From an optimization exercise on the open Yosys and OpenROAD flow, aimed at a short achievable clock period and few clock cycles; shortcuts taken in it are not production practice.
The RTL was checked by simulation tests, not by an equivalence proof against the original design.
Some runs may be left out. An edit can pass the tests and still lose a function that they never use.
Power and IR drop assume default switching activity.

===== flow/run.sh =====
#!/bin/bash
# synth_recipe.tcl (not shown) runs the flow's synth.tcl, then flattens the netlist and writes it again
# the make line also repeats each setting of config.mk as NAME=value (left out here)
make -C /OpenROAD-flow-scripts/flow DESIGN_CONFIG=/design/flow/config.mk WORK_HOME=/design/flow/orfs CLKGATE_MAP_FILE= SYNTH_SCRIPT=/design/flow/synth_recipe.tcl finish

===== flow/constraint.sdc =====
create_clock -name core_clock -period 12.0 [get_ports {CPU_CLK}]
set_input_delay 2.4000 -clock core_clock [delete_from_list [all_inputs] [get_ports {CPU_CLK}]]
set_output_delay 2.4000 -clock core_clock [all_outputs]
set_load 0.01 [all_outputs]

===== flow/config.mk =====
export PLATFORM = sky130hd
export DESIGN_NAME = RV32Core
export DESIGN_NICKNAME = RV32Core
export VERILOG_FILES = /design/flow/design.v
export SDC_FILE = /design/flow/constraint.sdc
export NUM_CORES = 4
export LEC_CHECK = 0
export CAP_MARGIN = 20
export CORE_MARGIN = 2
export CORE_UTILIZATION = 45
export PLACE_DENSITY = 0.6
export SLEW_MARGIN = 20

===== flow/design.v =====
`timescale 1ns / 1ps
`timescale 1ns / 1ps
 `timescale 1ns / 1ps
module ALU(
    input wire [31:0] Operand1,
    input wire [31:0] Operand2,
    input wire [3:0] AluContrl,
    output reg [31:0] AluOut
    );    
	wire signed [31:0] Operand1_Signed = $signed(Operand1);
    wire signed [31:0] Operand2_Signed = $signed(Operand2);  
    always@(*)
	begin
		case(AluContrl)
			4'd0:
				begin
					AluOut <= Operand1 << (Operand2[4:0]);
				end
			4'd1:
				begin
					AluOut <= Operand1 >> (Operand2[4:0]);
				end
			4'd2:
				begin
					AluOut <= Operand1_Signed >>> (Operand2[4:0]);
				end
			4'd3:
				begin
					AluOut <= Operand1 + Operand2;
				end
			4'd4:
				begin
					AluOut <= Operand1 - Operand2;
				end
			4'd5:
				begin
					AluOut <= Operand1 ^ Operand2;
				end
			4'd6:
				begin
					AluOut <= Operand1 | Operand2;
				end
			4'd7:
				begin
					AluOut <= Operand1 & Operand2;
				end
			4'd8:
				begin
					AluOut <= Operand1_Signed < Operand2_Signed ? 32'b1:32'b0;
				end
			4'd9:
				begin
					AluOut <= Operand1 < Operand2 ? 32'b1:32'b0;
				end
			4'd10:
				begin
					AluOut <= {Operand2[31:12], 12'b0};
				end
			4'd11:
				begin
					AluOut <= Operand1 & (~Operand2);
				end
			default: AluOut <= 32'b0;
		endcase
	end
endmodule
`timescale 1ns / 1ps
 `timescale 1ns / 1ps
module BranchDecisionMaking(
    input wire [2:0] BranchTypeE,
    input wire [31:0] Operand1,Operand2,
    output reg BranchE
    );
	wire signed [31:0] Operand1_Signed = $signed(Operand1);
    wire signed [31:0] Operand2_Signed = $signed(Operand2);
	always@(*)
	begin
		case(BranchTypeE)
			3'd1: BranchE <= (Operand1 == Operand2) ? 1'b1 : 1'b0;
			3'd2: BranchE <= (Operand1 != Operand2) ? 1'b1 : 1'b0;
			3'd3: BranchE <= (Operand1_Signed < Operand2_Signed) ? 1'b1 : 1'b0;
			3'd4: BranchE <= (Operand1 < Operand2) ? 1'b1 : 1'b0;
			3'd5: BranchE <= (Operand1_Signed >= Operand2_Signed) ? 1'b1 : 1'b0;
			3'd6: BranchE <= (Operand1 >= Operand2) ? 1'b1 : 1'b0;
			default: BranchE <= 1'b0;
		endcase
	end
endmodule
module CSR_RegisterFile(
    input wire clk,
    input wire rst,
    input wire WE,
    input wire [4:0] A,
    input wire [4:0] B,
    input wire [31:0] WD,
    output wire [31:0] RD
    );
    reg [31:0] CSR[31:0];
    integer i;
    always@(posedge clk)
    begin
        if(rst)         for(i=0;i<32;i=i+1) CSR[i][31:0]<=32'b0;
        else if(WE)     CSR[B]<=WD;
    end
    assign RD = (WE && (B==A)) ? WD : CSR[A];
endmodule
`timescale 1ns / 1ps
 `timescale 1ns / 1ps
module ControlUnit(
    input wire [6:0] Op,
    input wire [2:0] Fn3,
    input wire [6:0] Fn7,
    output wire JalD,
    output wire JalrD,
    output reg [2:0] RegWriteD,
    output wire MemToRegD,
    output reg [3:0] MemWriteD,
    output wire LoadNpcD,
    output reg [1:0] RegReadD,
    output reg [2:0] BranchTypeD,
    output reg [3:0] AluContrlD,
    output wire [1:0] AluSrc2D,		 
    output wire AluSrc1D, 			 
	output wire ResultCtrlD,
	output reg [2:0] MuxcD,
    output reg [2:0] ImmType,
    output wire CSRWriteD,
    output wire CSRRead        
    ); 
	assign AluSrc1D = (Op == 7'b0010111) ? 1:0;	
	assign AluSrc2D = ((Op == 7'b0010011)&&(Fn3[1:0] == 2'b01)) ? (2'b01) : (((Op == 7'b0110011)||(Op == 7'b1100011)) ? 2'b00 : 2'b10);
	assign JalD = (Op == 7'b1101111) ? 1:0;
    assign JalrD = (Op == 7'b1100111) ? 1:0;
    assign MemToRegD = (Op == 7'b0000011) ? 1:0; 
	assign LoadNpcD = ((Op == 7'b1101111)||(Op == 7'b1100111)) ? 1:0;
	assign ResultCtrlD = (Op == 7'b1110011) ? 1:0;	 
	assign CSRWriteD = (Op == 7'b1110011) ? 1:0;
	assign CSRRead = (Op == 7'b1110011) ? 1:0;
	always@(*)
	begin
		RegWriteD <= 3'b0;
		MemWriteD <= 0;
		AluContrlD <= 4'd3;
		ImmType <= 3'd0;
		RegReadD <= 2'b00;
		BranchTypeD <= 3'd0;
		MuxcD <= 3'b000;
		case(Op)
			7'b0010011:	  
				begin
					RegWriteD <= 3'd3;
					MemWriteD <= 0;
					ImmType <= 3'd1;
					RegReadD <= 2'b10;
					BranchTypeD <= 3'd0;
					MuxcD <= 3'b000;
					case(Fn3)
						3'b000:	 
							AluContrlD <= 4'd3;
						3'b001:	 
							AluContrlD <= 4'd0;
						3'b010:	 
							AluContrlD <= 4'd8;
						3'b011:	 
							AluContrlD <= 4'd9;
						3'b100:	 
							AluContrlD <= 4'd5;
						3'b101:	 
							begin
								if(Fn7 == 7'b0)
									AluContrlD <= 4'd1;	
								else
									AluContrlD <= 4'd2;
							end
						3'b110:	 
							AluContrlD <= 4'd6;
						3'b111:	 
							AluContrlD <= 4'd7;
					endcase	
				end
			7'b0110011:	 
				begin
					RegWriteD <= 3'd3;
					MemWriteD <= 0;
					ImmType <= 3'd0;
					RegReadD <= 2'b11;
					BranchTypeD <= 3'd0;
					MuxcD <= 3'b000;
					case(Fn3)
						3'b000:	 
						  begin
							if(Fn7 == 7'b0)
								AluContrlD <= 4'd3;	
							else
								AluContrlD <= 4'd4;
						  end
						3'b001:	 
							AluContrlD <= 4'd0;
						3'b010:	 
							AluContrlD <= 4'd8;
						3'b011:	 
							AluContrlD <= 4'd9;
						3'b100:	 
							AluContrlD <= 4'd5;
						3'b101:	 
							begin
								if(Fn7 == 7'b0)
									AluContrlD <= 4'd1;
								else
									AluContrlD <= 4'd2;
							end
						3'b110:	 
							AluContrlD <= 4'd6;
						3'b111:	 
							AluContrlD <= 4'd7;
					endcase
				end
			7'b0110111:	 
				begin
					RegWriteD <= 3'd3;
					MemWriteD <= 0;
					AluContrlD <= 4'd10;
					ImmType <= 3'd4;
					RegReadD <= 2'b00;
					BranchTypeD <= 3'd0;
					MuxcD <= 3'b000;
				end
			7'b0010111:	 
				begin
					RegWriteD <= 3'd3;
					MemWriteD <= 0;
					AluContrlD <= 4'd3;
					ImmType <= 3'd4;	
					RegReadD <= 2'b00;
					BranchTypeD <= 3'd0;
					MuxcD <= 3'b000;
				end
			7'b1101111:	 
				begin
					RegWriteD <= 3'd3;
					MemWriteD <= 0;
					AluContrlD <= 4'd3;
					ImmType <= 3'd5;
					RegReadD <= 2'b00;
					BranchTypeD <= 3'd0;
					MuxcD <= 3'b000;
				end
			7'b1100111:  
				begin
					RegWriteD <= 3'd3;
					MemWriteD <= 0;
					AluContrlD <= 4'd3;
					ImmType <= 3'd1;
					RegReadD <= 2'b10;
					BranchTypeD <= 3'd0;
					MuxcD <= 3'b000;
				end
			7'b1100011:	 
				begin
				    RegWriteD <= 3'b0;
					MemWriteD <= 0;
					ImmType <= 3'd3;	
					RegReadD <= 2'b11;
					MuxcD <= 3'b000;
					case(Fn3)
						3'b000:	 
							BranchTypeD <= 3'd1;
						3'b001:	 
							BranchTypeD <= 3'd2;
						3'b100:	 
							BranchTypeD <= 3'd3;
						3'b101:	 
							BranchTypeD <= 3'd5;
						3'b110:	 
							BranchTypeD <= 3'd4;
						3'b111:	 
							BranchTypeD <= 3'd6;
						default:;
					endcase
				end
			7'b0000011:	 
				begin
					MemWriteD <= 0;
					AluContrlD <= 4'd3;
					ImmType <= 3'd1;
					RegReadD <= 2'b10;
					BranchTypeD <= 3'd0;
					MuxcD <= 3'b000;
					case(Fn3)
						3'b000:	 
							RegWriteD <= 3'd1;
						3'b001:	 
							RegWriteD <= 3'd2;
						3'b010:	 
							RegWriteD <= 3'd3;
						3'b100:  
							RegWriteD <= 3'd4;
						3'b101:  
							RegWriteD <= 3'd5;
						default:;
					endcase
				end
			7'b0100011:	 
				begin
					RegWriteD <= 3'b0;
					AluContrlD <= 4'd3;
					ImmType <= 3'd2; 
					RegReadD <= 2'b11;
					BranchTypeD <= 3'd0;
					MuxcD <= 3'b000;
					case(Fn3)
						3'b000:	 
							MemWriteD <= 4'b0001;
						3'b001:	 
							MemWriteD <= 4'b0011;
						3'b010:	 
							MemWriteD <= 4'b1111;
						default:;
					endcase
				end
			7'b1110011:	 
				begin
					RegWriteD <= 3'd3;
					ImmType <= 3'd6;
					MemWriteD <= 0;
					RegReadD <= 2'b10;
					BranchTypeD <= 3'd0;
					case(Fn3)
						3'b001:	 
							begin
								AluContrlD <= 4'd3;
								MuxcD <= 3'b001;
							end
						3'b010:	 
							begin
								AluContrlD <= 4'd6;
								MuxcD <= 3'b011;
							end
						3'b011:	 
							begin
								AluContrlD <= 4'd11;
								MuxcD <= 3'b011;
							end
						3'b101:	 
							begin
								AluContrlD <= 4'd3;
								MuxcD <= 3'b010;
							end
						3'b110:	 
							begin
								AluContrlD <= 4'd6;
								MuxcD <= 3'b100;
							end
						3'b111:	 
							begin
								AluContrlD <= 4'd11;
								MuxcD <= 3'b100;
							end
					endcase
				end
			default:	 
				begin
					RegWriteD <= 3'b0;
					MemWriteD <= 0;
					AluContrlD <= 4'd3;
					ImmType <= 3'd0;
					RegReadD <= 2'b00;
					BranchTypeD <= 3'd0;
					MuxcD <= 3'b000;
				end
		endcase
	end
endmodule
`timescale 1ns / 1ps
 `timescale 1ns / 1ps
module DataExt(
    input wire [31:0] IN,
    input wire [1:0] LoadedBytesSelect,
    input wire [2:0] RegWriteW,
    output reg [31:0] OUT
    );
    wire [31:0] IN_NA;
 	assign IN_NA = IN >> (LoadedBytesSelect * 32'h8);
	always@(*)
	begin
		case(RegWriteW)
			3'd1: OUT <= { {24{IN_NA[7]}}, IN_NA[7:0] };		
			3'd2: OUT <= { {16{IN_NA[15]}}, IN_NA[15:0] };
			3'd3: OUT <= IN;
			3'd4: OUT <= { 24'b0 , IN_NA[7:0] };
			3'd5: OUT <= { 16'b0 , IN_NA[15:0] };
			default: OUT <= 32'hxxxxxxxx;
		endcase
	end
endmodule
`timescale 1ns / 1ps
module EXSegReg(
    input wire clk,
    input wire en,
    input wire clear,
    input wire [31:0] PCD,
    output reg [31:0] PCE, 
    input wire [31:0] JalNPC,
    output reg [31:0] BrNPC, 
    input wire [31:0] ImmD,
    output reg [31:0] ImmE,
    input wire [4:0] RdD,
    output reg [4:0] RdE,
    input wire [4:0] Rs1D,
    output reg [4:0] Rs1E,
    input wire [4:0] Rs2D,
    output reg [4:0] Rs2E,
    input wire [31:0] RegOut1D,
    output reg [31:0] RegOut1E,
    input wire [31:0] RegOut2D,
    output reg [31:0] RegOut2E,
    input wire JalrD,
    output reg JalrE,
    input wire [2:0] RegWriteD,
    output reg [2:0] RegWriteE,
    input wire MemToRegD,
    output reg MemToRegE,
    input wire [3:0] MemWriteD,
    output reg [3:0] MemWriteE,
    input wire LoadNpcD,
    output reg LoadNpcE,
    input wire [1:0] RegReadD,
    output reg [1:0] RegReadE, 
    input wire [2:0] BranchTypeD,
    output reg [2:0] BranchTypeE,
    input wire [3:0] AluContrlD,
    output reg [3:0] AluContrlE,
    input wire AluSrc1D,
    output reg AluSrc1E,
    input wire [1:0] AluSrc2D,
    output reg [1:0] AluSrc2E,
    input wire [31:0] CSROutD,
	output reg [31:0] CSROutE,
	input wire [4:0] CSRD,
	output reg [4:0] CSRE,
	input wire ResultCtrlD,
	output reg ResultCtrlE,
	input wire [2:0] MuxcD,
	output reg [2:0] MuxcE,
	input wire CSRWriteD,
	output reg CSRWriteE
    );
    always@(posedge clk) begin
        if(en)
            if(clear)
                begin
                PCE<=32'b0; 
                BrNPC<=32'b0; 
                ImmE<=32'b0;
                RdE<=32'b0;
                Rs1E<=5'b0;
                Rs2E<=5'b0;
                RegOut1E<=32'b0;
                RegOut2E<=32'b0;
                JalrE<=1'b0;
                RegWriteE<=1'b0;
                MemToRegE<=1'b0;
                MemWriteE<=1'b0;
                LoadNpcE<=1'b0;
                RegReadE<=2'b00;
                BranchTypeE <= 3'b0;
                AluContrlE<=4'b0;
                AluSrc1E<=1'b0; 
                AluSrc2E<=2'b0; 
                CSROutE <= 32'b0;
                CSRE <= 5'b0;
                ResultCtrlE <= 1'b0;
                MuxcE <= 3'b0;  
                CSRWriteE <= 1'b0;  
            end else begin
                PCE<=PCD; 
                BrNPC<=JalNPC; 
                ImmE<=ImmD;
                RdE<=RdD;
                Rs1E<=Rs1D;
                Rs2E<=Rs2D;
                RegOut1E<=RegOut1D;
                RegOut2E<=RegOut2D;
                JalrE<=JalrD;
                RegWriteE<=RegWriteD;
                MemToRegE<=MemToRegD;
                MemWriteE<=MemWriteD;
                LoadNpcE<=LoadNpcD;
                RegReadE<=RegReadD;
                BranchTypeE <= BranchTypeD;
                AluContrlE<=AluContrlD;
                AluSrc1E<=AluSrc1D;
                AluSrc2E<=AluSrc2D; 
                CSROutE <= CSROutD;
                CSRE <= CSRD;
                ResultCtrlE <= ResultCtrlD;
                MuxcE <= MuxcD;   
                CSRWriteE <= CSRWriteD;     
            end
        end
endmodule
`timescale 1ns / 1ps
module HarzardUnit(
    input wire CpuRst, ICacheMiss, DCacheMiss, 
    input wire BranchE, JalrE, JalD, 
    input wire [4:0] Rs1D, Rs2D, Rs1E, Rs2E, RdE, RdM, RdW,
    input wire [1:0] RegReadE,
    input wire MemToRegE,
    input wire [2:0] RegWriteM, RegWriteW,
    output reg StallF, FlushF, StallD, FlushD, StallE, FlushE, StallM, FlushM, StallW, FlushW,
    output reg [1:0] Forward1E, Forward2E
    );
	always@(*)
	begin
		if(CpuRst)
			{StallF, FlushF, StallD, FlushD, StallE, FlushE, StallM, FlushM, StallW, FlushW} <= 10'b0101010101;
		else if(BranchE)
			{StallF, FlushF, StallD, FlushD, StallE, FlushE, StallM, FlushM, StallW, FlushW} <= 10'b0001010000;
		else if(JalrE)
			{StallF, FlushF, StallD, FlushD, StallE, FlushE, StallM, FlushM, StallW, FlushW} <= 10'b0001010000;
		else if(JalD)
			{StallF, FlushF, StallD, FlushD, StallE, FlushE, StallM, FlushM, StallW, FlushW} <= 10'b0001000000;
		else if( MemToRegE && ((RdE == Rs1D)||(RdE == Rs2D)))
			{StallF, FlushF, StallD, FlushD, StallE, FlushE, StallM, FlushM, StallW, FlushW} <= 10'b1010010000;
		else
			{StallF, FlushF, StallD, FlushD, StallE, FlushE, StallM, FlushM, StallW, FlushW} <= 10'b0000000000;
	end
	always@(*)		 
	begin
		if((RegReadE[1])&&(RegWriteM != 0)&&(RdM == Rs1E)&&(RdM != 0))
			Forward1E <= 2'b10;
		else if((RegReadE[1])&&(RegWriteW != 0)&&(RdW == Rs1E)&&(RdW != 0))
			Forward1E <= 2'b01;
		else
			Forward1E <= 2'b00;
	end
	always@(*)		 
	begin
		if((RegReadE[0])&&(RegWriteM != 0)&&(RdM == Rs2E)&&(RdM != 0))
			Forward2E <= 2'b10;
		else if((RegReadE[0])&&(RegWriteW != 0)&&(RdW == Rs2E)&&(RdW != 0))
			Forward2E <= 2'b01;
		else
			Forward2E <= 2'b00;
	end
endmodule
`timescale 1ns / 1ps
module IDSegReg(
    input wire clk,
    input wire clear,
    input wire en,
    input wire [31:0] RD_raw,
    output wire [31:0] RD,
    input wire [31:0] PCF,
    output reg [31:0] PCD 
    );
    always@(posedge clk)
        if(en)
            PCD <= clear ? 0: PCF;
    reg stall_ff;
    reg clear_ff;
    reg [31:0] RD_old;
    always @ (posedge clk)
    begin
        stall_ff<=~en;
        clear_ff<=clear;
        RD_old<=RD_raw;
    end    
    assign RD = stall_ff ? RD_old : (clear_ff ? 32'b0 : RD_raw );
endmodule
`timescale 1ns / 1ps
module IFSegReg(
    input wire clk,
    input wire en, clear,
    input wire [31:0] PC_In,
    output reg [31:0] PCF
    );
    always@(posedge clk)
        if(en) begin
            if(clear)
                PCF <= 0;
            else 
                PCF <= PC_In;
        end
endmodule
`timescale 1ns / 1ps
 `timescale 1ns / 1ps
module ImmOperandUnit(
    input wire [31:7] In,
    input wire [2:0] Type,
    output reg [31:0] Out
    );
    always@(*)
    begin
        case(Type)
            3'd1: Out <= { {21{In[31]}}, In[30:20] };
			3'd2: Out <= { {21{In[31]}}, In[30:25], In[11:7] };
			3'd3:	Out <= { {20{In[31]}}, In[7], In[30:25], In[11:8], 1'b0 };
			3'd4:	Out <= { In[31:12], 12'b0 };
			3'd5:	Out <= { {12{In[31]}}, In[19:12], In[20], In[30:21], 1'b0 };
			3'd6: Out <= { 27'b0, In[19:15] };
            default:Out<=32'hxxxxxxxx;
        endcase
    end
endmodule
`timescale 1ns / 1ps
module MEMSegReg(
    input wire clk,
    input wire en,
    input wire clear,
    input wire [31:0] AluOutE,
    output reg [31:0] AluOutM, 
    input wire [31:0] ForwardData2,
    output reg [31:0] StoreDataM, 
    input wire [4:0] RdE,
    output reg [4:0] RdM,
    input wire [31:0] PCE,
    output reg [31:0] PCM,
    input wire [2:0] RegWriteE,
    output reg [2:0] RegWriteM,
    input wire MemToRegE,
    output reg MemToRegM,
    input wire [3:0] MemWriteE,
    output reg [3:0] MemWriteM,
    input wire LoadNpcE,
    output reg LoadNpcM
    );
    always@(posedge clk)
        if(en) begin
            AluOutM    <= clear ?     0 : AluOutE;
            StoreDataM <= clear ?     0 : ForwardData2;
            RdM        <= clear ?  5'h0 : RdE;
            PCM        <= clear ?     0 : PCE;
            RegWriteM  <= clear ?  3'h0 : RegWriteE;
            MemToRegM  <= clear ?  1'b0 : MemToRegE;
            MemWriteM  <= clear ?  4'b0 : MemWriteE;
            LoadNpcM   <= clear ?     0 : LoadNpcE;
        end
endmodule
`timescale 1ns / 1ps
module NPC_Generator(
    input wire [31:0] PCF,JalrTarget, BranchTarget, JalTarget,
    input wire BranchE,JalD,JalrE,
    output reg [31:0] PC_In
    );
	always@(*)
	begin
		if(JalrE)
			PC_In <= JalrTarget;
		else if(BranchE)
			PC_In <= BranchTarget;
		else if(JalD)
			PC_In <= JalTarget;
		else
			PC_In <= PCF + 4;
	end
endmodule
`timescale 1ns / 1ps
module RegisterFile(
    input wire clk,
    input wire rst,
    input wire WE3,
    input wire [4:0] A1,
    input wire [4:0] A2,
    input wire [4:0] A3,
    input wire [31:0] WD3,
    output wire [31:0] RD1,
    output wire [31:0] RD2
    );
    reg [31:0] RegFile[31:1];
    integer i;
    always@(posedge clk)
    begin
        if(rst)                                 for(i=1;i<32;i=i+1) RegFile[i][31:0]<=32'b0;
        else if( (WE3==1'b1) && (A3!=5'b0) )    RegFile[A3]<=WD3;
    end
    assign RD1= (A1==5'b0)?32'b0:(((WE3==1'b1)&&(A3==A1))?WD3:RegFile[A1]);
    assign RD2= (A2==5'b0)?32'b0:(((WE3==1'b1)&&(A3==A2))?WD3:RegFile[A2]);
endmodule
`timescale 1ns / 1ps
module WBSegReg(
    input wire clk,
    input wire en,
    input wire clear,
    input wire [31:0] A,
    input wire [31:0] WD,
    input wire [3:0] WE,
    output wire [31:0] RD,
    output reg [1:0] LoadedBytesSelect,
    output wire [31:0] MemA,
    output wire [3:0] MemWE,
    output wire [31:0] MemWD,
    input wire [31:0] RD_raw,
    input wire [31:0] ResultM,
    output reg [31:0] ResultW, 
    input wire [4:0] RdM,
    output reg [4:0] RdW,
    input wire [2:0] RegWriteM,
    output reg [2:0] RegWriteW,
    input wire MemToRegM,
    output reg MemToRegW
    );
    always@(posedge clk)
        if(en) begin
            LoadedBytesSelect <= clear ? 2'b00 : A[1:0];
            RegWriteW         <= clear ?  1'b0 : RegWriteM;
            MemToRegW         <= clear ?  1'b0 : MemToRegM;
            ResultW           <= clear ?     0 : ResultM;
            RdW               <= clear ?  5'b0 : RdM;
        end
    assign MemA  = A;
    assign MemWE = WE << A[1:0];
    assign MemWD = WD << (A[1:0]*8);
    reg stall_ff;
    reg clear_ff;
    reg [31:0] RD_old;
    always @ (posedge clk)
    begin
        stall_ff<=~en;
        clear_ff<=clear;
        RD_old<=RD_raw;
    end    
    assign RD = stall_ff ? RD_old : (clear_ff ? 32'b0 : RD_raw );
endmodule
module mux4to2(
	input [31:0] s1,	 
	input [31:0] s2,	 
	input [31:0] s3,	 
	input [31:0] s4,	 
	input [2:0]   s,
	output reg [31:0] out1,
	output reg [31:0] out2
);
	always@(*)
	begin
		case(s)
			3'b000:	 
				begin
					out1 <= s1;
					out2 <= s2;
				end
			3'b001:	 
				begin
					out1 <= s1;
					out2 <= s4;
				end
			3'b010:	 
				begin
					out1 <= s2;
					out2 <= s4;
				end
			3'b011:	 
				begin
					out1 <= s3;
					out2 <= s1;
				end
			3'b100:	 
				begin
					out1 <= s3;
					out2 <= s2;
				end
			default:
				begin
					out1 <= s1;
					out2 <= s2;
				end
		endcase
	end
endmodule
`timescale 1ns / 1ps
module RV32Core(
    input wire CPU_CLK,
    input wire CPU_RST,
    output wire [31:0] CPU_InstRAM_A,
    input wire [31:0] CPU_InstRAM_RD,
    output wire [31:0] CPU_DataRAM_A,
    output wire [3:0] CPU_DataRAM_WE,
    output wire [31:0] CPU_DataRAM_WD,
    input wire [31:0] CPU_DataRAM_RD
    );
    wire StallF, FlushF, StallD, FlushD, StallE, FlushE, StallM, FlushM, StallW, FlushW;
    wire [31:0] PC_In;
    wire [31:0] PCF;
    wire [31:0] Instr, PCD;
    wire JalD, JalrD, LoadNpcD, MemToRegD, AluSrc1D;
    wire [2:0] RegWriteD;
    wire [3:0] MemWriteD;
    wire [1:0] RegReadD;
    wire [2:0] BranchTypeD;
    wire [3:0] AluContrlD;
    wire [1:0] AluSrc2D;
    wire [2:0] RegWriteW;
    wire [4:0] RdW;
    wire [31:0] RegWriteData;
    wire [31:0] DM_RD_Ext;
    wire [2:0] ImmType;
    wire [31:0] ImmD;
    wire [31:0] JalNPC;
    wire [31:0] BrNPC; 
    wire [31:0] ImmE;
    wire [6:0] OpCodeD, Funct7D;
    wire [2:0] Funct3D;
    wire [4:0] Rs1D, Rs2D, RdD;
    wire [4:0] Rs1E, Rs2E, RdE;
    wire [31:0] RegOut1D;
    wire [31:0] RegOut1E;
    wire [31:0] RegOut2D;
    wire [31:0] RegOut2E;
    wire JalrE;
    wire [2:0] RegWriteE;
    wire MemToRegE;
    wire [3:0] MemWriteE;
    wire LoadNpcE;
    wire [1:0] RegReadE;
    wire [2:0] BranchTypeE;
    wire [3:0] AluContrlE;
    wire AluSrc1E;
    wire [1:0] AluSrc2E;
    wire [31:0] Operand1;
    wire [31:0] Operand2;
    wire BranchE;
    wire [31:0] AluOutE;
    wire [31:0] AluOutM; 
    wire [31:0] ForwardData1;
    wire [31:0] ForwardData2;
    wire [31:0] PCE;
    wire [31:0] StoreDataM; 
    wire [4:0] RdM;
    wire [31:0] PCM;
    wire [2:0] RegWriteM;
    wire MemToRegM;
    wire [3:0] MemWriteM;
    wire LoadNpcM;
    wire [31:0] DM_RD;
    wire [31:0] ResultM;
    wire [31:0] ResultW;
    wire MemToRegW;
    wire [1:0] Forward1E;
    wire [1:0] Forward2E;
    wire [1:0] LoadedBytesSelect;
	wire [4:0] CSRD,CSRE;
	wire [2:0] MuxcD,MuxcE;
	wire CSRWriteD, CSRWriteE, CSRWriteEE;
	wire ResultCtrlD,ResultCtrlE;
	wire [31:0] CSROutD,CSROutE;
	wire [31:0] Operand01,Operand02;
	wire [31:0] AluOutEE;
	wire CSRRead,CSRRead0;
    assign {Funct7D, Rs2D, Rs1D, Funct3D, RdD, OpCodeD} = Instr;
    assign JalNPC=ImmD+PCD;
    assign ForwardData1 = Forward1E[1]?(AluOutM):( Forward1E[0]?RegWriteData:RegOut1E );
    assign Operand1 = AluSrc1E?PCE:ForwardData1;
    assign ForwardData2 = Forward2E[1]?(AluOutM):( Forward2E[0]?RegWriteData:RegOut2E );
    assign Operand2 = AluSrc2E[1]?(ImmE):( AluSrc2E[0]?Rs2E:ForwardData2 );
    assign ResultM = LoadNpcM ? (PCM+4) : AluOutM;
    assign RegWriteData = ~MemToRegW?ResultW:DM_RD_Ext;
    assign AluOutE = (ResultCtrlE)? CSROutE:AluOutEE;
    assign CSRRead0 = ((CSRRead && ((MuxcD == 3'b001)||(MuxcD == 3'b0101))&&(RdD == 5'b0))||(CSRRead == 0)) ? 0:1;
    assign CSRWriteEE = CSRWriteE?((((MuxcE == 3'b011)&&(Rs1E == 5'b0))||((MuxcE == 3'b100)&&(ImmE == 32'b0)))? 0 :1):0;
    assign CSRD = Rs2D;
    assign CPU_InstRAM_A = PCF;
    NPC_Generator NPC_Generator1(
        .PCF(PCF),
        .JalrTarget(AluOutE), 
        .BranchTarget(BrNPC), 
        .JalTarget(JalNPC),
        .BranchE(BranchE),
        .JalD(JalD),
        .JalrE(JalrE),
        .PC_In(PC_In)
    );
    IFSegReg IFSegReg1(
        .clk(CPU_CLK),
        .en(~StallF),
        .clear(FlushF), 
        .PC_In(PC_In),
        .PCF(PCF)
    );
    IDSegReg IDSegReg1(
        .clk(CPU_CLK),
        .clear(FlushD),
        .en(~StallD),
        .RD_raw(CPU_InstRAM_RD),
        .RD(Instr),
        .PCF(PCF),
        .PCD(PCD) 
    );
    ControlUnit ControlUnit1(
        .Op(OpCodeD),
        .Fn3(Funct3D),
        .Fn7(Funct7D),
        .JalD(JalD),
        .JalrD(JalrD),
        .RegWriteD(RegWriteD),
        .MemToRegD(MemToRegD),
        .MemWriteD(MemWriteD),
        .LoadNpcD(LoadNpcD),
        .RegReadD(RegReadD),
        .BranchTypeD(BranchTypeD),
        .AluContrlD(AluContrlD),
        .AluSrc1D(AluSrc1D),
        .AluSrc2D(AluSrc2D),
        .ImmType(ImmType),
		.ResultCtrlD(ResultCtrlD),
		.MuxcD(MuxcD),
		.CSRWriteD(CSRWriteD),
		.CSRRead(CSRRead)
    );
    ImmOperandUnit ImmOperandUnit1(
        .In(Instr[31:7]),
        .Type(ImmType),
        .Out(ImmD)
    );
    RegisterFile RegisterFile1(
        .clk(CPU_CLK),
        .rst(CPU_RST),
        .WE3(|RegWriteW),
        .A1(Rs1D),
        .A2(Rs2D),
        .A3(RdW),
        .WD3(RegWriteData),
        .RD1(RegOut1D),
        .RD2(RegOut2D)
    );
	CSR_RegisterFile CSR0(
		.clk(CPU_CLK),
        .rst(CPU_RST),
        .WE(CSRWriteEE),
        .A(Rs2D),
        .B(CSRE),
        .WD(AluOutEE),
        .RD(CSROutD)
	);
    EXSegReg EXSegReg1(
        .clk(CPU_CLK),
        .en(~StallE),
        .clear(FlushE),
        .PCD(PCD),
        .PCE(PCE), 
        .JalNPC(JalNPC),
        .BrNPC(BrNPC), 
        .ImmD(ImmD),
        .ImmE(ImmE),
        .RdD(RdD),
        .RdE(RdE),
        .Rs1D(Rs1D),
        .Rs1E(Rs1E),
        .Rs2D(Rs2D),
        .Rs2E(Rs2E),
        .RegOut1D(RegOut1D),
        .RegOut1E(RegOut1E),
        .RegOut2D(RegOut2D),
        .RegOut2E(RegOut2E),
        .JalrD(JalrD),
        .JalrE(JalrE),
        .RegWriteD(RegWriteD),
        .RegWriteE(RegWriteE),
        .MemToRegD(MemToRegD),
        .MemToRegE(MemToRegE),
        .MemWriteD(MemWriteD),
        .MemWriteE(MemWriteE),
        .LoadNpcD(LoadNpcD),
        .LoadNpcE(LoadNpcE),
        .RegReadD(RegReadD),
        .RegReadE(RegReadE),
        .BranchTypeD(BranchTypeD),
        .BranchTypeE(BranchTypeE),
        .AluContrlD(AluContrlD),
        .AluContrlE(AluContrlE),
        .AluSrc1D(AluSrc1D),
        .AluSrc1E(AluSrc1E),
        .AluSrc2D(AluSrc2D),
        .AluSrc2E(AluSrc2E),
		.CSROutD(CSROutD),
		.CSROutE(CSROutE),
		.CSRD(CSRD),
		.CSRE(CSRE),
		.ResultCtrlD(ResultCtrlD),
		.ResultCtrlE(ResultCtrlE),
		.MuxcD(MuxcD),
		.MuxcE(MuxcE),
		.CSRWriteD(CSRWriteD),
		.CSRWriteE(CSRWriteE)
    	);
	mux4to2 M0(
		.s1(Operand1),
		.s2(Operand2),
		.s3(CSROutE),
		.s4(32'b0),
		.s(MuxcE),
		.out1(Operand01),
		.out2(Operand02)
		);
    ALU ALU1(
        .Operand1(Operand01),
        .Operand2(Operand02),
        .AluContrl(AluContrlE),
        .AluOut(AluOutEE)
    	);
    BranchDecisionMaking BranchDecisionMaking1(
        .BranchTypeE(BranchTypeE),
        .Operand1(Operand1),
        .Operand2(Operand2),
        .BranchE(BranchE)
        );
    MEMSegReg MEMSegReg1(
        .clk(CPU_CLK),
        .en(~StallM),
        .clear(FlushM),
        .AluOutE(AluOutE),
        .AluOutM(AluOutM), 
        .ForwardData2(ForwardData2),
        .StoreDataM(StoreDataM), 
        .RdE(RdE),
        .RdM(RdM),
        .PCE(PCE),
        .PCM(PCM),
        .RegWriteE(RegWriteE),
        .RegWriteM(RegWriteM),
        .MemToRegE(MemToRegE),
        .MemToRegM(MemToRegM),
        .MemWriteE(MemWriteE),
        .MemWriteM(MemWriteM),
        .LoadNpcE(LoadNpcE),
        .LoadNpcM(LoadNpcM)
    );
    WBSegReg WBSegReg1(
        .clk(CPU_CLK),
        .en(~StallW),
        .clear(FlushW),
        .A(AluOutM),
        .WD(StoreDataM),
        .WE(MemWriteM),
        .RD(DM_RD),
        .LoadedBytesSelect(LoadedBytesSelect),
        .MemA(CPU_DataRAM_A),
        .MemWE(CPU_DataRAM_WE),
        .MemWD(CPU_DataRAM_WD),
        .RD_raw(CPU_DataRAM_RD),
        .ResultM(ResultM),
        .ResultW(ResultW), 
        .RdM(RdM),
        .RdW(RdW),
        .RegWriteM(RegWriteM),
        .RegWriteW(RegWriteW),
        .MemToRegM(MemToRegM),
        .MemToRegW(MemToRegW)
    );
    DataExt DataExt1(
        .IN(DM_RD),
        .LoadedBytesSelect(LoadedBytesSelect),
        .RegWriteW(RegWriteW),
        .OUT(DM_RD_Ext)
    );
    HarzardUnit HarzardUnit1(
        .CpuRst(CPU_RST),
        .BranchE(BranchE),
        .JalrE(JalrE),
        .JalD(JalD),
        .Rs1D(Rs1D),
        .Rs2D(Rs2D),
        .Rs1E(Rs1E),
        .Rs2E(Rs2E),
        .RegReadE(RegReadE),
        .MemToRegE(MemToRegE),
        .RdE(RdE),
        .RdM(RdM),
        .RegWriteM(RegWriteM),
        .RdW(RdW),
        .RegWriteW(RegWriteW),
        .ICacheMiss(1'b0),
        .DCacheMiss(1'b0),
        .StallF(StallF),
        .FlushF(FlushF),
        .StallD(StallD),
        .FlushD(FlushD),
        .StallE(StallE),
        .FlushE(FlushE),
        .StallM(StallM),
        .FlushM(FlushM),
        .StallW(StallW),
        .FlushW(FlushW),
        .Forward1E(Forward1E),
        .Forward2E(Forward2E)
    	);    
endmodule

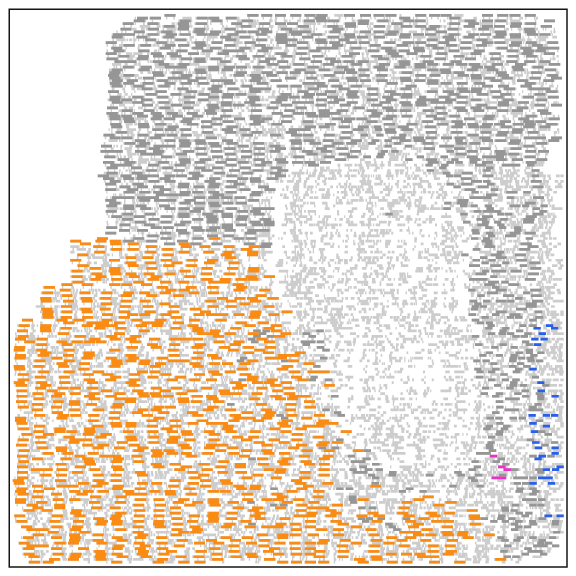
(run_1/ff_map.png)
Drawn at 1 px/um. Other sequential cells in the stronger gray, the rest of the logic in the fainter gray.
EXSegReg1.RdE -> magenta  # placed flops 5, where bottom right
RegisterFile1.RegFile -> orange  # placed flops 1024
IDSegReg1.RD_old -> blue  # placed flops 32, where bottom right

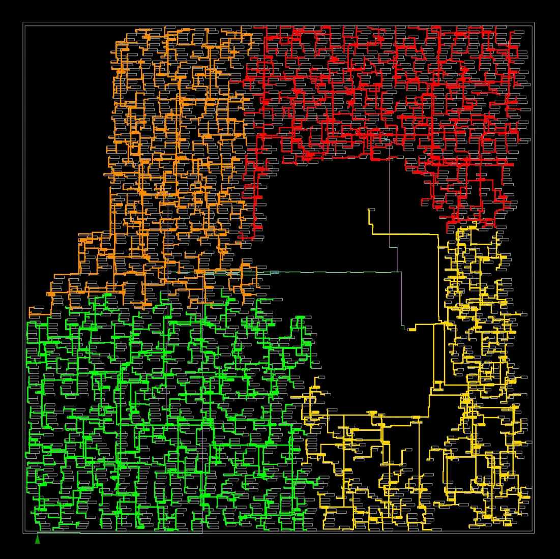
(run_1/cts.png)
H-tree Lvls: 5
clk sink count: 2531
Seq Cell Count: 2531
CTS buffer count: 287
Clock Root Buffer: clkbuf_16

==> impl_metrics.tcl, run 1 <==
set metrics [dict create \
    sequentialPowerShare_pct 45.1 \
    num-multi-input-gates 11149 \
    synth_most_common_cell "nand2_1" \
    inverters 189 \
    cts_setup_buffers 0 \
    comb-power_mw 3.68 \
    top_layer_used "met5" \
    ir_drop_uv 107.1 \
    powerClk_mw 8.62 \
    cp-start-kind "input port" \
    outcome "no timing/DRC/antenna violations" \
    hold_end "MEMSegReg1.LoadNpcM" \
    met2_usage_pct 55.26 \
    finalInstanceArea_um2 151800 \
    fin_ws_ns 2.342 \
    start_util_pct 45.29 \
    wl_mm 626.1 \
    switchingPower_mw 6.873 \
    grt_max_degree 131 \
    holdPathStages 1 \
    postSynthCellCount 15262 \
    power_density_nw_per_um2 147.6 \
    clk_pin_slew_ns 0.06 \
    synth-xor-area-share_pct 1.084 \
    top_area_cell_class "registers" \
    num_vias 123881 \
    ctsResizeCount 0 \
    cp.depth 25 \
    critPathTopFamily "compound AO/OA/AOI/OAI gates" \
    die_w_um 556.3 \
    drc 0 \
    wl_met3_mm 87.34 \
    setup-tns-final_ns 0 \
    slowest_delay_ns 1.06 \
    ys_ff_latch 2531 \
    drt_pre_antenna_iters 7 \
    tritoncts "yes" \
    synth_edf_count 2112 \
    nClkBuffers 372 \
    crit_start "CPU_DataRAM_RD[23]" \
    grt_overflow 0 \
    synthArstFlopShare_pct 0 \
    finalHoldViolations 0 \
    final-max-slew-violation-count 0 \
    instances_no_fill 18978 \
    p_leak_nw 54.40 \
]
Testbench counts for the RTL of run 1, summed over its fixed seeds: cycles 788,903.
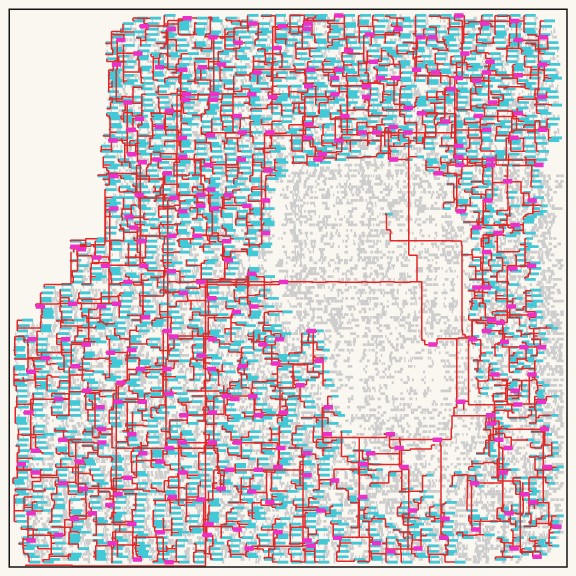
(run_1/clock_wires.png)
Drawn at 1 px/um.
clock wires -> red  # length 33.3 mm
flip-flops -> cyan  # count 2531
clock-net drivers -> magenta  # count 287
flops lie = widely spread
routed clock nets = 288
clock power share: 38.5%
Worst Skew: 0.09732 ns

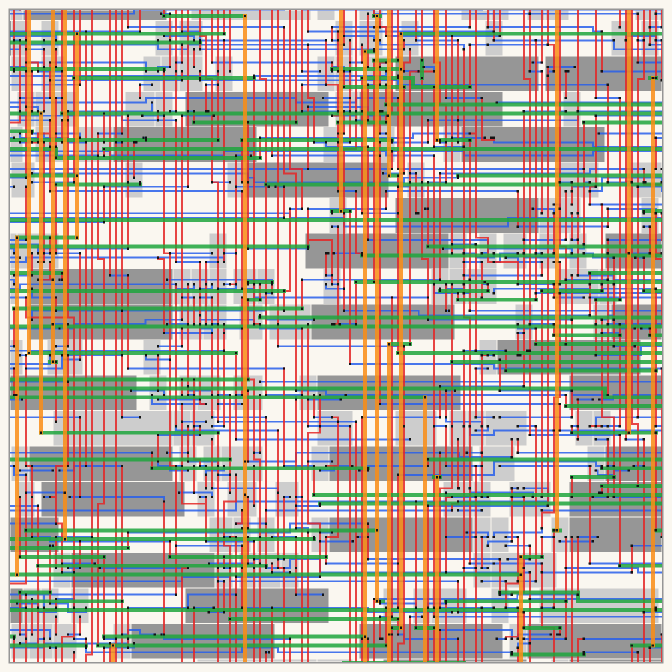
(run_1/closeup.png)
Region (114, 114) to (164, 164) um. Cells in gray, sequential cells in the stronger gray; small squares are vias.
M3 -> green
M4 -> orange
M2 -> red
M1 -> blue
netlist names of flops here include = RegisterFile1.RegFile (27)
cells with their middle in the window = 155
most frequent = nand2_1 (50), nor2_1 (31), edfxtp_1 (27)
sequential cells in the window = 27

==> run_1/m4.png <==
Drawn at 1 px/um.
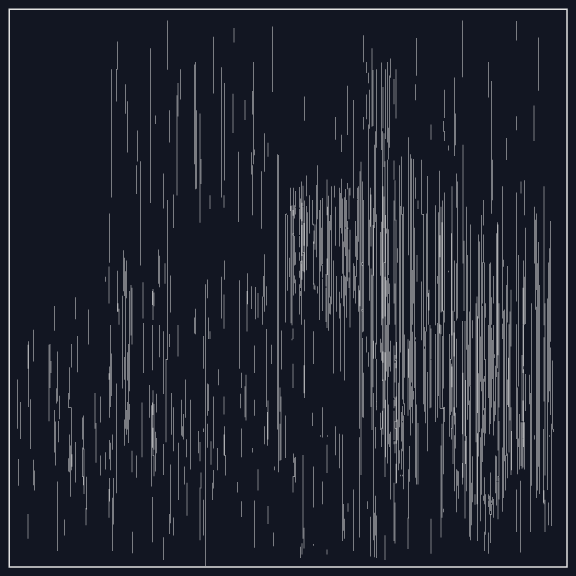

## Run 2: files that changed since run 1, shown whole
removed: flow/run.sh
==> flow/design.v <==
`timescale 1ns / 1ps
module RV32Core(
    input wire CPU_CLK,
    input wire CPU_RST,
    output wire [31:0] CPU_InstRAM_A,
    input wire [31:0] CPU_InstRAM_RD,
    output wire [31:0] CPU_DataRAM_A,
    output wire [3:0] CPU_DataRAM_WE,
    output wire [31:0] CPU_DataRAM_WD,
    input wire [31:0] CPU_DataRAM_RD
    );
    localparam IB = 5;               
    localparam NB = 1 << IB;
    localparam TW = 8;               
    localparam TL = IB + 2;          
    wire clk = CPU_CLK;
    wire rst = CPU_RST;
    integer i;
    function [31:0] ksadd;
        input [31:0] a, b;
        input        cin;
        reg   [31:0] g, p, gn, pn, p0;
        integer k, d;
        begin
            p0 = a ^ b;
            g  = a & b;
            p  = p0;
            g[0] = g[0] | (p0[0] & cin);
            for (d = 1; d < 32; d = d * 2) begin
                gn = g;
                pn = p;
                for (k = d; k < 32; k = k + 1) begin
                    gn[k] = g[k] | (p[k] & g[k-d]);
                    pn[k] = p[k] & p[k-d];
                end
                g = gn;
                p = pn;
            end
            ksadd = p0 ^ {g[30:0], cin};
        end
    endfunction
    function ksltu;
        input [31:0] a, b;
        reg   [31:0] g, p, gn, pn;
        integer k, d;
        begin
            g = a & ~b;
            p = ~(a ^ b);
            g[0] = g[0] | p[0];
            for (d = 1; d < 32; d = d * 2) begin
                gn = g;
                pn = p;
                for (k = d; k < 32; k = k + 1) begin
                    gn[k] = g[k] | (p[k] & g[k-d]);
                    pn[k] = p[k] & p[k-d];
                end
                g = gn;
                p = pn;
            end
            ksltu = ~g[31];
        end
    endfunction
    reg  [31:0] pcF;
    reg              btb_v   [0:NB-1];
    reg  [TW-1:0]    btb_tag [0:NB-1];
    reg  [29:0]      btb_tgt [0:NB-1];
    reg  [1:0]       btb_ctr [0:NB-1];
    reg  [1:0]       btb_typ [0:NB-1];   
    reg  [29:0]      ras [0:7];
    reg  [2:0]       rasSp;
    reg              rwE;                
    reg  [2:0]       rwIdx;
    reg  [29:0]      rwVal;
    reg         ivI, svI;
    reg  [31:0] pcI, skidI;
    reg  [29:0] ptgtI;
    reg         predI, hitI;
    reg  [1:0]  ctrI;
    reg  [2:0]  spI;
    reg         pushI, popI;
    reg         vD;
    reg  [31:0] IR, pcD;
    reg  [29:0] ptgtD;
    reg         predD, hitD;
    reg  [1:0]  ctrD;
    reg  [2:0]  spD;
    reg         pushD, popD;
    reg  [31:0] pcE, pc4E, tgtE, constE, aRegE, bRegE, sRegE;
    reg  [2:0]  fAE, fBE, fSE;           
    reg  [29:0] ptgtE;
    reg  [4:0]  rdE, csrIdxE, zimmE;
    reg  [2:0]  f3E;
    reg         wrE, ldE, stE, brE, jalE, jalrE, csrWeE, lateE;
    reg         subE, sAddE, sSllE, sSrlE, sSraE, sSltE, sSltuE, sXorE, sOrE, sAndE, sConstE, sCsrE;
    reg         predE, hitE;
    reg  [1:0]  ctrE;
    reg         lsAE, lsBE;              
    reg         lbrE;                    
    reg  [2:0]  spE;
    reg         pushE, popE;
    reg  [31:0] resM, wdM, redirM, capAM, capBM;
    reg  [31:0] memA;                    
    reg  [3:0]  weM;
    reg  [4:0]  rdM;
    reg  [2:0]  f3M;
    reg         wrM, ldM, misM, lateM, lsAM, lsBM;
    reg  [9:0]  lopM;
    reg         lbrM, predM, tgtOkM, hitM;
    reg  [1:0]  ctrM;
    reg  [31:0] tgtM, pc4M, pcM;
    reg             buWe;
    reg  [IB-1:0]   buIdx;
    reg  [TW-1:0]   buTag;
    reg  [29:0]     buTgt;
    reg  [1:0]      buCtr;
    reg  [31:0] resW, capAW, capBW;
    reg  [4:0]  rdW;
    reg  [2:0]  f3W;
    reg  [1:0]  offW;
    reg         wrW, ldW, lateW, lsAW, lsBW;
    reg  [9:0]  lopW;
    reg         lbrW, predW, tgtOkW, hitW;
    reg  [1:0]  ctrW;
    reg  [31:0] tgtW, pc4W, pcW;
    reg         misX;
    reg  [31:0] redirX;
    reg         brM, misB, jrM;
    reg  [31:0] redirB;
    reg  [29:0] ptgtM;
    reg  [2:0]  spM, spW, spRecM, spRecB, spRecX;
    reg         pushRecM;
    reg  [29:0] pushValM;
    reg  [1:0]  buTyp;
    reg  [31:0] resX;
    reg  [4:0]  rdX;
    reg         wrX;
    reg  [31:0] RF  [1:31];
    reg  [31:0] CSR [0:31];
    wire [IB-1:0] idxF   = pcF[TL-1:2];
    wire          hitF   = btb_v[idxF] && (btb_tag[idxF] == pcF[TL+TW-1:TL]);
    wire [1:0]    ctrF   = btb_ctr[idxF];
    wire          predF  = hitF && ctrF[1];
    wire [1:0]    typF   = btb_typ[idxF];
    wire [29:0]   rasTop = (rwE && rwIdx == rasSp) ? rwVal : ras[rasSp];
    wire [29:0]   ptgtF  = typF[0] ? rasTop : btb_tgt[idxF];
    wire [31:0]   pc4F   = pcF + 32'd4;
    wire [31:0]   npcF   = predF ? {ptgtF, 2'b00} : pc4F;
    wire          pushF  = predF && typF[1];
    wire          popF   = predF && typF[0];
    wire [2:0]    spF    = pushF ? rasSp + 3'd1 : (popF ? rasSp - 3'd1 : rasSp);
    assign CPU_InstRAM_A = pcF;
    wire [31:0] instrI = svI ? skidI : CPU_InstRAM_RD;
    wire [6:0] opD  = IR[6:0];
    wire [4:0] rdD  = IR[11:7];
    wire [2:0] f3D  = IR[14:12];
    wire [4:0] rs1D = IR[19:15];
    wire [4:0] rs2D = IR[24:20];
    wire isLUI   = opD == 7'b0110111;
    wire isAUIPC = opD == 7'b0010111;
    wire isJAL   = opD == 7'b1101111;
    wire isJALR  = opD == 7'b1100111;
    wire isBR    = opD == 7'b1100011;
    wire isLD    = opD == 7'b0000011;
    wire isST    = opD == 7'b0100011;
    wire isOPI   = opD == 7'b0010011;
    wire isOP    = opD == 7'b0110011;
    wire isSYS   = opD == 7'b1110011;
    wire isCSR   = isSYS && (f3D[1:0] != 2'b00);
    wire ldOk    = (f3D == 3'd0) || (f3D == 3'd1) || (f3D == 3'd2) || (f3D == 3'd4) || (f3D == 3'd5);
    wire stOk    = (f3D == 3'd0) || (f3D == 3'd1) || (f3D == 3'd2);
    wire useRs1  = isOP || isOPI || isLD || isST || isBR || isJALR || (isCSR && !f3D[2]);
    wire useRs2  = isOP || isST || isBR;
    wire bIsRs2  = isOP || isBR;
    wire writesRd = isLUI || isAUIPC || isJAL || isJALR || isOP || isOPI || isCSR || (isLD && ldOk);
    wire wrD      = writesRd && (rdD != 5'd0);
    wire [31:0] immI = {{21{IR[31]}}, IR[30:20]};
    wire [31:0] immS = {{21{IR[31]}}, IR[30:25], IR[11:7]};
    wire [31:0] immB = {{20{IR[31]}}, IR[7], IR[30:25], IR[11:8], 1'b0};
    wire [31:0] immU = {IR[31:12], 12'b0};
    wire [31:0] immJ = {{12{IR[31]}}, IR[19:12], IR[20], IR[30:21], 1'b0};
    wire [31:0] immPc = isAUIPC ? immU : (isJAL ? immJ : immB);
    wire [31:0] tgtD  = ksadd(pcD, immPc, 1'b0);
    wire [31:0] pc4D  = pcD + 32'd4;
    wire [31:0] constD = isLUI ? immU : (isAUIPC ? tgtD : pc4D);
    wire [31:0] immAlu = isST ? immS : immI;
    wire opAlu   = isOP || isOPI;
    wire fnAdd   = opAlu && (f3D == 3'd0);
    wire fnSub   = isOP && (f3D == 3'd0) && IR[30];
    wire fnSll   = opAlu && (f3D == 3'd1);
    wire fnSlt   = opAlu && (f3D == 3'd2);
    wire fnSltu  = opAlu && (f3D == 3'd3);
    wire fnXor   = opAlu && (f3D == 3'd4);
    wire fnSrl   = opAlu && (f3D == 3'd5) && !IR[30];
    wire fnSra   = opAlu && (f3D == 3'd5) && IR[30];
    wire fnOr    = opAlu && (f3D == 3'd6);
    wire fnAnd   = opAlu && (f3D == 3'd7);
    wire fnConst = isLUI || isAUIPC || isJAL || isJALR;
    wire [31:0] rf1 = (rs1D == 5'd0) ? 32'd0 : ((wrX && rdX == rs1D) ? resX : RF[rs1D]);
    wire [31:0] rf2 = (rs2D == 5'd0) ? 32'd0 : ((wrX && rdX == rs2D) ? resX : RF[rs2D]);
    wire m1E = wrE && (rdE == rs1D);
    wire m1M = wrM && (rdM == rs1D);
    wire m1W = wrW && (rdW == rs1D);
    wire m2E = wrE && (rdE == rs2D);
    wire m2M = wrM && (rdM == rs2D);
    wire m2W = wrW && (rdW == rs2D);
    wire [2:0] f1D = m1E ? 3'b001 : (m1M ? 3'b010 : (m1W ? 3'b100 : 3'b000));
    wire [2:0] f2D = m2E ? 3'b001 : (m2M ? 3'b010 : (m2W ? 3'b100 : 3'b000));
    wire slowE  = ldE || lateE;
    wire slowM  = ldM || lateM;
    wire late1  = m1E && useRs1 && slowE;
    wire late2  = m2E && useRs2 && slowE;
    wire wait1  = !m1E && m1M && useRs1 && slowM;
    wire wait2  = !m2E && m2M && useRs2 && slowM;
    wire lateD  = (late1 || late2) && opAlu;
    wire lbrD   = (late1 || late2) && isBR;
    wire stall  = vD && (((late1 || late2) && !opAlu && !isBR) || wait1 || wait2 ||
                         (isST && lbrE) || (isCSR && (brE || jalrE || lbrE || lbrM)));
    wire [31:0] A = ({32{fAE[0]}} & resM) | ({32{fAE[1]}} & resW) | ({32{fAE[2]}} & resX) |
                    ({32{fAE == 3'b000}} & aRegE);
    wire [31:0] B = ({32{fBE[0]}} & resM) | ({32{fBE[1]}} & resW) | ({32{fBE[2]}} & resX) |
                    ({32{fBE == 3'b000}} & bRegE);
    wire [31:0] S = ({32{fSE[0]}} & resM) | ({32{fSE[1]}} & resW) | ({32{fSE[2]}} & resX) |
                    ({32{fSE == 3'b000}} & sRegE);
    wire        tgtOkE = (ptgtE == tgtE[31:2]) && (tgtE[1:0] == 2'b00);
    wire [31:0] sum  = ksadd(A, subE ? ~B : B, subE);
    wire        eq   = (A == B);
    wire        ltu  = ksltu(A, B);
    wire        lt   = ltu ^ A[31] ^ B[31];
    wire [31:0] sll  = A << B[4:0];
    wire [31:0] srl  = A >> B[4:0];
    wire [31:0] sra  = $signed(A) >>> B[4:0];
    wire [31:0] csrOld = CSR[csrIdxE];
    wire [31:0] csrSrc = f3E[2] ? {27'd0, zimmE} : A;
    wire [31:0] resE =
        ({32{sAddE}}   & sum) |
        ({32{sSllE}}   & sll) |
        ({32{sSrlE}}   & srl) |
        ({32{sSraE}}   & sra) |
        ({32{sSltE}}   & {31'd0, lt}) |
        ({32{sSltuE}}  & {31'd0, ltu}) |
        ({32{sXorE}}   & (A ^ B)) |
        ({32{sOrE}}    & (A | B)) |
        ({32{sAndE}}   & (A & B)) |
        ({32{sConstE}} & constE) |
        ({32{sCsrE}}   & csrOld);
    wire        killE   = misM || misB || misX;
    wire        misE    = !killE && (jalE ? !(predE && tgtOkE) : (jalrE ? !predE : (predE && !brE && !lbrE)));
    wire        callE   = jalE && (rdE == 5'd1 || rdE == 5'd5);
    wire        retE    = jalrE && (rdE == 5'd0) && (zimmE == 5'd1 || zimmE == 5'd5);
    wire [31:0] redirE  = jalE ? tgtE : (jalrE ? {sum[31:1], 1'b0} : pc4E);
    wire        eqM  = (capAM == capBM);
    wire        ltuM = ksltu(capAM, capBM);
    wire        ltM  = ltuM ^ capAM[31] ^ capBM[31];
    reg         condM;
    always @(*) begin
        case (f3M)
            3'b000: condM = eqM;
            3'b001: condM = !eqM;
            3'b100: condM = ltM;
            3'b101: condM = !ltM;
            3'b110: condM = ltuM;
            3'b111: condM = !ltuM;
            default: condM = 1'b0;
        endcase
    end
    wire        takenB = brM && condM;
    wire        jrBad  = (redirM[31:2] != ptgtM) || (redirM[1:0] != 2'b00);
    wire        misBc  = !misB && !misX && ((brM && (predM ? (!tgtOkM || !takenB) : takenB)) ||
                                            (jrM && jrBad));
    wire [31:0] redirBc = jrM ? redirM : (!predM ? tgtM : (tgtOkM ? pc4M : pcM));
    wire [3:0]  maskE = (f3E[1:0] == 2'b00) ? 4'b0001 : ((f3E[1:0] == 2'b01) ? 4'b0011 : 4'b1111);
    wire [3:0]  weE   = (stE && !killE) ? (maskE << sum[1:0]) : 4'b0000;
    wire [31:0] wdE   = S << {sum[1:0], 3'b000};
    wire [9:0]  lopE = {sAndE, sOrE, sXorE, sSltuE, sSltE, sSraE, sSrlE, sSllE, sAddE, subE};
    wire [31:0] ldSh = CPU_DataRAM_RD >> {offW, 3'b000};
    reg  [31:0] ldExt;
    always @(*) begin
        case (f3W)
            3'd0:    ldExt = {{24{ldSh[7]}}, ldSh[7:0]};
            3'd1:    ldExt = {{16{ldSh[15]}}, ldSh[15:0]};
            3'd4:    ldExt = {24'd0, ldSh[7:0]};
            3'd5:    ldExt = {16'd0, ldSh[15:0]};
            default: ldExt = CPU_DataRAM_RD;
        endcase
    end
    wire [31:0] LA   = lsAW ? resX : capAW;
    wire [31:0] LB   = lsBW ? resX : capBW;
    wire [31:0] lSum = ksadd(LA, lopW[0] ? ~LB : LB, lopW[0]);
    wire        lLtu = ksltu(LA, LB);
    wire        lLt  = lLtu ^ LA[31] ^ LB[31];
    wire [31:0] lSll = LA << LB[4:0];
    wire [31:0] lSrl = LA >> LB[4:0];
    wire [31:0] lSra = $signed(LA) >>> LB[4:0];
    wire [31:0] lateRes =
        ({32{lopW[1]}} & lSum) |
        ({32{lopW[2]}} & lSll) |
        ({32{lopW[3]}} & lSrl) |
        ({32{lopW[4]}} & lSra) |
        ({32{lopW[5]}} & {31'd0, lLt}) |
        ({32{lopW[6]}} & {31'd0, lLtu}) |
        ({32{lopW[7]}} & (LA ^ LB)) |
        ({32{lopW[8]}} & (LA | LB)) |
        ({32{lopW[9]}} & (LA & LB));
    wire [31:0] wdataW = ldW ? ldExt : (lateW ? lateRes : resW);
    wire        lEq = (LA == LB);
    reg         condL;
    always @(*) begin
        case (f3W)
            3'b000: condL = lEq;
            3'b001: condL = !lEq;
            3'b100: condL = lLt;
            3'b101: condL = !lLt;
            3'b110: condL = lLtu;
            3'b111: condL = !lLtu;
            default: condL = 1'b0;
        endcase
    end
    wire        takenL = lbrW && condL;
    wire        misL   = lbrW && !misX && (predW ? (!takenL || !tgtOkW) : takenL);
    wire [31:0] redirL = !predW ? tgtW : (tgtOkW ? pc4W : pcW);
    assign CPU_DataRAM_A  = memA;
    assign CPU_DataRAM_WE = (misB || misX) ? 4'b0000 : weM;
    assign CPU_DataRAM_WD = wdM;
    wire goD = vD && !stall && !killE;    
    always @(posedge clk) begin
        if (rst) begin
            pcF <= 32'd0;
            ivI <= 1'b0;
            svI <= 1'b0;
        end else if (misX) begin
            pcF <= redirX;
            ivI <= 1'b0;
            svI <= 1'b0;
        end else if (misB) begin
            pcF <= redirB;
            ivI <= 1'b0;
            svI <= 1'b0;
        end else if (misM) begin
            pcF <= redirM;
            ivI <= 1'b0;
            svI <= 1'b0;
        end else if (stall) begin
            if (ivI)
                svI <= 1'b1;
        end else begin
            pcF   <= npcF;
            ivI   <= 1'b1;
            svI   <= 1'b0;
        end
        if (!stall) begin
            pcI   <= pcF;
            ptgtI <= ptgtF;
            predI <= predF;
            hitI  <= hitF;
            ctrI  <= ctrF;
            spI   <= spF;
            pushI <= pushF;
            popI  <= popF;
        end
    end
    always @(posedge clk) begin
        if (rst)
            rasSp <= 3'd0;
        else if (misX)
            rasSp <= spRecX;
        else if (misB)
            rasSp <= spRecB;
        else if (misM)
            rasSp <= spRecM;
        else if (!stall)
            rasSp <= spF;
        rwE   <= !rst && !misX && !misB && (misM ? pushRecM : (!stall && pushF));
        rwIdx <= misM ? spRecM : spF;
        rwVal <= misM ? pushValM : pc4F[31:2];
        if (rwE)
            ras[rwIdx] <= rwVal;
    end
    always @(posedge clk)
        if (stall && !svI)
            skidI <= CPU_InstRAM_RD;
    always @(posedge clk) begin
        if (rst || killE)
            vD <= 1'b0;
        else if (!stall)
            vD <= ivI;
        if (!stall) begin
            IR    <= instrI;
            pcD   <= pcI;
            ptgtD <= ptgtI;
            predD <= predI;
            hitD  <= hitI;
            ctrD  <= ctrI;
            spD   <= spI;
            pushD <= pushI;
            popD  <= popI;
        end
    end
    always @(posedge clk) begin
        pcE     <= pcD;
        pc4E    <= pc4D;
        tgtE    <= tgtD;
        ptgtE   <= ptgtD;
        constE  <= constD;
        aRegE   <= rf1;
        bRegE   <= bIsRs2 ? rf2 : immAlu;
        sRegE   <= rf2;
        fAE     <= f1D;
        fBE     <= bIsRs2 ? f2D : 3'b000;
        fSE     <= f2D;
        rdE     <= rdD;
        csrIdxE <= IR[24:20];
        zimmE   <= rs1D;
        f3E     <= f3D;
        subE    <= fnSub;
        sAddE   <= fnAdd || isLD || isST;
        sSllE   <= fnSll;
        sSrlE   <= fnSrl;
        sSraE   <= fnSra;
        sSltE   <= fnSlt;
        sSltuE  <= fnSltu;
        sXorE   <= fnXor;
        sOrE    <= fnOr;
        sAndE   <= fnAnd;
        sConstE <= fnConst;
        sCsrE   <= isCSR;
        hitE    <= hitD;
        ctrE    <= ctrD;
        spE     <= spD;
        pushE   <= pushD;
        popE    <= popD;
        lsAE    <= late1;
        lsBE    <= late2;
        if (rst || !goD) begin
            wrE    <= 1'b0;
            ldE    <= 1'b0;
            stE    <= 1'b0;
            brE    <= 1'b0;
            jalE   <= 1'b0;
            jalrE  <= 1'b0;
            csrWeE <= 1'b0;
            predE  <= 1'b0;
            lateE  <= 1'b0;
            lbrE   <= 1'b0;
        end else begin
            wrE    <= wrD;
            ldE    <= isLD && ldOk;
            stE    <= isST && stOk;
            brE    <= isBR && !lbrD;
            jalE   <= isJAL;
            jalrE  <= isJALR;
            csrWeE <= isCSR && ((f3D[1:0] == 2'b01) || (rs1D != 5'd0));
            predE  <= predD;
            lateE  <= lateD;
            lbrE   <= lbrD;
        end
    end
    always @(posedge clk) begin
        if (rst) begin
            for (i = 0; i < 32; i = i + 1) CSR[i] <= 32'd0;
        end else if (csrWeE && !killE) begin
            for (i = 0; i < 32; i = i + 1)
                if (csrIdxE == i)
                    CSR[i] <= (f3E[1:0] == 2'b01) ? csrSrc :
                              ((f3E[1:0] == 2'b10) ? (CSR[i] | csrSrc) : (CSR[i] & ~csrSrc));
        end
    end
    always @(posedge clk) begin
        resM   <= resE;
        wdM    <= wdE;
        rdM    <= rdE;
        f3M    <= f3E;
        redirM <= redirE;
        capAM  <= A;
        capBM  <= B;
        lsAM   <= lsAE;
        lsBM   <= lsBE;
        lopM   <= lopE;
        predM  <= predE;
        tgtOkM <= tgtOkE;
        hitM   <= hitE;
        ctrM   <= ctrE;
        tgtM   <= tgtE;
        pc4M   <= pc4E;
        pcM    <= pcE;
        redirB <= redirBc;
        memA   <= sum;
        ptgtM  <= ptgtE;
        spM    <= spE;
        spRecB <= spM;
        spRecM <= (callE && !pushE) ? spE + 3'd1 : ((retE && !popE) ? spE - 3'd1 : spE);
        pushRecM <= callE && !pushE;
        pushValM <= pc4E[31:2];
        if (rst) begin
            weM   <= 4'b0000;
            wrM   <= 1'b0;
            ldM   <= 1'b0;
            misM  <= 1'b0;
            lateM <= 1'b0;
            lbrM  <= 1'b0;
            brM   <= 1'b0;
            jrM   <= 1'b0;
            misB  <= 1'b0;
        end else begin
            weM   <= weE;
            wrM   <= wrE && !killE;
            ldM   <= ldE && !killE;
            misM  <= misE;
            lateM <= lateE && !killE;
            lbrM  <= lbrE && !killE;
            brM   <= brE && !killE;
            jrM   <= jalrE && predE && !killE;
            misB  <= misBc;
        end
    end
    wire [1:0]  ctrIncW = (ctrW == 2'b11) ? 2'b11 : ctrW + 2'd1;
    wire [1:0]  ctrDecW = (ctrW == 2'b00) ? 2'b00 : ctrW - 2'd1;
    wire [1:0]  ctrIncM = (ctrM == 2'b11) ? 2'b11 : ctrM + 2'd1;
    wire [1:0]  ctrDecM = (ctrM == 2'b00) ? 2'b00 : ctrM - 2'd1;
    always @(posedge clk) begin
        if (lbrW) begin
            buIdx <= pcW[TL-1:2];
            buTag <= pcW[TL+TW-1:TL];
            buTgt <= tgtW[31:2];
            buCtr <= hitW ? (takenL ? ctrIncW : ctrDecW) : 2'b11;
            buTyp <= 2'b00;
        end else if (brM) begin
            buIdx <= pcM[TL-1:2];
            buTag <= pcM[TL+TW-1:TL];
            buTgt <= tgtM[31:2];
            buCtr <= hitM ? (takenB ? ctrIncM : ctrDecM) : 2'b11;
            buTyp <= 2'b00;
        end else begin
            buIdx <= pcE[TL-1:2];
            buTag <= pcE[TL+TW-1:TL];
            buTgt <= tgtE[31:2];
            buCtr <= 2'b11;
            buTyp <= {callE, retE};
        end
        if (rst)
            buWe <= 1'b0;
        else if (lbrW)
            buWe <= !misX && (hitW || takenL);
        else if (brM)
            buWe <= !misB && !misX && (hitM || takenB);
        else
            buWe <= !killE && (jalE || retE);
    end
    always @(posedge clk) begin
        if (rst) begin
            for (i = 0; i < NB; i = i + 1) btb_v[i] <= 1'b0;
        end else if (buWe) begin
            btb_v[buIdx] <= 1'b1;
        end
        if (buWe) begin
            btb_tag[buIdx] <= buTag;
            btb_tgt[buIdx] <= buTgt;
            btb_ctr[buIdx] <= buCtr;
            btb_typ[buIdx] <= buTyp;
        end
    end
    always @(posedge clk) begin
        resW  <= resM;
        rdW   <= rdM;
        f3W   <= f3M;
        offW  <= resM[1:0];
        capAW <= capAM;
        capBW <= capBM;
        lsAW  <= lsAM;
        lsBW  <= lsBM;
        lopW  <= lopM;
        predW  <= predM;
        tgtOkW <= tgtOkM;
        hitW   <= hitM;
        ctrW   <= ctrM;
        tgtW   <= tgtM;
        pc4W   <= pc4M;
        pcW    <= pcM;
        spW    <= spM;
        spRecX <= spW;
        redirX <= redirL;
        if (rst) begin
            wrW   <= 1'b0;
            ldW   <= 1'b0;
            lateW <= 1'b0;
            lbrW  <= 1'b0;
            misX  <= 1'b0;
        end else begin
            wrW   <= wrM && !misB && !misX;
            ldW   <= ldM && !misB && !misX;
            lateW <= lateM && !misB && !misX;
            lbrW  <= lbrM && !misB && !misX;
            misX  <= misL;
        end
    end
    always @(posedge clk) begin
        resX <= wdataW;
        rdX  <= rdW;
        if (rst)
            wrX <= 1'b0;
        else
            wrX <= wrW && !misX;
    end
    always @(posedge clk) begin
        if (rst) begin
            for (i = 1; i < 32; i = i + 1) RF[i] <= 32'd0;
        end else if (wrX) begin
            RF[rdX] <= resX;
        end
    end
endmodule
==> flow/flow/run.sh <==
#!/bin/bash
set -euo pipefail
export SETUP_SLACK_MARGIN=${SETUP_SLACK_MARGIN_OVERRIDE:-8.0}
bash standard.sh > standard.log 2>&1
==> flow/standard.sh <==
#!/bin/bash
# synth_recipe.tcl (not shown) runs the flow's synth.tcl, then flattens the netlist and writes it again
# the make line also repeats each setting of config.mk as NAME=value (left out here)
make -C /OpenROAD-flow-scripts/flow DESIGN_CONFIG=/design/flow/config.mk WORK_HOME=/design/flow/orfs CLKGATE_MAP_FILE= SYNTH_SCRIPT=/design/flow/synth_recipe.tcl "${@:-finish}"
==> flow/config.mk <==
export PLATFORM = sky130hd
export DESIGN_NAME = RV32Core
export DESIGN_NICKNAME = RV32Core
export VERILOG_FILES = /design/flow/design.v
export SDC_FILE = /design/flow/constraint.sdc
export NUM_CORES = 4
export LEC_CHECK = 0
export ABC_CLOCK_PERIOD_IN_PS = 3500
export CAP_MARGIN = 20
export CORE_MARGIN = 2
export CORE_UTILIZATION = 50
export PLACE_DENSITY = 0.62
export SLEW_MARGIN = 20
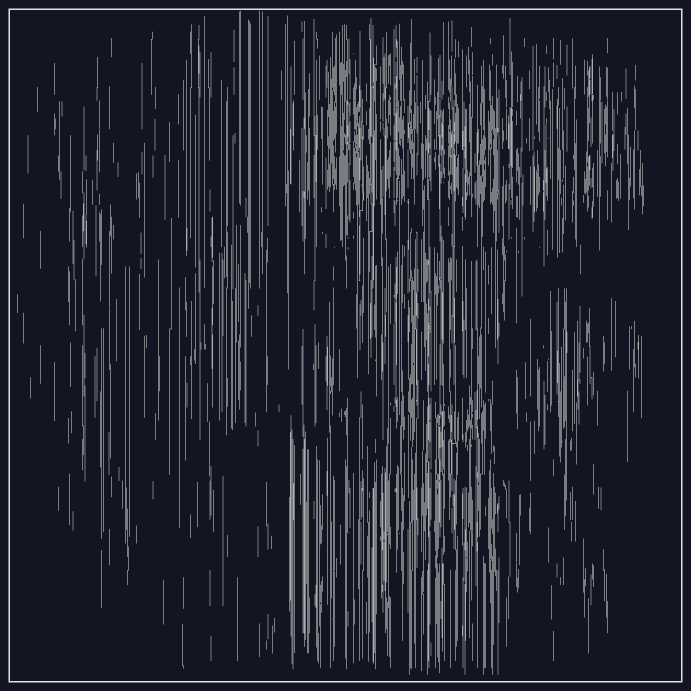
(run_2/m4.png)
Drawn at 1 px/um.
longest straight run = 289 um
main direction = vertical
wire length on this layer = 71.6 mm
nets with wire on the layer = 759
vias: 166800
routed wire length: 888.4 mm

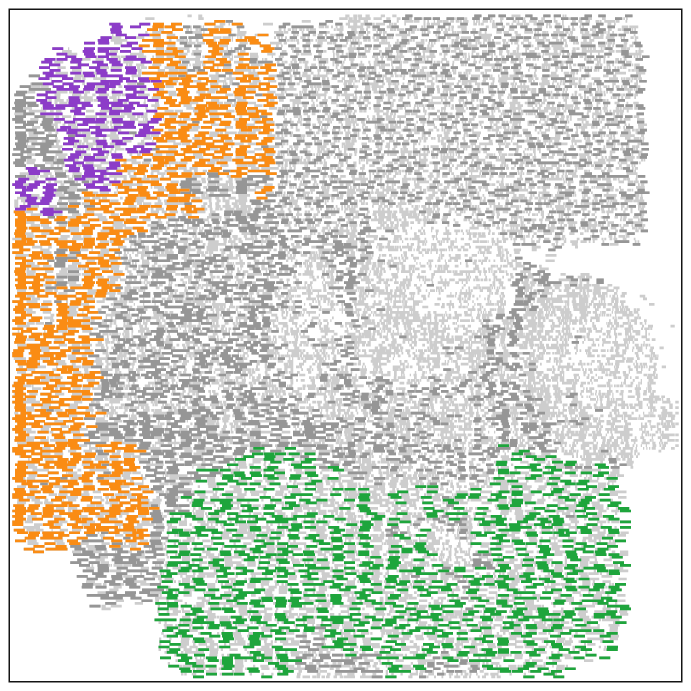
(run_2/ff_map.png)
Drawn at 1 px/um. Other sequential cells in the stronger gray, the rest of the logic in the fainter gray.
btb_tgt -> orange  # placed flops 960
btb_tag -> purple  # placed flops 256, where top left
RF -> green  # placed flops 1024
sequential power: 19.2 mW
Finished Core Util: 57.99%
sequential share of cell area: 50.20%
total area of sequential cells: 128800 um2

==> run 2 against run 1 <==
Effect of this change: critical endpoint is now CPU_DataRAM_WE[1]; first-iteration DRC count grew 56%; maximum frequency grew 120%; sequential share of layout area grew 2.9 points.
==> impl_metrics.tcl, run 2 <==
set metrics [dict create \
    cp.depth 4 \
    drc 0 \
    grt_overflow 0 \
    critPathTopFamily "flip-flops" \
    nClkBuffers 765 \
    top_area_cell_class "registers" \
    synth_edf_count 2814 \
    tritoncts "yes" \
    synth_most_common_cell "edfxtp_1" \
    slowest_delay_ns 0.36 \
    crit_start "misX" \
    skew_ns 0.07293 \
    grt_max_degree 210 \
    met2_usage_pct 54.25 \
    outcome "no timing/DRC/antenna violations" \
    cts_root_buf "clkbuf_16" \
    instances_no_fill 24170 \
    p_leak_nw 88.17 \
    inverters 273 \
    clk_pin_slew_ns 0.06 \
    top_layer_used "met5" \
    hold_end "pcM[20]" \
    numSequentialCells 5004 \
    cp-start-kind "register" \
    comb-power_mw 4.50 \
    synth-xor-area-share_pct 1.216 \
    drt_pre_antenna_iters 12 \
    wl_met3_mm 123.0 \
    start_util_pct 50.29 \
]
Testbench counts for the RTL of run 2, summed over its fixed seeds: cycles 699,231.
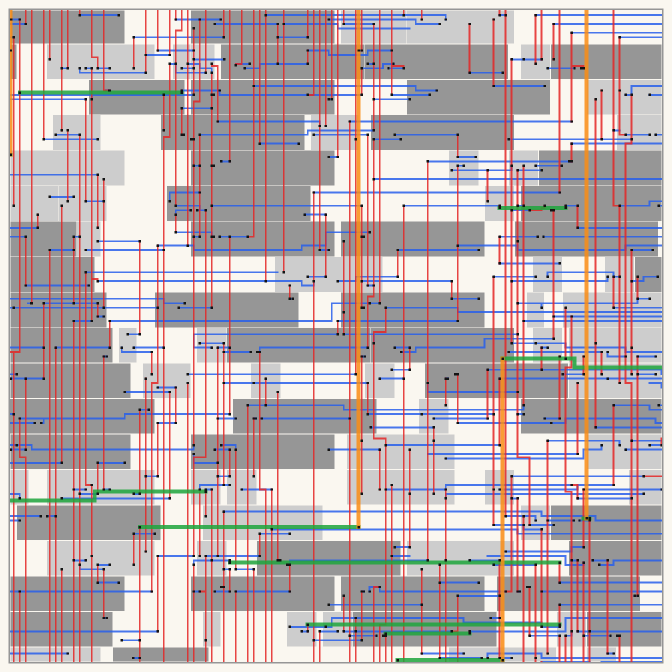
(run_2/closeup.png)
Region (143, 143) to (193, 193) um. Cells in gray, sequential cells in the stronger gray; small squares are vias.
M1 -> blue
M4 -> orange
M2 -> red
M3 -> green
netlist names of flops here include = ras (20), RF (19), rwVal (3)
sequential cells in the window = 43
cells with their middle in the window = 88
most frequent = edfxtp_1 (40), and2_1 (19), mux4_2 (12)

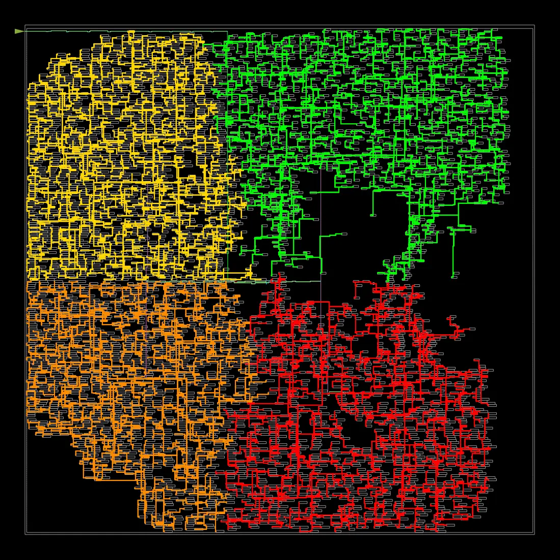
(run_2/cts.png)
CTS buffer count: 532
clk sink count: 5004
H-tree Lvls: 6

==> run_2/clock_wires.png <==
Drawn at 1 px/um.
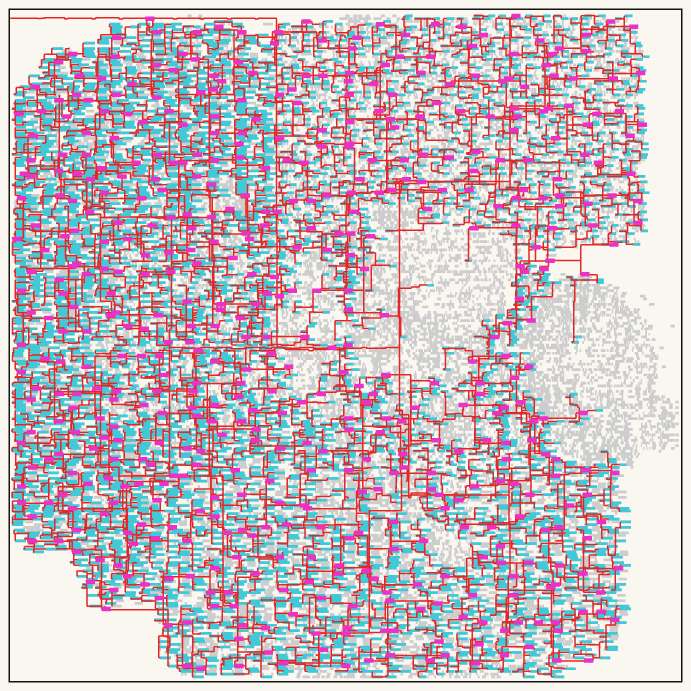

==> run 3: changes to the inputs <==
--- a/flow/design.v
+++ b/flow/design.v
@@ -124,6 +124,7 @@
     reg  [31:0] tgtW, pc4W, pcW;
     reg         misX;
     reg  [31:0] redirX;
+    reg         dropWe;                  
     reg         brM, misB, jrM;
     reg  [31:0] redirB;
     reg  [29:0] ptgtM;
@@ -319,7 +320,7 @@
     wire        misL   = lbrW && !misX && (predW ? (!takenL || !tgtOkW) : takenL);
     wire [31:0] redirL = !predW ? tgtW : (tgtOkW ? pc4W : pcW);
     assign CPU_DataRAM_A  = memA;
-    assign CPU_DataRAM_WE = (misB || misX) ? 4'b0000 : weM;
+    assign CPU_DataRAM_WE = dropWe ? 4'b0000 : weM;
     assign CPU_DataRAM_WD = wdM;
     wire goD = vD && !stall && !killE;    
     always @(posedge clk) begin
@@ -591,6 +592,7 @@
             lbrW  <= lbrM && !misB && !misX;
             misX  <= misL;
         end
+        dropWe <= !rst && (misBc || misL);
     end
     always @(posedge clk) begin
         resX <= wdataW;
--- a/flow/config.mk
+++ b/flow/config.mk
@@ -8,6 +8,6 @@
 export ABC_CLOCK_PERIOD_IN_PS = 3500
 export CAP_MARGIN = 20
 export CORE_MARGIN = 2
-export CORE_UTILIZATION = 50
-export PLACE_DENSITY = 0.62
+export CORE_UTILIZATION = 60
+export PLACE_DENSITY = 0.7
 export SLEW_MARGIN = 20
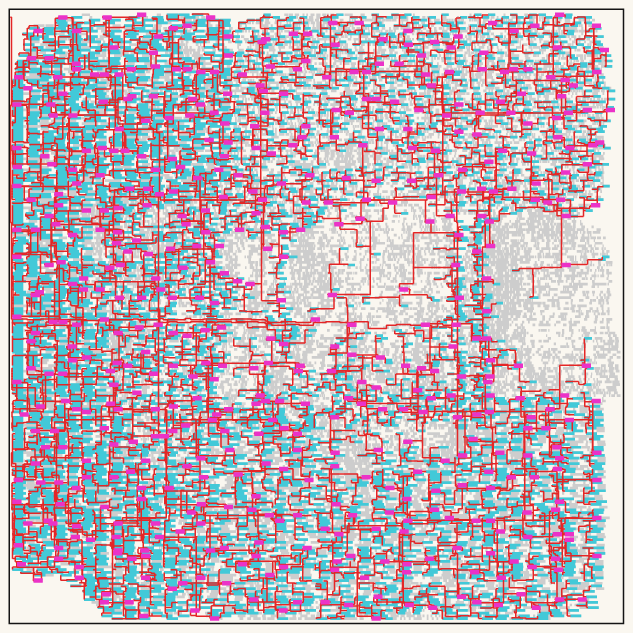
(run_3/clock_wires.png)
Drawn at 1 px/um.
flip-flops -> cyan  # count 5005
clock wires -> red  # length 58.8 mm
clock-net drivers -> magenta  # count 527
routed clock nets = 528
P_clk: 16.6 mW
Clock Latency Late Sink: 1.09 ns
clock power share: 41.1%

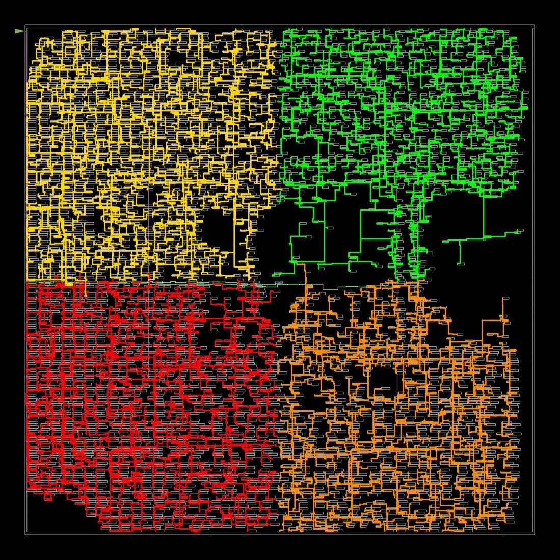
(run_3/cts.png)
clk sink count: 5005
Seq Cell Count: 5005
CTS buffer count: 527

==> run 3 against run 2 <==
Effect of this change: clock power about the same; sequential power about the same; synthesized area about the same; sequential cell count increased by 1; wire length increased by 0.29%; critical path type unchanged.
==> impl_metrics.tcl, run 3 <==
set metrics [dict create \
    drc 0 \
    grt_max_degree 200 \
    postSynthCellCount 17985 \
    synthArstFlopShare_pct 0 \
    sequentialPowerShare_pct 47.4 \
    grt_overflow 0 \
    comb-power_mw 4.62 \
    slowest_delay_ns 0.41 \
    p_leak_nw 88.59 \
    setup-tns-final_ns 0 \
    start_util_pct 60.27 \
    crit_start "dropWe" \
    finalHoldViolations 0 \
    holdPathStages 0 \
    clk_pin_slew_ns 0.07 \
    die_w_um 612.7 \
    tritoncts "yes" \
    critPathTopFamily "flip-flops" \
    final-max-slew-violation-count 0 \
    cts_setup_buffers 239 \
    num_vias 170050 \
    nClkBuffers 759 \
    inverters 253 \
    num-multi-input-gates 11092 \
    met2_usage_pct 63.59 \
    ys_ff_latch 5005 \
    cp.depth 2 \
    cp-start-kind "register" \
    outcome "no timing/DRC/antenna violations" \
    finalInstanceArea_um2 257500 \
    seq_share_pct 50.02 \
    synth_edf_count 2814 \
    switchingPower_mw 10.67 \
    cts_root_buf "clkbuf_16" \
    ir_drop_uv 179.4 \
    wl_met3_mm 133.9 \
    h-tree-depth 6 \
    top_layer_used "met5" \
    ctsResizeCount 1299 \
    fin_ws_ns 7.593 \
]
Testbench counts for the RTL of run 3, summed over its fixed seeds: cycles 699,231.
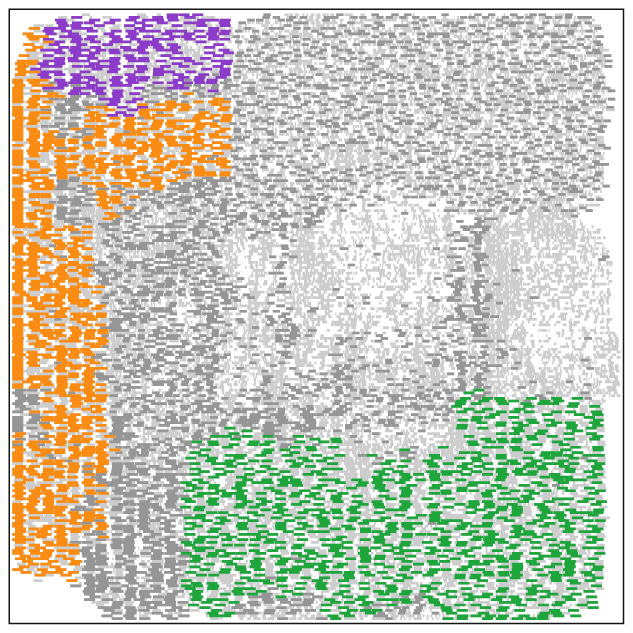
(run_3/ff_map.png)
Drawn at 1 px/um. Other sequential cells in the stronger gray, the rest of the logic in the fainter gray.
RF -> green  # placed flops 1024
btb_tgt -> orange  # placed flops 960, where a column on the left
btb_tag -> purple  # placed flops 256, where top left
not colored = 2765
total area of sequential cells: 128800 um2
Finished Core Util: 69.80%
sequential power: 19.1 mW

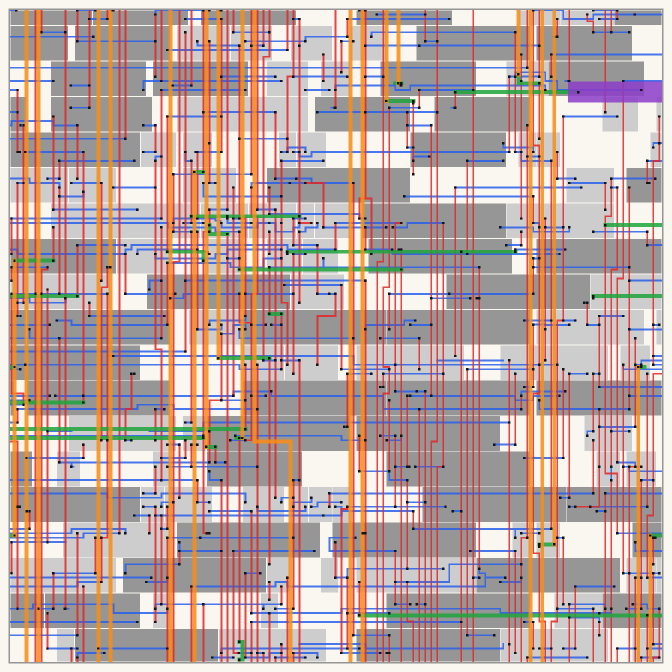
(run_3/closeup.png)
Region (128, 128) to (178, 178) um. Cells in gray, sequential cells in the stronger gray; small squares are vias.
M5 -> purple
M4 -> orange
M1 -> blue
M2 -> red
M3 -> green
cells with their middle in the window = 111
most frequent = edfxtp_1 (29), dfxtp_1 (12), mux4_2 (10)
sequential cells in the window = 43
netlist names of flops here include = ras (28), rwVal (7), spRecM (2)

## port drivers added, routing unchanged
The flow's constraints put no driver on any port. The routed layouts listed below were extracted and timed again, unchanged, in two steps. Step 1 (the two cells are an assumption about what drives the block):
set clk [get_ports {CPU_CLK}]
set_driving_cell -lib_cell sky130_fd_sc_hd__clkbuf_16 $clk
set_driving_cell -lib_cell sky130_fd_sc_hd__buf_2 [delete_from_list [all_inputs] $clk]
Step 2, shift: input delay + t, output delay - t, t = (earliest + latest rising clock arrival at the registers) / 2. This alone moves slack from input paths to output paths. Slacks: ideal / step 1 / step 2; pairs: ideal / step 1.
run | t (ns) | slack for setup (ns) | latest minus earliest clock arrival (ns)
run 1 | 1.018 | 2.342 / 2.427 / 1.409 | 0.099 / 0.099
run 2 | 1.181 | 7.578 / 7.476 / 6.832 | 0.081 / 0.082
run 3 | 1.199 | 7.593 / 7.465 / 6.626 | 0.061 / 0.061
After both steps setup and hold are still met in every run listed. For run 3, which loses most, drivers alone change the setup slack by -0.128 ns; drivers and shift together by -0.967 ns.
